Source: an optimization exercise on an open RTL-to-GDS flow (aim: small area, a short achievable clock period and few clock cycles per item). Production flows keep margins and buffers that such runs may drop. RTL that was checked went through simulation tests only; none was proved equivalent to the original. Some runs may be left out. An edit can pass the tests and still lose a function that they never use. The RTL of runs 2 to 4 was laid out without a check of its function.

run_1/layers.png
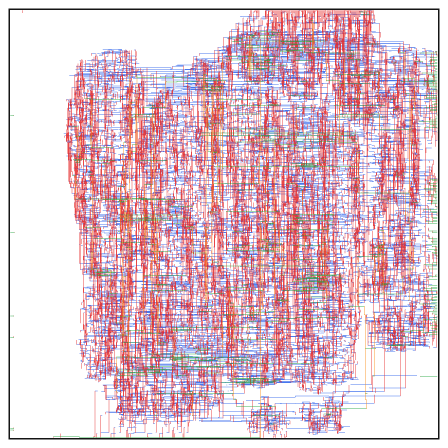
run_1/clock_wires.png
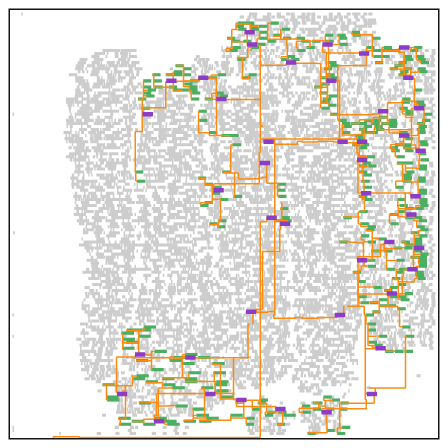
run_1/m1.png
Supply wires on this layer in gray.
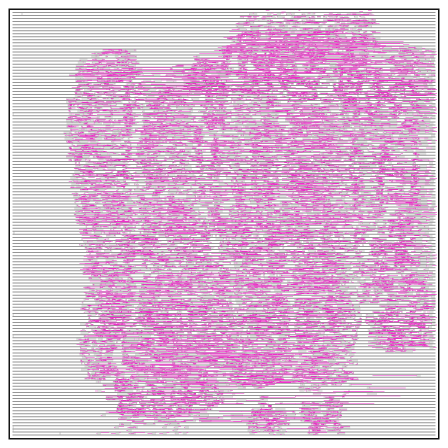
run_1/congestion_map.png
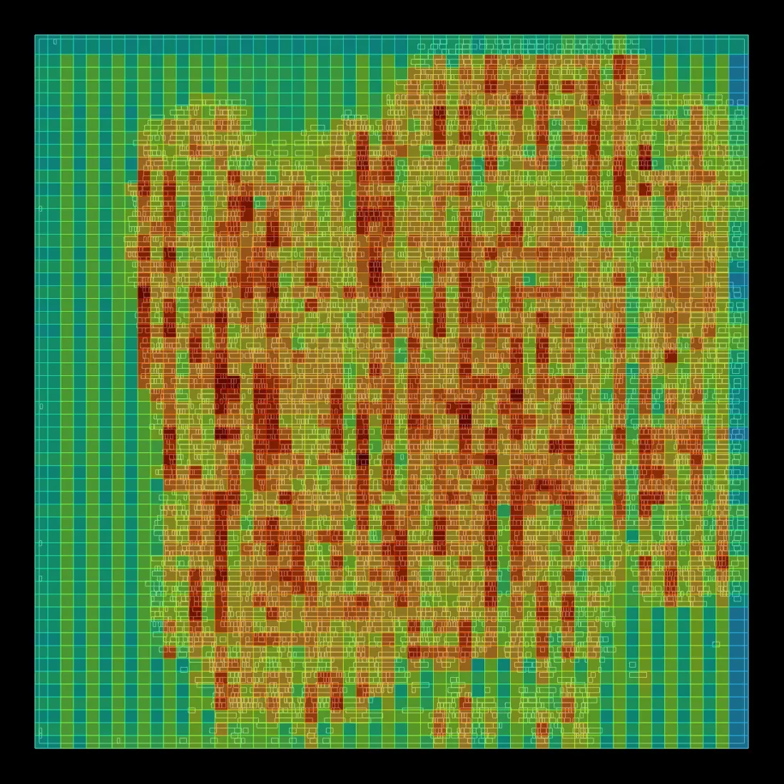
### run.sh
#!/bin/bash
# synth_recipe.tcl (not shown) runs the flow's synth.tcl, then flattens the netlist and writes it again
# the make line also repeats each setting of config.mk as NAME=value (left out here)
make -C /OpenROAD-flow-scripts/flow DESIGN_CONFIG=/design/flow/config.mk WORK_HOME=/design/flow/orfs CLKGATE_MAP_FILE= SYNTH_SCRIPT=/design/flow/synth_recipe.tcl finish
### config.mk
export PLATFORM = sky130hd
export DESIGN_NAME = R2FFT
export DESIGN_NICKNAME = R2FFT
export VERILOG_FILES = /design/flow/design.v
export SDC_FILE = /design/flow/constraint.sdc
export NUM_CORES = 8
export LEC_CHECK = 0
export CAP_MARGIN = 20
export CORE_MARGIN = 2
export CORE_UTILIZATION = 40
export SLEW_MARGIN = 20
### constraint.sdc
create_clock -name core_clock -period 10.0 [get_ports {clk}]
set_input_delay 2.0000 -clock core_clock [delete_from_list [all_inputs] [get_ports {clk}]]
set_output_delay 2.0000 -clock core_clock [all_outputs]
set_load 0.01 [all_outputs]
### design.v
module R2FFT
  #(
    parameter FFT_LENGTH = 1024,
    parameter FFT_DW = 16,
    parameter PL_DEPTH = 3,
    parameter FFT_N = $clog2( FFT_LENGTH )
    )
   (
    input wire                      clk,
    input wire                      rst,
    input wire                      autorun,
    input wire                      run,
    input wire                      fin,
    input wire                      ifft,
    output wire                     done,
    output wire [2:0]               status,
    output wire signed [7:0]        bfpexp,
    input wire                      sact_istream,
    input wire signed [FFT_DW-1:0]  sdw_istream_real,
    input wire signed [FFT_DW-1:0]  sdw_istream_imag,
    input wire                      dmaact,
    input wire [FFT_N-1:0]          dmaa,
    output wire signed [FFT_DW-1:0] dmadr_real,
    output wire signed [FFT_DW-1:0] dmadr_imag,
    output wire                     twact,
    output wire [FFT_N-1-2:0]       twa,
    input wire [FFT_DW-1:0]         twdr_cos,
    output wire                     ract_ram0,
    output wire [FFT_N-1-1:0]       ra_ram0,
    input wire [FFT_DW*2-1:0]       rdr_ram0,
    output wire                     wact_ram0,
    output wire [FFT_N-1-1:0]       wa_ram0,
    output wire [FFT_DW*2-1:0]      wdw_ram0,
    output wire                     ract_ram1,
    output wire [FFT_N-1-1:0]       ra_ram1,
    input wire [FFT_DW*2-1:0]       rdr_ram1,
    output wire                     wact_ram1,
    output wire [FFT_N-1-1:0]       wa_ram1,
    output wire [FFT_DW*2-1:0]      wdw_ram1
    );
   function automatic [8:0] bitrev9(input [8:0] x);
      integer i;
      for (i = 0; i < 9; i = i + 1) bitrev9[i] = x[8-i];
   endfunction
   function automatic [7:0] bitrev8(input [7:0] x);
      integer i;
      for (i = 0; i < 8; i = i + 1) bitrev8[i] = x[7-i];
   endfunction
   function automatic [9:0] pnext(input [9:0] p, input [3:0] s);
      reg [9:0] m;
      begin
         m = 10'd1 << s;
         pnext = ((p | m) + 10'd1) & ~m;
      end
   endfunction
   function automatic [15:0] neg16(input [15:0] x);
      neg16 = ~x + 16'd1;
   endfunction
   function automatic [15:0] sat17(input [16:0] x);
      sat17 = (x[16] == x[15]) ? x[15:0] : {x[16], {15{~x[16]}}};
   endfunction
   reg [2:0]  st;
   reg [9:0]  icnt;
   wire       fin_fft;
   assign status = st;
   assign done = (st == 3'd4);
   assign bfpexp = 8'sd0;
   always @(posedge clk) begin
      if (rst) begin
         st <= 3'd0;
      end else begin
         case (st)
           3'd0: st <= 3'd1;
           3'd1: if (sact_istream && (&icnt)) st <= autorun ? 3'd3 : 3'd2;
           3'd2: if (run) st <= 3'd3;
           3'd3: if (fin_fft) st <= 3'd4;
           3'd4: if (fin) st <= 3'd1;
           default: st <= 3'd0;
         endcase
      end
   end
   always @(posedge clk) begin
      if (st != 3'd1) icnt <= 10'd0;
      else if (sact_istream) icnt <= icnt + 10'd1;
   end
   wire run3 = (st == 3'd3);
   reg [3:0]  rs;
   reg [8:0]  rk;
   reg [8:0]  ru;
   wire [8:0] rmask = (9'd1 << rs) - 9'd1;
   wire [7:0] tpair = bitrev8(ru[8:1]);
   always @(posedge clk) begin
      if (!run3) begin
         rs <= 4'd0;
         rk <= 9'd0;
         ru <= 9'd0;
      end else begin
         rk <= rk + 9'd1;
         if (&rk) begin
            rs <= rs + 4'd1;
            ru <= 9'd0;
         end else if ((rk & rmask) == rmask) begin
            ru <= ru + 9'd1;
         end
      end
   end
   assign twact = run3;
   assign twa = rk[0] ? (8'd0 - tpair) : tpair;
   reg [15:0] c_hold;
   reg        i_msb, i_szero, i_rot;
   reg signed [15:0] wr_r, wi_r;
   wire [15:0] s_eff = i_szero ? 16'd0 : twdr_cos;
   always @(posedge clk) begin
      if (rk[0]) begin
         c_hold <= twdr_cos;
         i_msb <= (rs == 4'd0) ? 1'b0 : ru[0];
         i_szero <= (ru[8:1] == 8'd0);
         i_rot <= (rs == 4'd0);
         if (i_rot) begin
            wr_r <= ifft ? neg16(wi_r) : wi_r;
            wi_r <= ifft ? wr_r : neg16(wr_r);
         end
      end else begin
         if (!i_msb) begin
            wr_r <= c_hold;
            wi_r <= ifft ? s_eff : neg16(s_eff);
         end else begin
            wr_r <= neg16(s_eff);
            wi_r <= ifft ? c_hold : neg16(c_hold);
         end
      end
   end
   reg        ion;
   reg [3:0]  is_;
   reg [9:0]  ip;
   wire       iv = run3 && ion && (is_ < 4'd10);
   wire [9:0] iq = ip | (10'd1 << is_);
   wire       ibank = ^ip;
   always @(posedge clk) begin
      ion <= run3;
      if (!run3) begin
         is_ <= 4'd0;
         ip <= 10'd0;
      end else if (iv) begin
         ip <= pnext(ip, is_);
         if (&(ip | iq)) is_ <= is_ + 4'd1;
      end
   end
   wire [8:0] ra_fft0 = ibank ? iq[9:1] : ip[9:1];
   wire [8:0] ra_fft1 = ibank ? ip[9:1] : iq[9:1];
   reg        v1, v2, v3;
   reg        bank1;
   always @(posedge clk) begin
      if (rst || !run3) begin
         v1 <= 1'b0;
         v2 <= 1'b0;
         v3 <= 1'b0;
      end else begin
         v1 <= iv;
         v2 <= v1;
         v3 <= v2;
      end
      bank1 <= ibank;
   end
   wire [31:0] opA = bank1 ? rdr_ram1 : rdr_ram0;
   wire [31:0] opB = bank1 ? rdr_ram0 : rdr_ram1;
   wire [15:0] a_re = opA[15:0];
   wire [15:0] a_im = opA[31:16];
   wire [15:0] b_re = opB[15:0];
   wire [15:0] b_im = opB[31:16];
   wire [16:0] s_re = {a_re[15], a_re} + {b_re[15], b_re};
   wire [16:0] s_im = {a_im[15], a_im} + {b_im[15], b_im};
   wire [16:0] d_re = {a_re[15], a_re} - {b_re[15], b_re};
   wire [16:0] d_im = {a_im[15], a_im} - {b_im[15], b_im};
   reg [15:0] sr1, si1;
   reg signed [15:0] dr1, di1;
   always @(posedge clk) begin
      sr1 <= s_re[16:1];
      si1 <= s_im[16:1];
      dr1 <= {d_re[16] ^ (b_re == 16'h8000), d_re[15:1]};
      di1 <= {d_im[16] ^ (b_im == 16'h8000), d_im[15:1]};
   end
   wire signed [15:0] m1w, m2w, m3w, m4w;
   fixed_point_multiplier um1 (.a(wr_r), .b(dr1), .m(m1w));
   fixed_point_multiplier um2 (.a(wi_r), .b(di1), .m(m2w));
   fixed_point_multiplier um3 (.a(wr_r), .b(di1), .m(m3w));
   fixed_point_multiplier um4 (.a(wi_r), .b(dr1), .m(m4w));
   reg signed [15:0] m1, m2, m3, m4;
   reg [15:0] sr2, si2;
   always @(posedge clk) begin
      m1 <= m1w;
      m2 <= m2w;
      m3 <= m3w;
      m4 <= m4w;
      sr2 <= sr1;
      si2 <= si1;
   end
   wire [16:0] x_re = {m1[15], m1} - {m2[15], m2};
   wire [16:0] x_im = {m3[15], m3} + {m4[15], m4};
   wire [31:0] outP = {si2, sr2};
   wire [31:0] outQ = {sat17(x_im), sat17(x_re)};
   reg [3:0]  ws;
   reg [9:0]  wp;
   wire [9:0] wq = wp | (10'd1 << ws);
   wire       wbank = ^wp;
   reg        wlast;
   always @(posedge clk) begin
      if (!run3) begin
         ws <= 4'd0;
         wp <= 10'd0;
      end else if (v3) begin
         wp <= pnext(wp, ws);
         if (&(wp | wq)) ws <= ws + 4'd1;
      end
      wlast <= run3 && v3 && (ws == 4'd9) && (&(wp | wq));
   end
   assign fin_fft = wlast;
   reg        wact0_r, wact1_r;
   reg [8:0]  wa0_r, wa1_r;
   reg [31:0] wdw0_r, wdw1_r;
   wire       in_wr = (st == 3'd1) && sact_istream;
   wire [8:0] in_a = bitrev9(icnt[8:0]);
   always @(posedge clk) begin
      if (rst) begin
         wact0_r <= 1'b0;
         wact1_r <= 1'b0;
      end else if (in_wr) begin
         wact0_r <= ~^icnt;
         wact1_r <= ^icnt;
      end else begin
         wact0_r <= v3;
         wact1_r <= v3;
      end
      if (in_wr) begin
         wa0_r <= in_a;
         wa1_r <= in_a;
         wdw0_r <= {sdw_istream_imag, sdw_istream_real};
         wdw1_r <= {sdw_istream_imag, sdw_istream_real};
      end else begin
         wa0_r <= wbank ? wq[9:1] : wp[9:1];
         wa1_r <= wbank ? wp[9:1] : wq[9:1];
         wdw0_r <= wbank ? outQ : outP;
         wdw1_r <= wbank ? outP : outQ;
      end
   end
   assign wact_ram0 = wact0_r;
   assign wact_ram1 = wact1_r;
   assign wa_ram0 = wa0_r;
   assign wa_ram1 = wa1_r;
   assign wdw_ram0 = wdw0_r;
   assign wdw_ram1 = wdw1_r;
   wire dmode = (st == 3'd4);
   reg  dsel;
   always @(posedge clk) dsel <= ^dmaa;
   assign ract_ram0 = dmode | iv;
   assign ract_ram1 = dmode | iv;
   assign ra_ram0 = dmode ? dmaa[9:1] : ra_fft0;
   assign ra_ram1 = dmode ? dmaa[9:1] : ra_fft1;
   assign {dmadr_imag, dmadr_real} = dsel ? rdr_ram1 : rdr_ram0;
endmodule
module fixed_point_multiplier (
    input  wire signed [15:0] a,
    input  wire signed [15:0] b,
    output wire signed [15:0] m
);
   wire signed [31:0] p = a * b;
   assign m = (p[31:30] == 2'b01) ? 16'sh7fff : p[30:15];
endmodule
==> impl_metrics.ini, run 1 <==
[run_status]
status = timing/DRC/antenna clean

[worst_setup_path]
cpMostUsedCell = fa_1
critPathArrivalTime_ns = 8.47
critPathMaxStageDelay_ns = 1.02
startpoint_type = register
end_kind = register
crit_slowest_cell = edfxtp_1
ff2ff_path_depth = 21
critPathKind = register to register
path_max_fanout = 20
cp.depth = 21
cp.required_ns = 10.51
worst-path-buf-inv = 4
path_cells = buf_4 > nand2_1 > fa_1 > fa_1 > fa_1 > inv_1 > fa_1 > fa_1 > inv_1 > fa_1 > inv_1 > ha_1 > a21o_1 > a21o_1 > a21oi_1 > o21ai_1 > o211ai_1 > a211oi_1 > o21ai_1 > nand2_1 > or2_2
critPathTopFamily = adder cells

[synth]
netlist_instances = 6454
synth-seq-cells = 365
synth_top_area_share_pct = 36.5
yosysMostFrequentCell = inv_1
yosysWarnings = 1
ys_seq_area_share_pct = 13.6
synth_area_mm2 = 0.0575
ys_top_cells_by_area = fa_1 37%, dfxtp_1 11%, ha_1 9.1%
synth-edff-count = 51
yosys.area.top_type = fa_1
synth.distinct_cells = 97
async_flop_share_pct = 0
ys.flop_type = dfxtp_1
synth_commonest_cells = 1248 x inv_1, 1048 x fa_1, 739 x nand2_1
avgSynthCellArea_um2 = 8.90

[job]
cap_violations = 0

[global_route]
antenna_found_initial = 1
overflow = 0
grt_start_max_net_pins = 91
grt_pass1_wl_um = 249000
grt_pass1_vias = 46075

[cts]
holdBufCountCts = 0
htreeDepth = 2
numCtsBuffers = 44
clock_path_buffers = 3
post_cts.repair.setup_buffers = 0
cts_sinks = 365
cts_tree = done
clkSlewWorstSetupHoldPaths_ns = 0.07
cts_root_buf = clkbuf_16
cts_resized = 0

[die]
rows = 139
start_util_pct = 40.1
core_area_mm2 = 0.143
dieArea_mm2 = 0.147
dieWidth_um = 383
nWellTaps = 1903
die_y_um = 383
pin_count = 287

[layout]
syn_to_final_growth_pct = 10.6
multi_input_area_share_pct = 68.7
seq_share_pct = 12.3
n_antenna_cell = 1
multi_input_cells = 4508
final_nets = 8122
buffer_area_share_pct = 5.35
layout-drive-gt1-share_pct = 3.78
inverters = 1250
largest_cell_class = multi-input gates
multi_input_area_mm2 = 0.0437
buffers = 358
final_cell_mix = 1248 x inv_1, 1048 x fa_1, 738 x nand2_1
largest_registers = wdw0_r: 32 flops, wdw1_r: 32 flops
seqCellArea_mm2 = 0.00783
final_cells = 8466
seq_cells = 365
clock_area_share_pct = 2.44
final_cell_area_mm2 = 0.0635
final_common_cell = inv_1
clockBufferCount = 58
fill_cells = 13867

[timing]
fin_crit_sh_pct = 79.7
slew_headroom_pct = 22.8
hold_viol = 0
fin_tns_setup_ns = 0
layout_min_cycle_time_ns = 7.97
rsz0062_at_grt = no
layout_setup_ws_ns = 2.03
setup-violations-final = 0
worst_slew_pin_slew_ns = 1.16
drv_slew = 0
fin_hold_ws_ns = 0.322
max_freq_mhz = 126

[drt]
viasPerCell = 5.06
ant_nets = 0
wl_met2_um = 76000
drt_iter0_drc = 2147
num_vias = 42842
drt_wl_total_um = 153000
wl_met1_um = 64600
highest_layer = met4
dr_wl_met3_um = 7130
drc = 0
dr.pass1.iters = 7

[place]
post-place-ws_ns = 1.98
dp.cells = 8383
hpwl_um = 122000
port-buffer-count = 277
place_area_mm2 = 0.0620
globalplace.congestion = 0.879

[hold_path]
hold_depth = 0
hp-class = register to register
Testbench counts for the RTL of run 1, summed over its fixed seeds: cycles 172,160, frames 24.
## Picture notes: layers.png
Key: M3 = green [wire length 7130 um]; M4 = orange [wire length 4860 um]; M1 = blue [wire length 64.6 mm]; M2 = red [wire length 76.0 mm]
Overall Global Routing Usage: 21.3%
post-DR wirelength/cell: 18.0 um

## Picture notes: clock_wires.png
Key: clock wires = orange [length 6220 um]; flip-flops = green [count 365]; clock-net drivers = purple [count 44]
There are 45 routed clock nets.
Layout Skew: 0.0332 ns
Clk Latency, worst-skew pair: 0.63 ns

## Picture notes: m1.png
The layer holds 42% of the routed length. 7433 nets have wire on it. The wires run mostly horizontal. The layer carries 64.6 mm of wire. The longest straight run is 83.5 um.

## Picture notes: congestion_map.png
GR Layer Usage met3: 2.33%
busiest grt layer: met2
GR Layer Usage met2: 38.1%
fin util: 44.4%
M1 GR Usage: 26.8%

[run 1: worst paths after layout]
| check | to | from | slack, ns |
|---|---|---|---|
| worst max register to register | m3[6] | wr_r[11] | 2.03 |
| worst max-delay path | m3[6] | wr_r[11] | 2.03 |
| worst min-delay path | si2[13] | si1[13] | 0.32 |
| worst min register to register | si2[13] | si1[13] | 0.32 |
[run 1: worst register-to-register path, delay by kind of cell, from the launching register on]
kind | cells | cell delay, ns
buf+inv | 4 | 0.60
flops | 1 | 1.02
fa+ha+maj | 7 | 3.36
simple gates | 3 | 0.65
compound gates | 7 | 2.22
[run 1: logic make-up after synthesis]
kind of cell	count (synthesis)	synth area share (%)
adders and majority gates	1468	45.6
buffers and inverters	1588	10.5
muxes	57	1.09
DFF	365	13.6
other	1	0.00653
AOI/OAI and AO/OA	732	8.20
and+or+nand+nor	1960	16.7
xor gates and xnor gates	283	4.31
run_1/route_heat.png
Bar = 100 um. 38 x 38 tiles, from dark blue (low) to red (high), scaled to the fullest tile. Values are wire area over tile area, all layers added.
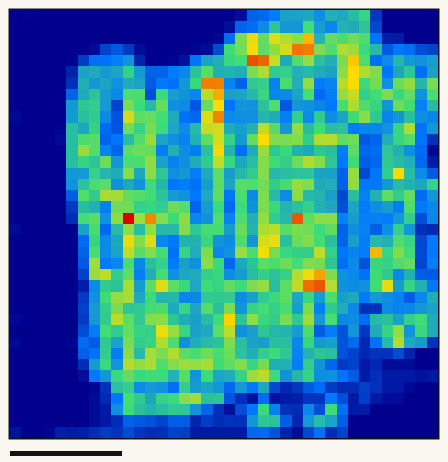

--- run 2 (changed files replaced; the others as in run 1) ---
==> design.v <==
module R2FFT
  #(
    parameter FFT_LENGTH = 1024,
    parameter FFT_DW = 16,
    parameter PL_DEPTH = 3,
    parameter FFT_N = $clog2( FFT_LENGTH )
    )
   (
    input wire                      clk,
    input wire                      rst,
    input wire                      autorun,
    input wire                      run,
    input wire                      fin,
    input wire                      ifft,
    output wire                     done,
    output wire [2:0]               status,
    output wire signed [7:0]        bfpexp,
    input wire                      sact_istream,
    input wire signed [FFT_DW-1:0]  sdw_istream_real,
    input wire signed [FFT_DW-1:0]  sdw_istream_imag,
    input wire                      dmaact,
    input wire [FFT_N-1:0]          dmaa,
    output wire signed [FFT_DW-1:0] dmadr_real,
    output wire signed [FFT_DW-1:0] dmadr_imag,
    output wire                     twact,
    output wire [FFT_N-1-2:0]       twa,
    input wire [FFT_DW-1:0]         twdr_cos,
    output wire                     ract_ram0,
    output wire [FFT_N-1-1:0]       ra_ram0,
    input wire [FFT_DW*2-1:0]       rdr_ram0,
    output wire                     wact_ram0,
    output wire [FFT_N-1-1:0]       wa_ram0,
    output wire [FFT_DW*2-1:0]      wdw_ram0,
    output wire                     ract_ram1,
    output wire [FFT_N-1-1:0]       ra_ram1,
    input wire [FFT_DW*2-1:0]       rdr_ram1,
    output wire                     wact_ram1,
    output wire [FFT_N-1-1:0]       wa_ram1,
    output wire [FFT_DW*2-1:0]      wdw_ram1
    );
   function automatic [8:0] bitrev9(input [8:0] x);
      integer i;
      for (i = 0; i < 9; i = i + 1) bitrev9[i] = x[8-i];
   endfunction
   function automatic [7:0] bitrev8(input [7:0] x);
      integer i;
      for (i = 0; i < 8; i = i + 1) bitrev8[i] = x[7-i];
   endfunction
   function automatic [9:0] pnext(input [9:0] p, input [3:0] s);
      reg [9:0] m;
      begin
         m = 10'd1 << s;
         pnext = ((p | m) + 10'd1) & ~m;
      end
   endfunction
   function automatic [15:0] neg16(input [15:0] x);
      neg16 = ~x + 16'd1;
   endfunction
   function automatic [15:0] sat17(input [16:0] x);
      sat17 = (x[16] == x[15]) ? x[15:0] : {x[16], {15{~x[16]}}};
   endfunction
   function automatic [23:0] booth(input [15:0] w);
      integer i;
      reg [16:0] x;
      begin
         x = {w, 1'b0};
         for (i = 0; i < 8; i = i + 1) begin
            booth[i] = x[2*i+2];
            booth[8+i] = x[2*i+1] ^ x[2*i];
            booth[16+i] = (x[2*i+2] & ~x[2*i+1] & ~x[2*i]) | (~x[2*i+2] & x[2*i+1] & x[2*i]);
         end
      end
   endfunction
   reg [2:0]  st;
   reg [9:0]  cnt;                  
   wire       fin_fft;
   assign status = st;
   assign done = (st == 3'd4);
   assign bfpexp = 8'sd0;
   wire       st1 = (st == 3'd1);
   wire       run3 = (st == 3'd3);
   wire       acc = st1 && sact_istream;
   always @(posedge clk) begin
      if (rst) begin
         st <= 3'd0;
      end else begin
         case (st)
           3'd0: st <= 3'd1;
           3'd1: if (sact_istream && (&cnt)) st <= autorun ? 3'd3 : 3'd2;
           3'd2: if (run) st <= 3'd3;
           3'd3: if (fin_fft) st <= 3'd4;
           3'd4: if (fin) st <= 3'd1;
           default: st <= 3'd0;
         endcase
      end
   end
   always @(posedge clk) begin
      if (!st1) cnt <= 10'd0;
      else if (sact_istream) cnt <= cnt + 10'd1;
   end
   wire [8:0] cnt_a = bitrev9(cnt[8:0]);    
   wire       cnt_par = ^cnt[8:0];
   reg        acc_r;
   reg [15:0] s_keep;
   wire [15:0] s_cur = acc_r ? twdr_cos : s_keep;
   wire [15:0] s_in = (cnt[7:0] == 8'd0) ? 16'd0 : s_cur;
   always @(posedge clk) begin
      acc_r <= acc;
      s_keep <= s_cur;
   end
   reg [3:0]  rs;
   reg [8:0]  rk;
   reg [8:0]  ru;
   wire [8:0] rmask = (9'd1 << rs) - 9'd1;
   wire [7:0] tpair = bitrev8(ru[8:1]);
   always @(posedge clk) begin
      if (!run3) begin
         rs <= 4'd1;
         rk <= 9'd0;
         ru <= 9'd0;
      end else begin
         rk <= rk + 9'd1;
         if (&rk) begin
            rs <= rs + 4'd1;
            ru <= 9'd0;
         end else if ((rk & rmask) == rmask) begin
            ru <= ru + 9'd1;
         end
      end
   end
   assign twact = st1 | run3;
   assign twa = run3 ? (rk[0] ? (8'd0 - tpair) : tpair) :
                cnt[9] ? cnt[7:0] : ~cnt[7:0];
   reg [15:0] c_hold;
   reg        i_msb, i_szero;
   always @(posedge clk) begin
      if (rk[0]) begin
         c_hold <= twdr_cos;
         i_msb <= ru[0];
         i_szero <= (ru[8:1] == 8'd0);
      end
   end
   reg        ion;
   reg [3:0]  is_;
   reg [9:0]  ip;
   wire       iv = run3 && ion && (is_ < 4'd10);
   wire [9:0] iq = ip | (10'd1 << is_);
   wire       ibank = ^ip;
   always @(posedge clk) begin
      ion <= run3;
      if (!run3) begin
         is_ <= 4'd1;
         ip <= 10'd0;
      end else if (iv) begin
         ip <= pnext(ip, is_);
         if (&iq) is_ <= is_ + 4'd1;
      end
   end
   wire [8:0] ra_fft0 = run3 ? (ibank ? iq[9:1] : ip[9:1]) : cnt_a;
   wire [8:0] ra_fft1 = run3 ? (ibank ? ip[9:1] : iq[9:1]) : cnt_a;
   wire       iv0 = acc && cnt[9];       
   reg        v1, v2, v3;
   reg        m0;                        
   reg        selA1, selB0, selB1;
   reg        msb1;
   reg [31:0] b_smp;
   always @(posedge clk) begin
      if (rst) begin
         v1 <= 1'b0;
         v2 <= 1'b0;
         v3 <= 1'b0;
      end else begin
         v1 <= iv | iv0;
         v2 <= v1;
         v3 <= v2;
      end
      m0 <= !run3;
      selA1 <= run3 ? ibank : cnt_par;
      selB0 <= run3 & (run3 ? ibank : cnt_par);
      selB1 <= run3 & ~(run3 ? ibank : cnt_par);
      msb1 <= cnt[8];
      b_smp <= {sdw_istream_imag, sdw_istream_real};
   end
   wire [31:0] rdA = ({32{selA1}} & rdr_ram1) | ({32{~selA1}} & rdr_ram0);
   wire [31:0] rdB = ({32{selA1}} & rdr_ram0) | ({32{~selA1}} & rdr_ram1);
   wire [31:0] opB = ({32{selB0}} & rdr_ram0) | ({32{selB1}} & rdr_ram1) | ({32{m0}} & b_smp);
   wire [15:0] a_re = rdA[15:0];
   wire [15:0] a_im = rdA[31:16];
   wire [15:0] b_re = opB[15:0];
   wire [15:0] b_im = opB[31:16];
   wire [16:0] s_re = {a_re[15], a_re} + {b_re[15], b_re};
   wire [16:0] s_im = {a_im[15], a_im} + {b_im[15], b_im};
   wire [16:0] d_re = {a_re[15], a_re} - {b_re[15], b_re};
   wire [16:0] d_im = {a_im[15], a_im} - {b_im[15], b_im};
   wire [15:0] dr_w = {d_re[16] ^ (b_re == 16'h8000), d_re[15:1]};
   wire [15:0] di_w = {d_im[16] ^ (b_im == 16'h8000), d_im[15:1]};
   function automatic dmin(input [15:0] a, input [15:0] b);
      dmin = ((a == 16'h8000) && (b == 16'h7fff)) ||
             ((b == 16'h8000) && (a[15:1] == 15'h4000));
   endfunction
   wire drmin = dmin(a_re, b_re);
   wire dimin = dmin(a_im, b_im);
   wire [15:0] tw_c = m0 ? twdr_cos : c_hold;
   wire [15:0] tw_s = m0 ? rdB[15:0] : (i_szero ? 16'd0 : twdr_cos);
   wire        tw_m = m0 ? msb1 : i_msb;
   wire [15:0] wr_src = tw_m ? tw_s : tw_c;
   wire [15:0] wi_src = tw_m ? tw_c : tw_s;
   wire        wr_min = (wr_src == 16'h8000);
   wire        wi_min = (wi_src == 16'h8000);
   wire [23:0] wr_bw = booth(wr_src) ^ {16'd0, {8{tw_m & ~wr_min}}};
   wire [23:0] wi_bw = booth(wi_src) ^ {16'd0, {8{~ifft & ~wi_min}}};
   wire        tw_load = m0 || !rk[0];
   reg [23:0] wr_b, wi_b;
   reg        wrmin, wimin;
   always @(posedge clk) begin
      if (tw_load) begin
         wr_b <= wr_bw;
         wi_b <= wi_bw;
         wrmin <= wr_min;
         wimin <= wi_min;
      end
   end
   wire wrmin_n = tw_load ? wr_min : wrmin;
   wire wimin_n = tw_load ? wi_min : wimin;
   reg [15:0] sr1, si1, dr1, di1;
   reg        dr0_wr, dr0_wi, di0_wr, di0_wi;
   always @(posedge clk) begin
      sr1 <= s_re[16:1];
      si1 <= s_im[16:1];
      dr1 <= dr_w;
      di1 <= di_w;
      dr0_wr <= dr_w[0] | (drmin & wrmin_n);
      dr0_wi <= dr_w[0] | (drmin & wimin_n);
      di0_wr <= di_w[0] | (dimin & wrmin_n);
      di0_wi <= di_w[0] | (dimin & wimin_n);
   end
   wire [16:0] hs1w, hc1w, hs2w, hc2w, hs3w, hc3w, hs4w, hc4w;
   wire        hi1w, hi2w, hi3w, hi4w;
   r2mul um1 (.a({dr1[15:1], dr0_wr}), .bn(wr_b[7:0]), .b1(wr_b[15:8]), .b2(wr_b[23:16]),
              .hs(hs1w), .hc(hc1w), .hci(hi1w));
   r2mul um2 (.a({di1[15:1], di0_wi}), .bn(wi_b[7:0]), .b1(wi_b[15:8]), .b2(wi_b[23:16]),
              .hs(hs2w), .hc(hc2w), .hci(hi2w));
   r2mul um3 (.a({di1[15:1], di0_wr}), .bn(wr_b[7:0]), .b1(wr_b[15:8]), .b2(wr_b[23:16]),
              .hs(hs3w), .hc(hc3w), .hci(hi3w));
   r2mul um4 (.a({dr1[15:1], dr0_wi}), .bn(wi_b[7:0]), .b1(wi_b[15:8]), .b2(wi_b[23:16]),
              .hs(hs4w), .hc(hc4w), .hci(hi4w));
   reg [16:0] hs1, hc1, hs2, hc2, hs3, hc3, hs4, hc4;
   reg        hi1, hi2, hi3, hi4;
   reg [15:0] sr2, si2;
   always @(posedge clk) begin
      hs1 <= hs1w; hc1 <= hc1w; hi1 <= hi1w;
      hs2 <= hs2w; hc2 <= hc2w; hi2 <= hi2w;
      hs3 <= hs3w; hc3 <= hc3w; hi3 <= hi3w;
      hs4 <= hs4w; hc4 <= hc4w; hi4 <= hi4w;
      sr2 <= sr1;
      si2 <= si1;
   end
   function automatic [16:0] add4(input [16:0] a, input [16:0] b, input [16:0] c, input [16:0] d,
                                  input k0, input k1, input k2);
      reg [16:0] s1, c1, s2, c2;
      begin
         s1 = a ^ b ^ c;
         c1 = {((a & b) | (a & c) | (b & c)), k0};
         s2 = s1 ^ c1 ^ d;
         c2 = {((s1 & c1) | (s1 & d) | (c1 & d)), k1};
         add4 = s2 + c2 + {16'd0, k2};
      end
   endfunction
   wire [16:0] x_re = add4(hs1, hc1, ~hs2, ~hc2, hi1, ~hi2, 1'b1);
   wire [16:0] x_im = add4(hs3, hc3, hs4, hc4, hi3, hi4, 1'b0);
   wire [31:0] outP = {si2, sr2};
   wire [31:0] outQ = {sat17(x_im), sat17(x_re)};
   reg [3:0]  ws;
   reg [9:0]  wn;
   wire [9:0] wp = (ws == 4'd0) ? {bitrev9(wn[8:0]), 1'b0} : wn;
   wire [9:0] wq = wp | (10'd1 << ws);
   wire       wbank = ^wp;
   wire       wend = (ws == 4'd0) ? (&wn[8:0]) : (&wq);
   reg        wlast;
   always @(posedge clk) begin
      if (st == 3'd0 || st == 3'd4) begin
         ws <= 4'd0;
         wn <= 10'd0;
      end else if (v3) begin
         if (ws == 4'd0) wn <= wend ? 10'd0 : wn + 10'd1;
         else wn <= pnext(wn, ws);
         if (wend) ws <= ws + 4'd1;
      end
      wlast <= run3 && v3 && (ws == 4'd9) && wend;
   end
   assign fin_fft = wlast;
   reg        wact0_r, wact1_r;
   reg [8:0]  wa0_r, wa1_r;
   reg [31:0] wdw0_r, wdw1_r;
   wire       in_wr = acc && !cnt[9];
   wire [31:0] smp = {sdw_istream_imag, sdw_istream_real};
   wire [31:0] swd = {sdw_istream_imag, s_in};
   always @(posedge clk) begin
      if (rst) begin
         wact0_r <= 1'b0;
         wact1_r <= 1'b0;
      end else begin
         wact0_r <= in_wr | v3;
         wact1_r <= in_wr | v3;
      end
      if (in_wr) begin
         wa0_r <= cnt_a;
         wa1_r <= cnt_a;
         wdw0_r <= cnt_par ? swd : smp;
         wdw1_r <= cnt_par ? smp : swd;
      end else begin
         wa0_r <= wbank ? wq[9:1] : wp[9:1];
         wa1_r <= wbank ? wp[9:1] : wq[9:1];
         wdw0_r <= wbank ? outQ : outP;
         wdw1_r <= wbank ? outP : outQ;
      end
   end
   assign wact_ram0 = wact0_r;
   assign wact_ram1 = wact1_r;
   assign wa_ram0 = wa0_r;
   assign wa_ram1 = wa1_r;
   assign wdw_ram0 = wdw0_r;
   assign wdw_ram1 = wdw1_r;
   wire dmode = (st == 3'd4);
   reg  dsel;
   always @(posedge clk) dsel <= ^dmaa;
   wire ract_c = dmode | iv | (st1 & cnt[9]);
   assign ract_ram0 = ract_c;
   assign ract_ram1 = ract_c;
   assign ra_ram0 = dmode ? dmaa[9:1] : ra_fft0;
   assign ra_ram1 = dmode ? dmaa[9:1] : ra_fft1;
   assign {dmadr_imag, dmadr_real} = dsel ? rdr_ram1 : rdr_ram0;
endmodule
module r2mul(input wire [15:0] a, input wire [7:0] bn, input wire [7:0] b1, input wire [7:0] b2, output wire [16:0] hs, output wire [16:0] hc, output wire hci);
  wire neg0 = bn[0]; wire one0 = b1[0]; wire two0 = b2[0];
  wire pp0_0 = (((one0 & a[0]) | (two0 & 1'b0)) ^ neg0);
  wire pp0_1 = (((one0 & a[1]) | (two0 & a[0])) ^ neg0);
  wire pp0_2 = (((one0 & a[2]) | (two0 & a[1])) ^ neg0);
  wire pp0_3 = (((one0 & a[3]) | (two0 & a[2])) ^ neg0);
  wire pp0_4 = (((one0 & a[4]) | (two0 & a[3])) ^ neg0);
  wire pp0_5 = (((one0 & a[5]) | (two0 & a[4])) ^ neg0);
  wire pp0_6 = (((one0 & a[6]) | (two0 & a[5])) ^ neg0);
  wire pp0_7 = (((one0 & a[7]) | (two0 & a[6])) ^ neg0);
  wire pp0_8 = (((one0 & a[8]) | (two0 & a[7])) ^ neg0);
  wire pp0_9 = (((one0 & a[9]) | (two0 & a[8])) ^ neg0);
  wire pp0_10 = (((one0 & a[10]) | (two0 & a[9])) ^ neg0);
  wire pp0_11 = (((one0 & a[11]) | (two0 & a[10])) ^ neg0);
  wire pp0_12 = (((one0 & a[12]) | (two0 & a[11])) ^ neg0);
  wire pp0_13 = (((one0 & a[13]) | (two0 & a[12])) ^ neg0);
  wire pp0_14 = (((one0 & a[14]) | (two0 & a[13])) ^ neg0);
  wire pp0_15 = (((one0 & a[15]) | (two0 & a[14])) ^ neg0);
  wire pp0_16 = ~(((one0 & a[15]) | (two0 & a[15])) ^ neg0);
  wire neg1 = bn[1]; wire one1 = b1[1]; wire two1 = b2[1];
  wire pp1_0 = (((one1 & a[0]) | (two1 & 1'b0)) ^ neg1);
  wire pp1_1 = (((one1 & a[1]) | (two1 & a[0])) ^ neg1);
  wire pp1_2 = (((one1 & a[2]) | (two1 & a[1])) ^ neg1);
  wire pp1_3 = (((one1 & a[3]) | (two1 & a[2])) ^ neg1);
  wire pp1_4 = (((one1 & a[4]) | (two1 & a[3])) ^ neg1);
  wire pp1_5 = (((one1 & a[5]) | (two1 & a[4])) ^ neg1);
  wire pp1_6 = (((one1 & a[6]) | (two1 & a[5])) ^ neg1);
  wire pp1_7 = (((one1 & a[7]) | (two1 & a[6])) ^ neg1);
  wire pp1_8 = (((one1 & a[8]) | (two1 & a[7])) ^ neg1);
  wire pp1_9 = (((one1 & a[9]) | (two1 & a[8])) ^ neg1);
  wire pp1_10 = (((one1 & a[10]) | (two1 & a[9])) ^ neg1);
  wire pp1_11 = (((one1 & a[11]) | (two1 & a[10])) ^ neg1);
  wire pp1_12 = (((one1 & a[12]) | (two1 & a[11])) ^ neg1);
  wire pp1_13 = (((one1 & a[13]) | (two1 & a[12])) ^ neg1);
  wire pp1_14 = (((one1 & a[14]) | (two1 & a[13])) ^ neg1);
  wire pp1_15 = (((one1 & a[15]) | (two1 & a[14])) ^ neg1);
  wire pp1_16 = ~(((one1 & a[15]) | (two1 & a[15])) ^ neg1);
  wire neg2 = bn[2]; wire one2 = b1[2]; wire two2 = b2[2];
  wire pp2_0 = (((one2 & a[0]) | (two2 & 1'b0)) ^ neg2);
  wire pp2_1 = (((one2 & a[1]) | (two2 & a[0])) ^ neg2);
  wire pp2_2 = (((one2 & a[2]) | (two2 & a[1])) ^ neg2);
  wire pp2_3 = (((one2 & a[3]) | (two2 & a[2])) ^ neg2);
  wire pp2_4 = (((one2 & a[4]) | (two2 & a[3])) ^ neg2);
  wire pp2_5 = (((one2 & a[5]) | (two2 & a[4])) ^ neg2);
  wire pp2_6 = (((one2 & a[6]) | (two2 & a[5])) ^ neg2);
  wire pp2_7 = (((one2 & a[7]) | (two2 & a[6])) ^ neg2);
  wire pp2_8 = (((one2 & a[8]) | (two2 & a[7])) ^ neg2);
  wire pp2_9 = (((one2 & a[9]) | (two2 & a[8])) ^ neg2);
  wire pp2_10 = (((one2 & a[10]) | (two2 & a[9])) ^ neg2);
  wire pp2_11 = (((one2 & a[11]) | (two2 & a[10])) ^ neg2);
  wire pp2_12 = (((one2 & a[12]) | (two2 & a[11])) ^ neg2);
  wire pp2_13 = (((one2 & a[13]) | (two2 & a[12])) ^ neg2);
  wire pp2_14 = (((one2 & a[14]) | (two2 & a[13])) ^ neg2);
  wire pp2_15 = (((one2 & a[15]) | (two2 & a[14])) ^ neg2);
  wire pp2_16 = ~(((one2 & a[15]) | (two2 & a[15])) ^ neg2);
  wire neg3 = bn[3]; wire one3 = b1[3]; wire two3 = b2[3];
  wire pp3_0 = (((one3 & a[0]) | (two3 & 1'b0)) ^ neg3);
  wire pp3_1 = (((one3 & a[1]) | (two3 & a[0])) ^ neg3);
  wire pp3_2 = (((one3 & a[2]) | (two3 & a[1])) ^ neg3);
  wire pp3_3 = (((one3 & a[3]) | (two3 & a[2])) ^ neg3);
  wire pp3_4 = (((one3 & a[4]) | (two3 & a[3])) ^ neg3);
  wire pp3_5 = (((one3 & a[5]) | (two3 & a[4])) ^ neg3);
  wire pp3_6 = (((one3 & a[6]) | (two3 & a[5])) ^ neg3);
  wire pp3_7 = (((one3 & a[7]) | (two3 & a[6])) ^ neg3);
  wire pp3_8 = (((one3 & a[8]) | (two3 & a[7])) ^ neg3);
  wire pp3_9 = (((one3 & a[9]) | (two3 & a[8])) ^ neg3);
  wire pp3_10 = (((one3 & a[10]) | (two3 & a[9])) ^ neg3);
  wire pp3_11 = (((one3 & a[11]) | (two3 & a[10])) ^ neg3);
  wire pp3_12 = (((one3 & a[12]) | (two3 & a[11])) ^ neg3);
  wire pp3_13 = (((one3 & a[13]) | (two3 & a[12])) ^ neg3);
  wire pp3_14 = (((one3 & a[14]) | (two3 & a[13])) ^ neg3);
  wire pp3_15 = (((one3 & a[15]) | (two3 & a[14])) ^ neg3);
  wire pp3_16 = ~(((one3 & a[15]) | (two3 & a[15])) ^ neg3);
  wire neg4 = bn[4]; wire one4 = b1[4]; wire two4 = b2[4];
  wire pp4_0 = (((one4 & a[0]) | (two4 & 1'b0)) ^ neg4);
  wire pp4_1 = (((one4 & a[1]) | (two4 & a[0])) ^ neg4);
  wire pp4_2 = (((one4 & a[2]) | (two4 & a[1])) ^ neg4);
  wire pp4_3 = (((one4 & a[3]) | (two4 & a[2])) ^ neg4);
  wire pp4_4 = (((one4 & a[4]) | (two4 & a[3])) ^ neg4);
  wire pp4_5 = (((one4 & a[5]) | (two4 & a[4])) ^ neg4);
  wire pp4_6 = (((one4 & a[6]) | (two4 & a[5])) ^ neg4);
  wire pp4_7 = (((one4 & a[7]) | (two4 & a[6])) ^ neg4);
  wire pp4_8 = (((one4 & a[8]) | (two4 & a[7])) ^ neg4);
  wire pp4_9 = (((one4 & a[9]) | (two4 & a[8])) ^ neg4);
  wire pp4_10 = (((one4 & a[10]) | (two4 & a[9])) ^ neg4);
  wire pp4_11 = (((one4 & a[11]) | (two4 & a[10])) ^ neg4);
  wire pp4_12 = (((one4 & a[12]) | (two4 & a[11])) ^ neg4);
  wire pp4_13 = (((one4 & a[13]) | (two4 & a[12])) ^ neg4);
  wire pp4_14 = (((one4 & a[14]) | (two4 & a[13])) ^ neg4);
  wire pp4_15 = (((one4 & a[15]) | (two4 & a[14])) ^ neg4);
  wire pp4_16 = ~(((one4 & a[15]) | (two4 & a[15])) ^ neg4);
  wire neg5 = bn[5]; wire one5 = b1[5]; wire two5 = b2[5];
  wire pp5_0 = (((one5 & a[0]) | (two5 & 1'b0)) ^ neg5);
  wire pp5_1 = (((one5 & a[1]) | (two5 & a[0])) ^ neg5);
  wire pp5_2 = (((one5 & a[2]) | (two5 & a[1])) ^ neg5);
  wire pp5_3 = (((one5 & a[3]) | (two5 & a[2])) ^ neg5);
  wire pp5_4 = (((one5 & a[4]) | (two5 & a[3])) ^ neg5);
  wire pp5_5 = (((one5 & a[5]) | (two5 & a[4])) ^ neg5);
  wire pp5_6 = (((one5 & a[6]) | (two5 & a[5])) ^ neg5);
  wire pp5_7 = (((one5 & a[7]) | (two5 & a[6])) ^ neg5);
  wire pp5_8 = (((one5 & a[8]) | (two5 & a[7])) ^ neg5);
  wire pp5_9 = (((one5 & a[9]) | (two5 & a[8])) ^ neg5);
  wire pp5_10 = (((one5 & a[10]) | (two5 & a[9])) ^ neg5);
  wire pp5_11 = (((one5 & a[11]) | (two5 & a[10])) ^ neg5);
  wire pp5_12 = (((one5 & a[12]) | (two5 & a[11])) ^ neg5);
  wire pp5_13 = (((one5 & a[13]) | (two5 & a[12])) ^ neg5);
  wire pp5_14 = (((one5 & a[14]) | (two5 & a[13])) ^ neg5);
  wire pp5_15 = (((one5 & a[15]) | (two5 & a[14])) ^ neg5);
  wire pp5_16 = ~(((one5 & a[15]) | (two5 & a[15])) ^ neg5);
  wire neg6 = bn[6]; wire one6 = b1[6]; wire two6 = b2[6];
  wire pp6_0 = (((one6 & a[0]) | (two6 & 1'b0)) ^ neg6);
  wire pp6_1 = (((one6 & a[1]) | (two6 & a[0])) ^ neg6);
  wire pp6_2 = (((one6 & a[2]) | (two6 & a[1])) ^ neg6);
  wire pp6_3 = (((one6 & a[3]) | (two6 & a[2])) ^ neg6);
  wire pp6_4 = (((one6 & a[4]) | (two6 & a[3])) ^ neg6);
  wire pp6_5 = (((one6 & a[5]) | (two6 & a[4])) ^ neg6);
  wire pp6_6 = (((one6 & a[6]) | (two6 & a[5])) ^ neg6);
  wire pp6_7 = (((one6 & a[7]) | (two6 & a[6])) ^ neg6);
  wire pp6_8 = (((one6 & a[8]) | (two6 & a[7])) ^ neg6);
  wire pp6_9 = (((one6 & a[9]) | (two6 & a[8])) ^ neg6);
  wire pp6_10 = (((one6 & a[10]) | (two6 & a[9])) ^ neg6);
  wire pp6_11 = (((one6 & a[11]) | (two6 & a[10])) ^ neg6);
  wire pp6_12 = (((one6 & a[12]) | (two6 & a[11])) ^ neg6);
  wire pp6_13 = (((one6 & a[13]) | (two6 & a[12])) ^ neg6);
  wire pp6_14 = (((one6 & a[14]) | (two6 & a[13])) ^ neg6);
  wire pp6_15 = (((one6 & a[15]) | (two6 & a[14])) ^ neg6);
  wire pp6_16 = ~(((one6 & a[15]) | (two6 & a[15])) ^ neg6);
  wire neg7 = bn[7]; wire one7 = b1[7]; wire two7 = b2[7];
  wire pp7_0 = (((one7 & a[0]) | (two7 & 1'b0)) ^ neg7);
  wire pp7_1 = (((one7 & a[1]) | (two7 & a[0])) ^ neg7);
  wire pp7_2 = (((one7 & a[2]) | (two7 & a[1])) ^ neg7);
  wire pp7_3 = (((one7 & a[3]) | (two7 & a[2])) ^ neg7);
  wire pp7_4 = (((one7 & a[4]) | (two7 & a[3])) ^ neg7);
  wire pp7_5 = (((one7 & a[5]) | (two7 & a[4])) ^ neg7);
  wire pp7_6 = (((one7 & a[6]) | (two7 & a[5])) ^ neg7);
  wire pp7_7 = (((one7 & a[7]) | (two7 & a[6])) ^ neg7);
  wire pp7_8 = (((one7 & a[8]) | (two7 & a[7])) ^ neg7);
  wire pp7_9 = (((one7 & a[9]) | (two7 & a[8])) ^ neg7);
  wire pp7_10 = (((one7 & a[10]) | (two7 & a[9])) ^ neg7);
  wire pp7_11 = (((one7 & a[11]) | (two7 & a[10])) ^ neg7);
  wire pp7_12 = (((one7 & a[12]) | (two7 & a[11])) ^ neg7);
  wire pp7_13 = (((one7 & a[13]) | (two7 & a[12])) ^ neg7);
  wire pp7_14 = (((one7 & a[14]) | (two7 & a[13])) ^ neg7);
  wire pp7_15 = (((one7 & a[15]) | (two7 & a[14])) ^ neg7);
  wire pp7_16 = ~(((one7 & a[15]) | (two7 & a[15])) ^ neg7);
  wire t1 = pp0_10 ^ pp1_8;
  wire t2 = pp0_10 & pp1_8;
  wire t3 = pp0_11 ^ pp1_9;
  wire t4 = pp0_11 & pp1_9;
  wire t5 = pp0_12 ^ pp1_10 ^ pp2_8;
  wire t6 = (pp0_12 & pp1_10) | (pp0_12 & pp2_8) | (pp1_10 & pp2_8);
  wire t7 = pp3_6 ^ pp4_4;
  wire t8 = pp3_6 & pp4_4;
  wire t9 = pp0_13 ^ pp1_11 ^ pp2_9;
  wire t10 = (pp0_13 & pp1_11) | (pp0_13 & pp2_9) | (pp1_11 & pp2_9);
  wire t11 = pp3_7 ^ pp4_5;
  wire t12 = pp3_7 & pp4_5;
  wire t13 = pp0_14 ^ pp1_12 ^ pp2_10;
  wire t14 = (pp0_14 & pp1_12) | (pp0_14 & pp2_10) | (pp1_12 & pp2_10);
  wire t15 = pp3_8 ^ pp4_6 ^ pp5_4;
  wire t16 = (pp3_8 & pp4_6) | (pp3_8 & pp5_4) | (pp4_6 & pp5_4);
  wire t17 = pp6_2 ^ pp7_0;
  wire t18 = pp6_2 & pp7_0;
  wire t19 = pp0_15 ^ pp1_13 ^ pp2_11;
  wire t20 = (pp0_15 & pp1_13) | (pp0_15 & pp2_11) | (pp1_13 & pp2_11);
  wire t21 = pp3_9 ^ pp4_7 ^ pp5_5;
  wire t22 = (pp3_9 & pp4_7) | (pp3_9 & pp5_5) | (pp4_7 & pp5_5);
  wire t23 = pp6_3 ^ pp7_1;
  wire t24 = pp6_3 & pp7_1;
  wire t25 = pp0_16 ^ pp1_14 ^ pp2_12;
  wire t26 = (pp0_16 & pp1_14) | (pp0_16 & pp2_12) | (pp1_14 & pp2_12);
  wire t27 = pp3_10 ^ pp4_8 ^ pp5_6;
  wire t28 = (pp3_10 & pp4_8) | (pp3_10 & pp5_6) | (pp4_8 & pp5_6);
  wire t29 = pp6_4 ^ pp7_2 ^ 1'b1;
  wire t30 = (pp6_4 & pp7_2) | (pp6_4 & 1'b1) | (pp7_2 & 1'b1);
  wire t31 = pp1_15 ^ pp2_13 ^ pp3_11;
  wire t32 = (pp1_15 & pp2_13) | (pp1_15 & pp3_11) | (pp2_13 & pp3_11);
  wire t33 = pp4_9 ^ pp5_7 ^ pp6_5;
  wire t34 = (pp4_9 & pp5_7) | (pp4_9 & pp6_5) | (pp5_7 & pp6_5);
  wire t35 = pp7_3 ^ 1'b1;
  wire t36 = pp7_3 & 1'b1;
  wire t37 = pp1_16 ^ pp2_14 ^ pp3_12;
  wire t38 = (pp1_16 & pp2_14) | (pp1_16 & pp3_12) | (pp2_14 & pp3_12);
  wire t39 = pp4_10 ^ pp5_8 ^ pp6_6;
  wire t40 = (pp4_10 & pp5_8) | (pp4_10 & pp6_6) | (pp5_8 & pp6_6);
  wire t41 = pp2_15 ^ pp3_13 ^ pp4_11;
  wire t42 = (pp2_15 & pp3_13) | (pp2_15 & pp4_11) | (pp3_13 & pp4_11);
  wire t43 = pp5_9 ^ pp6_7;
  wire t44 = pp5_9 & pp6_7;
  wire t45 = pp2_16 ^ pp3_14 ^ pp4_12;
  wire t46 = (pp2_16 & pp3_14) | (pp2_16 & pp4_12) | (pp3_14 & pp4_12);
  wire t47 = pp3_15 ^ pp4_13;
  wire t48 = pp3_15 & pp4_13;
  wire t49 = pp0_6 ^ pp1_4;
  wire t50 = pp0_6 & pp1_4;
  wire t51 = pp0_7 ^ pp1_5;
  wire t52 = pp0_7 & pp1_5;
  wire t53 = pp0_8 ^ pp1_6 ^ pp2_4;
  wire t54 = (pp0_8 & pp1_6) | (pp0_8 & pp2_4) | (pp1_6 & pp2_4);
  wire t55 = pp3_2 ^ pp4_0;
  wire t56 = pp3_2 & pp4_0;
  wire t57 = pp0_9 ^ pp1_7 ^ pp2_5;
  wire t58 = (pp0_9 & pp1_7) | (pp0_9 & pp2_5) | (pp1_7 & pp2_5);
  wire t59 = pp3_3 ^ pp4_1;
  wire t60 = pp3_3 & pp4_1;
  wire t61 = pp2_6 ^ pp3_4 ^ pp4_2;
  wire t62 = (pp2_6 & pp3_4) | (pp2_6 & pp4_2) | (pp3_4 & pp4_2);
  wire t63 = pp5_0 ^ neg5 ^ t1;
  wire t64 = (pp5_0 & neg5) | (pp5_0 & t1) | (neg5 & t1);
  wire t65 = pp2_7 ^ pp3_5 ^ pp4_3;
  wire t66 = (pp2_7 & pp3_5) | (pp2_7 & pp4_3) | (pp3_5 & pp4_3);
  wire t67 = pp5_1 ^ t3 ^ t2;
  wire t68 = (pp5_1 & t3) | (pp5_1 & t2) | (t3 & t2);
  wire t69 = pp5_2 ^ pp6_0 ^ neg6;
  wire t70 = (pp5_2 & pp6_0) | (pp5_2 & neg6) | (pp6_0 & neg6);
  wire t71 = t5 ^ t7 ^ t4;
  wire t72 = (t5 & t7) | (t5 & t4) | (t7 & t4);
  wire t73 = pp5_3 ^ pp6_1 ^ t9;
  wire t74 = (pp5_3 & pp6_1) | (pp5_3 & t9) | (pp6_1 & t9);
  wire t75 = t11 ^ t6 ^ t8;
  wire t76 = (t11 & t6) | (t11 & t8) | (t6 & t8);
  wire t77 = neg7 ^ t13 ^ t15;
  wire t78 = (neg7 & t13) | (neg7 & t15) | (t13 & t15);
  wire t79 = t17 ^ t10 ^ t12;
  wire t80 = (t17 & t10) | (t17 & t12) | (t10 & t12);
  wire t81 = t19 ^ t21 ^ t23;
  wire t82 = (t19 & t21) | (t19 & t23) | (t21 & t23);
  wire t83 = t14 ^ t16 ^ t18;
  wire t84 = (t14 & t16) | (t14 & t18) | (t16 & t18);
  wire t85 = t25 ^ t27 ^ t29;
  wire t86 = (t25 & t27) | (t25 & t29) | (t27 & t29);
  wire t87 = t20 ^ t22 ^ t24;
  wire t88 = (t20 & t22) | (t20 & t24) | (t22 & t24);
  wire t89 = t31 ^ t33 ^ t35;
  wire t90 = (t31 & t33) | (t31 & t35) | (t33 & t35);
  wire t91 = t26 ^ t28 ^ t30;
  wire t92 = (t26 & t28) | (t26 & t30) | (t28 & t30);
  wire t93 = pp7_4 ^ t37 ^ t39;
  wire t94 = (pp7_4 & t37) | (pp7_4 & t39) | (t37 & t39);
  wire t95 = t32 ^ t34 ^ t36;
  wire t96 = (t32 & t34) | (t32 & t36) | (t34 & t36);
  wire t97 = pp7_5 ^ 1'b1 ^ t41;
  wire t98 = (pp7_5 & 1'b1) | (pp7_5 & t41) | (1'b1 & t41);
  wire t99 = t43 ^ t38 ^ t40;
  wire t100 = (t43 & t38) | (t43 & t40) | (t38 & t40);
  wire t101 = pp5_10 ^ pp6_8 ^ pp7_6;
  wire t102 = (pp5_10 & pp6_8) | (pp5_10 & pp7_6) | (pp6_8 & pp7_6);
  wire t103 = t45 ^ t42 ^ t44;
  wire t104 = (t45 & t42) | (t45 & t44) | (t42 & t44);
  wire t105 = pp5_11 ^ pp6_9 ^ pp7_7;
  wire t106 = (pp5_11 & pp6_9) | (pp5_11 & pp7_7) | (pp6_9 & pp7_7);
  wire t107 = 1'b1 ^ t47 ^ t46;
  wire t108 = (1'b1 & t47) | (1'b1 & t46) | (t47 & t46);
  wire t109 = pp3_16 ^ pp4_14 ^ pp5_12;
  wire t110 = (pp3_16 & pp4_14) | (pp3_16 & pp5_12) | (pp4_14 & pp5_12);
  wire t111 = pp6_10 ^ pp7_8 ^ t48;
  wire t112 = (pp6_10 & pp7_8) | (pp6_10 & t48) | (pp7_8 & t48);
  wire t113 = pp4_15 ^ pp5_13 ^ pp6_11;
  wire t114 = (pp4_15 & pp5_13) | (pp4_15 & pp6_11) | (pp5_13 & pp6_11);
  wire t115 = pp7_9 ^ 1'b1;
  wire t116 = pp7_9 & 1'b1;
  wire t117 = pp4_16 ^ pp5_14 ^ pp6_12;
  wire t118 = (pp4_16 & pp5_14) | (pp4_16 & pp6_12) | (pp5_14 & pp6_12);
  wire t119 = pp5_15 ^ pp6_13;
  wire t120 = pp5_15 & pp6_13;
  wire t121 = pp0_4 ^ pp1_2;
  wire t122 = pp0_4 & pp1_2;
  wire t123 = pp0_5 ^ pp1_3;
  wire t124 = pp0_5 & pp1_3;
  wire t125 = pp2_2 ^ pp3_0 ^ neg3;
  wire t126 = (pp2_2 & pp3_0) | (pp2_2 & neg3) | (pp3_0 & neg3);
  wire t127 = pp2_3 ^ pp3_1 ^ t51;
  wire t128 = (pp2_3 & pp3_1) | (pp2_3 & t51) | (pp3_1 & t51);
  wire t129 = neg4 ^ t53 ^ t55;
  wire t130 = (neg4 & t53) | (neg4 & t55) | (t53 & t55);
  wire t131 = t57 ^ t59 ^ t54;
  wire t132 = (t57 & t59) | (t57 & t54) | (t59 & t54);
  wire t133 = t61 ^ t63 ^ t58;
  wire t134 = (t61 & t63) | (t61 & t58) | (t63 & t58);
  wire t135 = t65 ^ t67 ^ t62;
  wire t136 = (t65 & t67) | (t65 & t62) | (t67 & t62);
  wire t137 = t69 ^ t71 ^ t66;
  wire t138 = (t69 & t71) | (t69 & t66) | (t71 & t66);
  wire t139 = t73 ^ t75 ^ t70;
  wire t140 = (t73 & t75) | (t73 & t70) | (t75 & t70);
  wire t141 = t77 ^ t79 ^ t74;
  wire t142 = (t77 & t79) | (t77 & t74) | (t79 & t74);
  wire t143 = t81 ^ t83 ^ t78;
  wire t144 = (t81 & t83) | (t81 & t78) | (t83 & t78);
  wire t145 = t85 ^ t87 ^ t82;
  wire t146 = (t85 & t87) | (t85 & t82) | (t87 & t82);
  wire t147 = t89 ^ t91 ^ t86;
  wire t148 = (t89 & t91) | (t89 & t86) | (t91 & t86);
  wire t149 = t93 ^ t95 ^ t90;
  wire t150 = (t93 & t95) | (t93 & t90) | (t95 & t90);
  wire t151 = t97 ^ t99 ^ t94;
  wire t152 = (t97 & t99) | (t97 & t94) | (t99 & t94);
  wire t153 = t101 ^ t103 ^ t98;
  wire t154 = (t101 & t103) | (t101 & t98) | (t103 & t98);
  wire t155 = t105 ^ t107 ^ t102;
  wire t156 = (t105 & t107) | (t105 & t102) | (t107 & t102);
  wire t157 = t109 ^ t111 ^ t106;
  wire t158 = (t109 & t111) | (t109 & t106) | (t111 & t106);
  wire t159 = t113 ^ t115 ^ t110;
  wire t160 = (t113 & t115) | (t113 & t110) | (t115 & t110);
  wire t161 = pp7_10 ^ t117 ^ t114;
  wire t162 = (pp7_10 & t117) | (pp7_10 & t114) | (t117 & t114);
  wire t163 = pp7_11 ^ 1'b1 ^ t119;
  wire t164 = (pp7_11 & 1'b1) | (pp7_11 & t119) | (1'b1 & t119);
  wire t165 = pp5_16 ^ pp6_14 ^ pp7_12;
  wire t166 = (pp5_16 & pp6_14) | (pp5_16 & pp7_12) | (pp6_14 & pp7_12);
  wire t167 = pp6_15 ^ pp7_13;
  wire t168 = pp6_15 & pp7_13;
  wire t169 = pp0_2 ^ pp1_0;
  wire t170 = pp0_2 & pp1_0;
  wire t171 = pp0_3 ^ pp1_1;
  wire t172 = pp0_3 & pp1_1;
  wire t173 = pp2_0 ^ neg2 ^ t121;
  wire t174 = (pp2_0 & neg2) | (pp2_0 & t121) | (neg2 & t121);
  wire t175 = pp2_1 ^ t123 ^ t122;
  wire t176 = (pp2_1 & t123) | (pp2_1 & t122) | (t123 & t122);
  wire t177 = t49 ^ t125 ^ t124;
  wire t178 = (t49 & t125) | (t49 & t124) | (t125 & t124);
  wire t179 = t50 ^ t127 ^ t126;
  wire t180 = (t50 & t127) | (t50 & t126) | (t127 & t126);
  wire t181 = t52 ^ t129 ^ t128;
  wire t182 = (t52 & t129) | (t52 & t128) | (t129 & t128);
  wire t183 = t56 ^ t131 ^ t130;
  wire t184 = (t56 & t131) | (t56 & t130) | (t131 & t130);
  wire t185 = t60 ^ t133 ^ t132;
  wire t186 = (t60 & t133) | (t60 & t132) | (t133 & t132);
  wire t187 = t64 ^ t135 ^ t134;
  wire t188 = (t64 & t135) | (t64 & t134) | (t135 & t134);
  wire t189 = t68 ^ t137 ^ t136;
  wire t190 = (t68 & t137) | (t68 & t136) | (t137 & t136);
  wire t191 = t72 ^ t139 ^ t138;
  wire t192 = (t72 & t139) | (t72 & t138) | (t139 & t138);
  wire t193 = t76 ^ t141 ^ t140;
  wire t194 = (t76 & t141) | (t76 & t140) | (t141 & t140);
  wire t195 = t80 ^ t143 ^ t142;
  wire t196 = (t80 & t143) | (t80 & t142) | (t143 & t142);
  wire t197 = t84 ^ t145 ^ t144;
  wire t198 = (t84 & t145) | (t84 & t144) | (t145 & t144);
  wire t199 = t88 ^ t147 ^ t146;
  wire t200 = (t88 & t147) | (t88 & t146) | (t147 & t146);
  wire t201 = t92 ^ t149 ^ t148;
  wire t202 = (t92 & t149) | (t92 & t148) | (t149 & t148);
  wire t203 = t96 ^ t151 ^ t150;
  wire t204 = (t96 & t151) | (t96 & t150) | (t151 & t150);
  wire t205 = t100 ^ t153 ^ t152;
  wire t206 = (t100 & t153) | (t100 & t152) | (t153 & t152);
  wire t207 = t104 ^ t155 ^ t154;
  wire t208 = (t104 & t155) | (t104 & t154) | (t155 & t154);
  wire t209 = t108 ^ t157 ^ t156;
  wire t210 = (t108 & t157) | (t108 & t156) | (t157 & t156);
  wire t211 = t112 ^ t159 ^ t158;
  wire t212 = (t112 & t159) | (t112 & t158) | (t159 & t158);
  wire t213 = t116 ^ t161 ^ t160;
  wire t214 = (t116 & t161) | (t116 & t160) | (t161 & t160);
  wire t215 = t118 ^ t163 ^ t162;
  wire t216 = (t118 & t163) | (t118 & t162) | (t163 & t162);
  wire t217 = t120 ^ t165 ^ t164;
  wire t218 = (t120 & t165) | (t120 & t164) | (t165 & t164);
  wire t219 = 1'b1 ^ t167 ^ t166;
  wire t220 = (1'b1 & t167) | (1'b1 & t166) | (t167 & t166);
  wire t221 = pp6_16 ^ pp7_14 ^ t168;
  wire t222 = (pp6_16 & pp7_14) | (pp6_16 & t168) | (pp7_14 & t168);
  wire t223 = pp7_15 ^ 1'b1;
  wire t224 = pp7_15 & 1'b1;
  wire [15:0] lo = {1'b0, t193, t191, t189, t187, t185, t183, t181, t179, t177, t175, t173, t171, neg1, pp0_1, pp0_0} + {1'b0, t192, t190, t188, t186, t184, t182, t180, t178, t176, t174, t172, t170, t169, 1'b0, neg0};
  assign hci = lo[15];
  assign hs = {1'b1, pp7_16, t223, t221, t219, t217, t215, t213, t211, t209, t207, t205, t203, t201, t199, t197, t195};
  assign hc = {1'b0, t224, t222, t220, t218, t216, t214, t212, t210, t208, t206, t204, t202, t200, t198, t196, t194};
endmodule
==> config.mk <==
export PLATFORM = sky130hd
export DESIGN_NAME = R2FFT
export DESIGN_NICKNAME = R2FFT
export VERILOG_FILES = /design/flow/design.v
export SDC_FILE = /design/flow/constraint.sdc
export NUM_CORES = 8
export LEC_CHECK = 0
export CAP_MARGIN = 20
export CORE_MARGIN = 2
export CORE_UTILIZATION = 40
export SETUP_SLACK_MARGIN = 5.0
export SLEW_MARGIN = 20
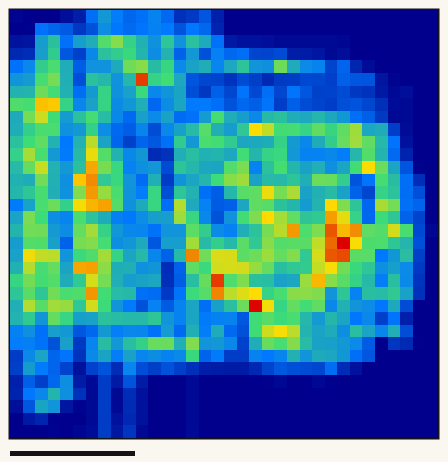
run_2/route_heat.png
Bar = 100 um. 34 x 34 tiles, from dark blue (low) to red (high), scaled to the fullest tile. Values are wire area over tile area, all layers added.
22% of the tiles are nearly empty. 19% of the tiles are over half the peak. The mean over all tiles is 0.22.
post-DR wirelength/cell: 23.0 um
via count: 38325

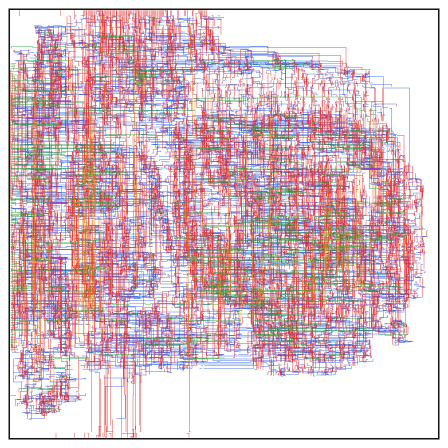
run_2/layers.png
Key: M4 = orange [wire length 7240 um]; M2 = red [wire length 70.8 mm]; M3 = green [wire length 13700 um]; M1 = blue [wire length 63.0 mm]; M5 = purple [wire length 70.4 um]
Overall Global Routing Usage: 25.9%
Routed WL: 155000 um

==> impl_metrics.ini, run 2 <==
[run_status]
status = timing/DRC/antenna clean

[synth]
synth-edff-count = 66
yosysWarnings = 1
ys_top_cells_by_area = dfxtp_1 19%, fa_1 17%, xnor2_1 8.5%
netlist_instances = 5099
async_flop_share_pct = 0
synth_area_mm2 = 0.0461
ys.flop_type = dfxtp_1
synth-seq-cells = 504
avgSynthCellArea_um2 = 9.05
synth_commonest_cells = 662 x inv_1, 484 x a22oi_1, 448 x xnor2_1

[timing]
rsz0062_at_grt = yes
hold_viol = 0
fin_hold_ws_ns = 0.325
drv_slew = 0
fin_tns_setup_ns = 0

[cts]
cts_root_buf = clkbuf_16
post_cts.repair.setup_buffers = 9
numCtsBuffers = 60
cts_resized = 175
htreeDepth = 2

[worst_setup_path]
ff2ff_path_depth = 17
end_kind = primary output
startpoint_type = input pin
cp.required_ns = 8.00
path_cells = clkdlybuf4s50_1 > nand2_1 > o21ai_0 > clkdlybuf4s15_2
reg2reg_from = hs1[0]
critPathMaxStageDelay_ns = 0.51
crit_slowest_cell = clkdlybuf4s50_1
r2r-end = wdw0_r[5]

[drt]
wl_met2_um = 70800
drt_iter0_drc = 3554
wl_met1_um = 63000
viasPerCell = 5.70
dr_wl_met3_um = 13700

[place]
place_area_mm2 = 0.0501
post-place-ws_ns = 4.07
dp.cells = 6595
globalplace.congestion = 0.947
port-buffer-count = 277

[hold_path]
worstHoldStart = si1[4]
hold_path_end = si2[4]
hp-class = register to register

[die]
rows = 124
start_util_pct = 40.4
pin_count = 287
core_area_mm2 = 0.114
dieWidth_um = 344

[layout]
final_cells = 6727
final_cell_mix = 658 x inv_1, 483 x a22oi_1, 444 x xnor2_1
multi_input_cells = 3523
largest_cell_class = multi-input gates
n_antenna_cell = 2
post-route-util_pct = 45.9
syn_to_final_growth_pct = 13.8
clock_area_share_pct = 4.14
multi_input_area_mm2 = 0.0315
clockBufferCount = 81
layout-drive-gt1-share_pct = 8.44
final_cell_area_mm2 = 0.0525
final_common_cell = inv_1
buffer_area_share_pct = 6.99

[global_route]
overflow = 0
grtUsageMet3_pct = 5.64
antenna_found_initial = 7
gr-usage-met1_pct = 33.2
grt_pass1_vias = 38528

[job]
cap_violations = 0
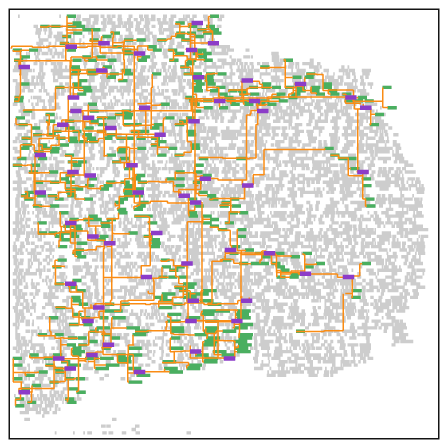
run_2/clock_wires.png
Clk Latency, worst-skew pair: 0.67 ns
Layout Skew: 0.0377 ns

==> run 2: cell types whose count changed after synthesis, moves of 43 or more <==
cell	before	now
inv_1	1248	662
a22oi_1	5	484
xor2_1	87	268
o221ai_1	46	3
and2_1	479	9
dfxtp_1	314	438
nand2_1	739	219
mux2_2	33	106
nor2_1	327	239
fa_1	1048	398
xnor2_1	196	448
ha_1	417	274
==> run 2: worst max path at each step <==
stage                            start    endpoint  slack (ns)
final                          dmaa[1]  ra_ram1[0]        5.02
after global routing            hs1[0]   wdw0_r[5]        4.94
after CTS                      dmaa[7]  ra_ram0[6]        4.90
after detailed placement  rdr_ram1[17]     si1[14]        4.07
after global placement    rdr_ram1[17]     si1[14]        4.08
after floorplan            rdr_ram0[1]     sr1[15]        5.36
==> run 2: cells by family after synthesis <==
family	count (synthesis)	share of synthesized area [%]
flops	504	23.3
xor+xnor	716	13.6
fa+ha+maj	683	24.9
mux	151	3.57
simple gates	758	7.89
compound gates	1207	17.8
buf+inv	1079	8.92
other cells	1	0.00813
==> run 2: critical path, delay by kind of cell <==
kind / cells / cell delay (ns)
buffers and inverters: 2 / 0.77
AO/OA/AOI/OAI: 1 / 0.10
AND/OR/NAND/NOR: 1 / 0.11
run_2/m1.png
Supply wires on this layer in gray.
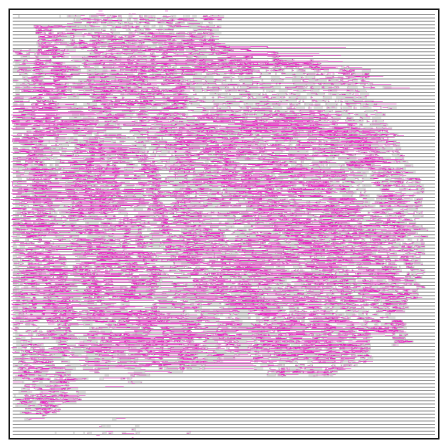

==> inputs of run 3 (changes only) <==
--- a/config.mk
+++ b/config.mk
@@ -10,3 +10,2 @@
 export CORE_UTILIZATION = 40
-export SETUP_SLACK_MARGIN = 5.0
 export SLEW_MARGIN = 20
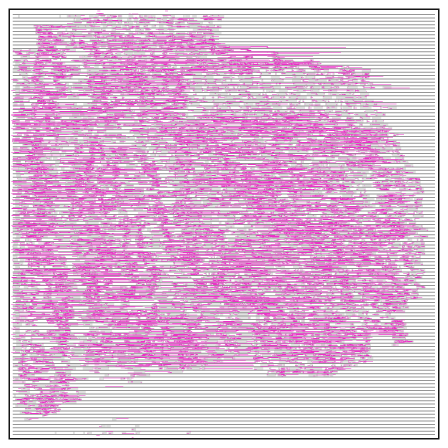
run_3/m1.png
Supply wires on this layer in gray.
The layer holds 41% of the routed length. The layer carries 62.4 mm of wire. 5456 nets have wire on it. The longest straight run is 82.8 um. The wires run mostly horizontal.

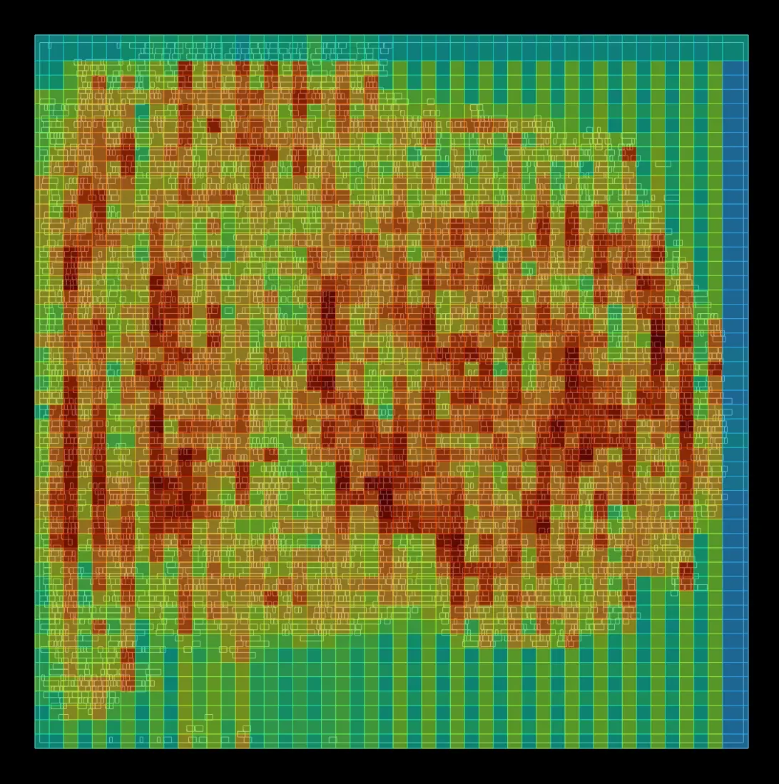
run_3/congestion_map.png
GR Layer Usage met3: 5.68%
Overall Global Routing Usage: 25.8%
GR Layer Usage met2: 41.9%
post-DR wirelength/cell: 23.0 um

==> impl_metrics.ini, run 3 <==
[run_status]
status = timing/DRC/antenna clean

[layout]
multi_input_area_mm2 = 0.0314
largest_cell_class = multi-input gates
final_cells = 6711
largest_registers = b_smp: 32 flops, wdw0_r: 32 flops, wdw1_r: 32 flops
seq_cells = 504
buffer_area_share_pct = 6.96
seq_share_pct = 20.6
syn_to_final_growth_pct = 13.4
n_antenna_cell = 2
final_nets = 5948
final_common_cell = inv_1
seqCellArea_mm2 = 0.0108
multi_input_cells = 3523
inverters = 665
final_cell_area_mm2 = 0.0523
final_cell_mix = 661 x inv_1, 484 x a22oi_1, 446 x xnor2_1
clockBufferCount = 81
fill_cells = 10909
layout-drive-gt1-share_pct = 7.10
multi_input_area_share_pct = 59.9
buffers = 392
clock_area_share_pct = 4.15
post-route-util_pct = 45.8

[timing]
rsz0062_at_grt = no
drv_slew = 0
hold_viol = 0
slew_headroom_pct = 26.3
fin_crit_sh_pct = 57.3
worst_slew_pin_slew_ns = 1.11
setup-violations-final = 0
layout_setup_ws_ns = 4.27
max_freq_mhz = 174
fin_tns_setup_ns = 0
fin_hold_ws_ns = 0.327
layout_min_cycle_time_ns = 5.73

[worst_setup_path]
critPathArrivalTime_ns = 3.73
regToRegSetupSlack_ns = 4.55
path_cells = nand2b_1 > inv_1 > nand2_1 > inv_1 > o21ai_0 > o21ai_0 > clkdlybuf4s50_1
end_kind = primary output
ff2ff_path_depth = 15
critPathMaxStageDelay_ns = 0.64
path_max_fanout = 23
startpoint_type = register
crit_slowest_cell = clkdlybuf4s50_1
critPathKind = register to primary output
r2r-end = wdw0_r[5]
crit_path_end = ra_ram0[6]
cp.required_ns = 8.00
reg2reg_from = hs1[0]
cp-startpoint = st[0]

[synth]
avgSynthCellArea_um2 = 9.05
synth-seq-cells = 504
synth.distinct_cells = 89
ys_seq_area_share_pct = 23.3
synth_commonest_cells = 662 x inv_1, 484 x a22oi_1, 448 x xnor2_1
yosys.area.top_type = dfxtp_1
synth_top_area_share_pct = 19.0
async_flop_share_pct = 0
yosysMostFrequentCell = inv_1
synth-edff-count = 66
ys_top_cells_by_area = dfxtp_1 19%, fa_1 17%, xnor2_1 8.5%
ys.flop_type = dfxtp_1
synth_area_mm2 = 0.0461
netlist_instances = 5099
yosysWarnings = 1

[hold_path]
hp-class = register to register
hold_depth = 0
hold_path_end = si2[4]
worstHoldStart = si1[4]

[cts]
holdBufCountCts = 0
clock_path_buffers = 3
clkSlewWorstSetupHoldPaths_ns = 0.06
cts_root_buf = clkbuf_16
cts_sinks = 504
htreeDepth = 2
cts_tree = done
cts_resized = 0
post_cts.repair.setup_buffers = 0
numCtsBuffers = 60

[die]
nWellTaps = 1512
start_util_pct = 40.4
rows = 124
dieArea_mm2 = 0.118
core_area_mm2 = 0.114
die_y_um = 344
dieWidth_um = 344
pin_count = 287

[drt]
num_vias = 38175
viasPerCell = 5.69
drt_wl_total_um = 154000
ant_nets = 0
wl_met2_um = 70800
wl_met1_um = 62400
drt_iter0_drc = 3489
drc = 0
highest_layer = met5
dr.pass1.iters = 9
dr_wl_met3_um = 13900

[place]
globalplace.congestion = 0.947
dp.cells = 6595
port-buffer-count = 277
place_area_mm2 = 0.0501
hpwl_um = 109000
post-place-ws_ns = 4.07

[job]
cap_violations = 0

[global_route]
grt_pass1_wl_um = 235000
antenna_found_initial = 6
gr-usage-met1_pct = 33.2
overflow = 0
grt_pass1_vias = 38468
grt_start_max_net_pins = 85
top_usage_layer = met2
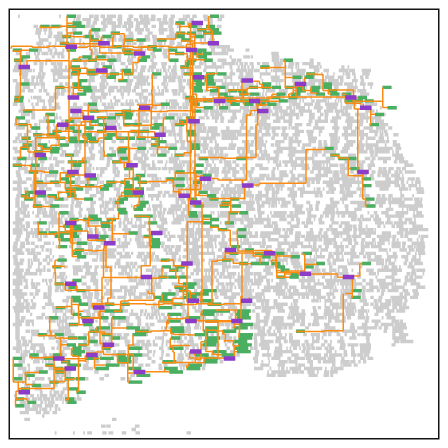
run_3/clock_wires.png
Key: clock-net drivers = purple [count 60]; clock wires = orange [length 7700 um]; flip-flops = green [count 504]
There are 61 routed clock nets.
Layout Skew: 0.0406 ns
Clk Latency, worst-skew pair: 0.68 ns

run 3: changes by cell type in the layout (fill, tap and decap cells not counted), sizes merged:
cell | previous run | this run
clkdlybuf4s50 | 168 | 277
dlygate4sd2 | 67 | 0
buf | 138 | 115
clkdlybuf4s15 | 18 | 0
dlymetal6s2s | 12 | 0
clkbuf | 85 | 81
clkinvlp | 6 | 3
inv | 669 | 671
run 3: kinds of logic (layout without fill, tap and decap cells):
logic type	Yosys count	count (layout)	synth area share, %
AOI/OAI and AO/OA	1207	1207	17.8
xor gates and xnor gates	716	716	13.6
adders and majority gates	683	683	24.9
buffers and inverters	1079	1170	8.92
DFF	504	504	23.3
muxes	151	151	3.57
other	1	10	0.00813
and+or+nand+nor	758	758	7.89
run 3: worst max-delay path, delay by kind of cell (launching register included):
| family | cells | cell delay [ns] |
|---|---|---|
| AND/OR/NAND/NOR | 2 | 0.26 |
| flip-flops | 1 | 0.52 |
| buffers and inverters | 3 | 1.59 |
| AO/OA/AOI/OAI | 2 | 0.67 |
run_3/layers.png
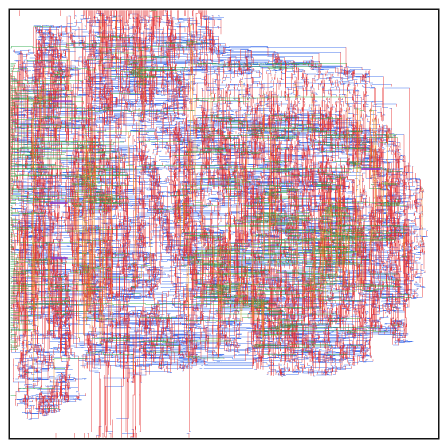

==> inputs of run 4 (changes only) <==
==> flow/run.sh (new file) <==
#!/bin/bash
# Standard synthesis, then the standard ORFS layout steps with a tighter
# internal setup target for repair_timing (the SDC is unchanged).
bash standard.sh synth > synth.log 2>&1 || exit 1
bash standard.sh SETUP_SLACK_MARGIN=5.6 finish > layout.log 2>&1
==> standard.sh (new file) <==
#!/bin/bash
# synth_recipe.tcl (not shown) runs the flow's synth.tcl, then flattens the netlist and writes it again
# the make line also repeats each setting of config.mk as NAME=value (left out here)
make -C /OpenROAD-flow-scripts/flow DESIGN_CONFIG=/design/flow/config.mk WORK_HOME=/design/flow/orfs CLKGATE_MAP_FILE= SYNTH_SCRIPT=/design/flow/synth_recipe.tcl "${@:-finish}"
removed: run.sh
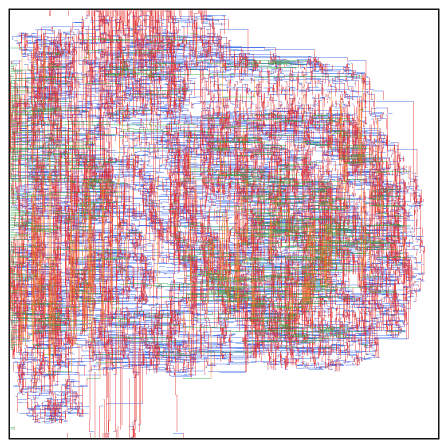
run_4/layers.png
Key: M2 = red [wire length 73.1 mm]; M3 = green [wire length 13700 um]; M4 = orange [wire length 7050 um]; M1 = blue [wire length 63.7 mm]

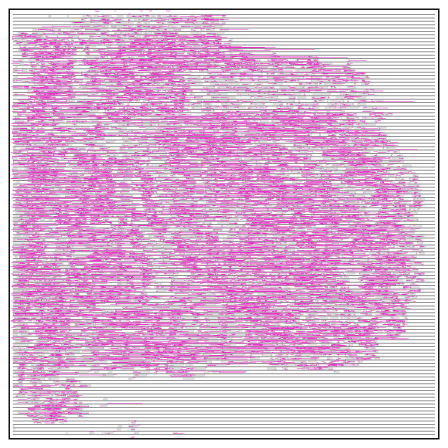
run_4/m1.png
Supply wires on this layer in gray.
The layer holds 40% of the routed length. The wires run mostly horizontal. The layer carries 63.7 mm of wire. The longest straight run is 94.8 um.
Routed WL: 158000 um
M1 GR Usage: 33.7%
via count: 38941

==> impl_metrics.ini, run 4 <==
[run_status]
status = timing/DRC/antenna clean

[synth]
ys.flop_type = dfxtp_1
avgSynthCellArea_um2 = 9.05
synth_top_area_share_pct = 19.0
yosys.area_share.simple_pct = 7.89
synth-edff-count = 66
yosys.area.top_type = dfxtp_1
async_flop_share_pct = 0
ys_top_cells_by_area = dfxtp_1 19%, fa_1 17%, xnor2_1 8.5%
synth_xor_area_share_pct = 13.6
synth_top_family_by_area = adder cells
synth_commonest_cells = 662 x inv_1, 484 x a22oi_1, 448 x xnor2_1
synth_compound_area_share_pct = 17.8
synth.distinct_cells = 89
synthMuxAreaShare_pct = 3.57

[drt]
ant_nets = 0
dr.pass1.iters = 6
viasPerCell = 5.69
wl_met2_um = 73100
wl_met1_um = 63700
post_drt_wl_per_cell_um = 23.0

[worst_setup_path]
ff2ff_path_depth = 14
critPathKind = register to primary output
critPathTopFamily = XOR/XNOR gates
startpoint_type = register
critPathArrivalTime_ns = 2.56
cp.required_ns = 8.00
reg2reg_from = dr1[1]
worst-path-buf-inv = 3
end_kind = primary output
critPathMaxStageDelay_ns = 0.37
path_cells = xnor2_4 > xnor2_2 > xnor2_2 > buf_4 > xor2_4 > buf_6 > a211oi_4 > o21ai_4 > buf_6
regToRegSetupSlack_ns = 5.68

[timing]
setup-violations-final = 0
layout_setup_ws_ns = 5.44
fin_crit_sh_pct = 45.6
fin_tns_setup_ns = 0
hold_viol = 0
finClkSkew_ns = 0.0553
worst_slew_pin_slew_ns = 1.09
rsz0062_at_grt = yes
fin_hold_ws_ns = 0.328

[layout]
largest_registers = b_smp: 32 flops, wdw0_r: 32 flops, wdw1_r: 32 flops
final_cells = 6844
final_common_cell = inv_1
final_nets = 6082
final_cell_mix = 654 x inv_1, 478 x a22oi_1, 433 x xnor2_1
syn_to_final_growth_pct = 19.6

[global_route]
grt_pass1_vias = 39317
track_usage_pct = 26.1
grtUsageMet3_pct = 5.07
grt_pass1_wl_um = 238000
grt_start_max_net_pins = 85
top_usage_layer = met2

[cts]
htreeDepth = 2
numCtsBuffers = 59
clk_latency_ns = 0.68
cts_tree = done
post_cts.repair.setup_buffers = 77
cts_root_buf = clkbuf_16

[place]
globalplace.congestion = 0.965
post-place-ws_ns = 4.35
port-buffer-count = 277
dp.cells = 6598

[die]
start_util_pct = 40.4
pin_count = 287
dieWidth_um = 344
core_area_mm2 = 0.114
rows = 124
die_y_um = 344

[hold_path]
hold_path_end = sr2[11]
hold_depth = 0
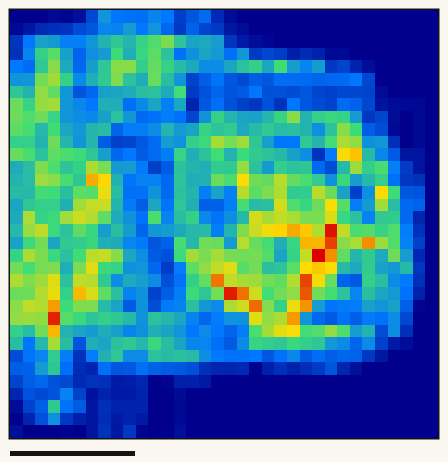
run_4/route_heat.png
Bar = 100 um. 34 x 34 tiles, from dark blue (low) to red (high), scaled to the fullest tile. Values are wire area over tile area, all layers added.
The mean over all tiles is 0.22. The fullest tile reaches 0.75. 20% of the tiles are over half the peak.

run 4: cell counts after synthesis:
Identical to the previous run, type by type.
run 4: how the worst max path moves through the flow:
stage	startpoint	to	slack, ns	cells past startpoint
floorplan	rdr_ram0[1]	sr1[15]	5.55	11
global placement	rdr_ram1[16]	si1[13]	4.37	12
detailed placement	rdr_ram1[17]	si1[13]	4.35	12
CTS	ip[6]	ra_ram0[4]	5.42	10
global route	ip[9]	ra_ram0[4]	5.41	10
finish	ip[9]	ra_ram0[8]	5.44	9
run 4: through the flow:
stage | util, % | cell area [um2]
finish | 48.3 | 55200
global route | 48.3 | 55200
CTS | 47.3 | 54100
detailed placement | 43.9 | 50300
global placement | 43.9 | 50300
floorplan | - | 46300
run 4: final cells by class:
| cell class | count | area [um2] |
|---|---|---|
| well taps | 1512 | 1890 |
| clock inverters | 33 | 459 |
| clock buffers | 78 | 1690 |
| multi-input cells | 3523 | 32400 |
| inverters | 665 | 2520 |
| flip-flops and latches | 504 | 10800 |
| fillers | 10557 | 59200 |
| repair buffers | 527 | 5380 |
| diodes | 2 | 5.00 |

what the ideal ports hide:
In the flow no input, the clock included, has a driving cell. The finished layouts below were timed again as built, in two steps. Step 1: set_driving_cell puts a clkbuf_16 on clk and a buf_2 on each other input, an assumption about the parent block. Step 2, shift: input delay + t, output delay - t, t = (earliest + latest rising clock arrival at the registers) / 2. This alone moves slack from input paths to output paths. Slacks: ideal ports / drivers / drivers and shift; pairs: ideal ports / drivers.
| run | t (ns) | slack for setup (ns) | worst setup path after step 2 | clock arrival spread, ns | cell pins on the clock port's net |
|---|---|---|---|---|---|
| run 1 | 0.683 | 2.033 / 2.033 / 2.033 | register to register | 0.038 / 0.038 | 1 |
| run 2 | 0.728 | 5.015 / 4.991 / 4.557 | input to register | 0.037 / 0.037 | 1 |
| run 3 | 0.728 | 4.266 / 4.195 / 4.108 | input to register | 0.041 / 0.042 | 1 |
| run 4 | 0.720 | 5.445 / 5.375 / 5.021 | input to register | 0.057 / 0.057 | 1 |
After both steps setup and hold are still met in every run listed. The setup slack of run 2, which loses most, moves by -0.024 ns with the drivers and by -0.458 ns with both steps.
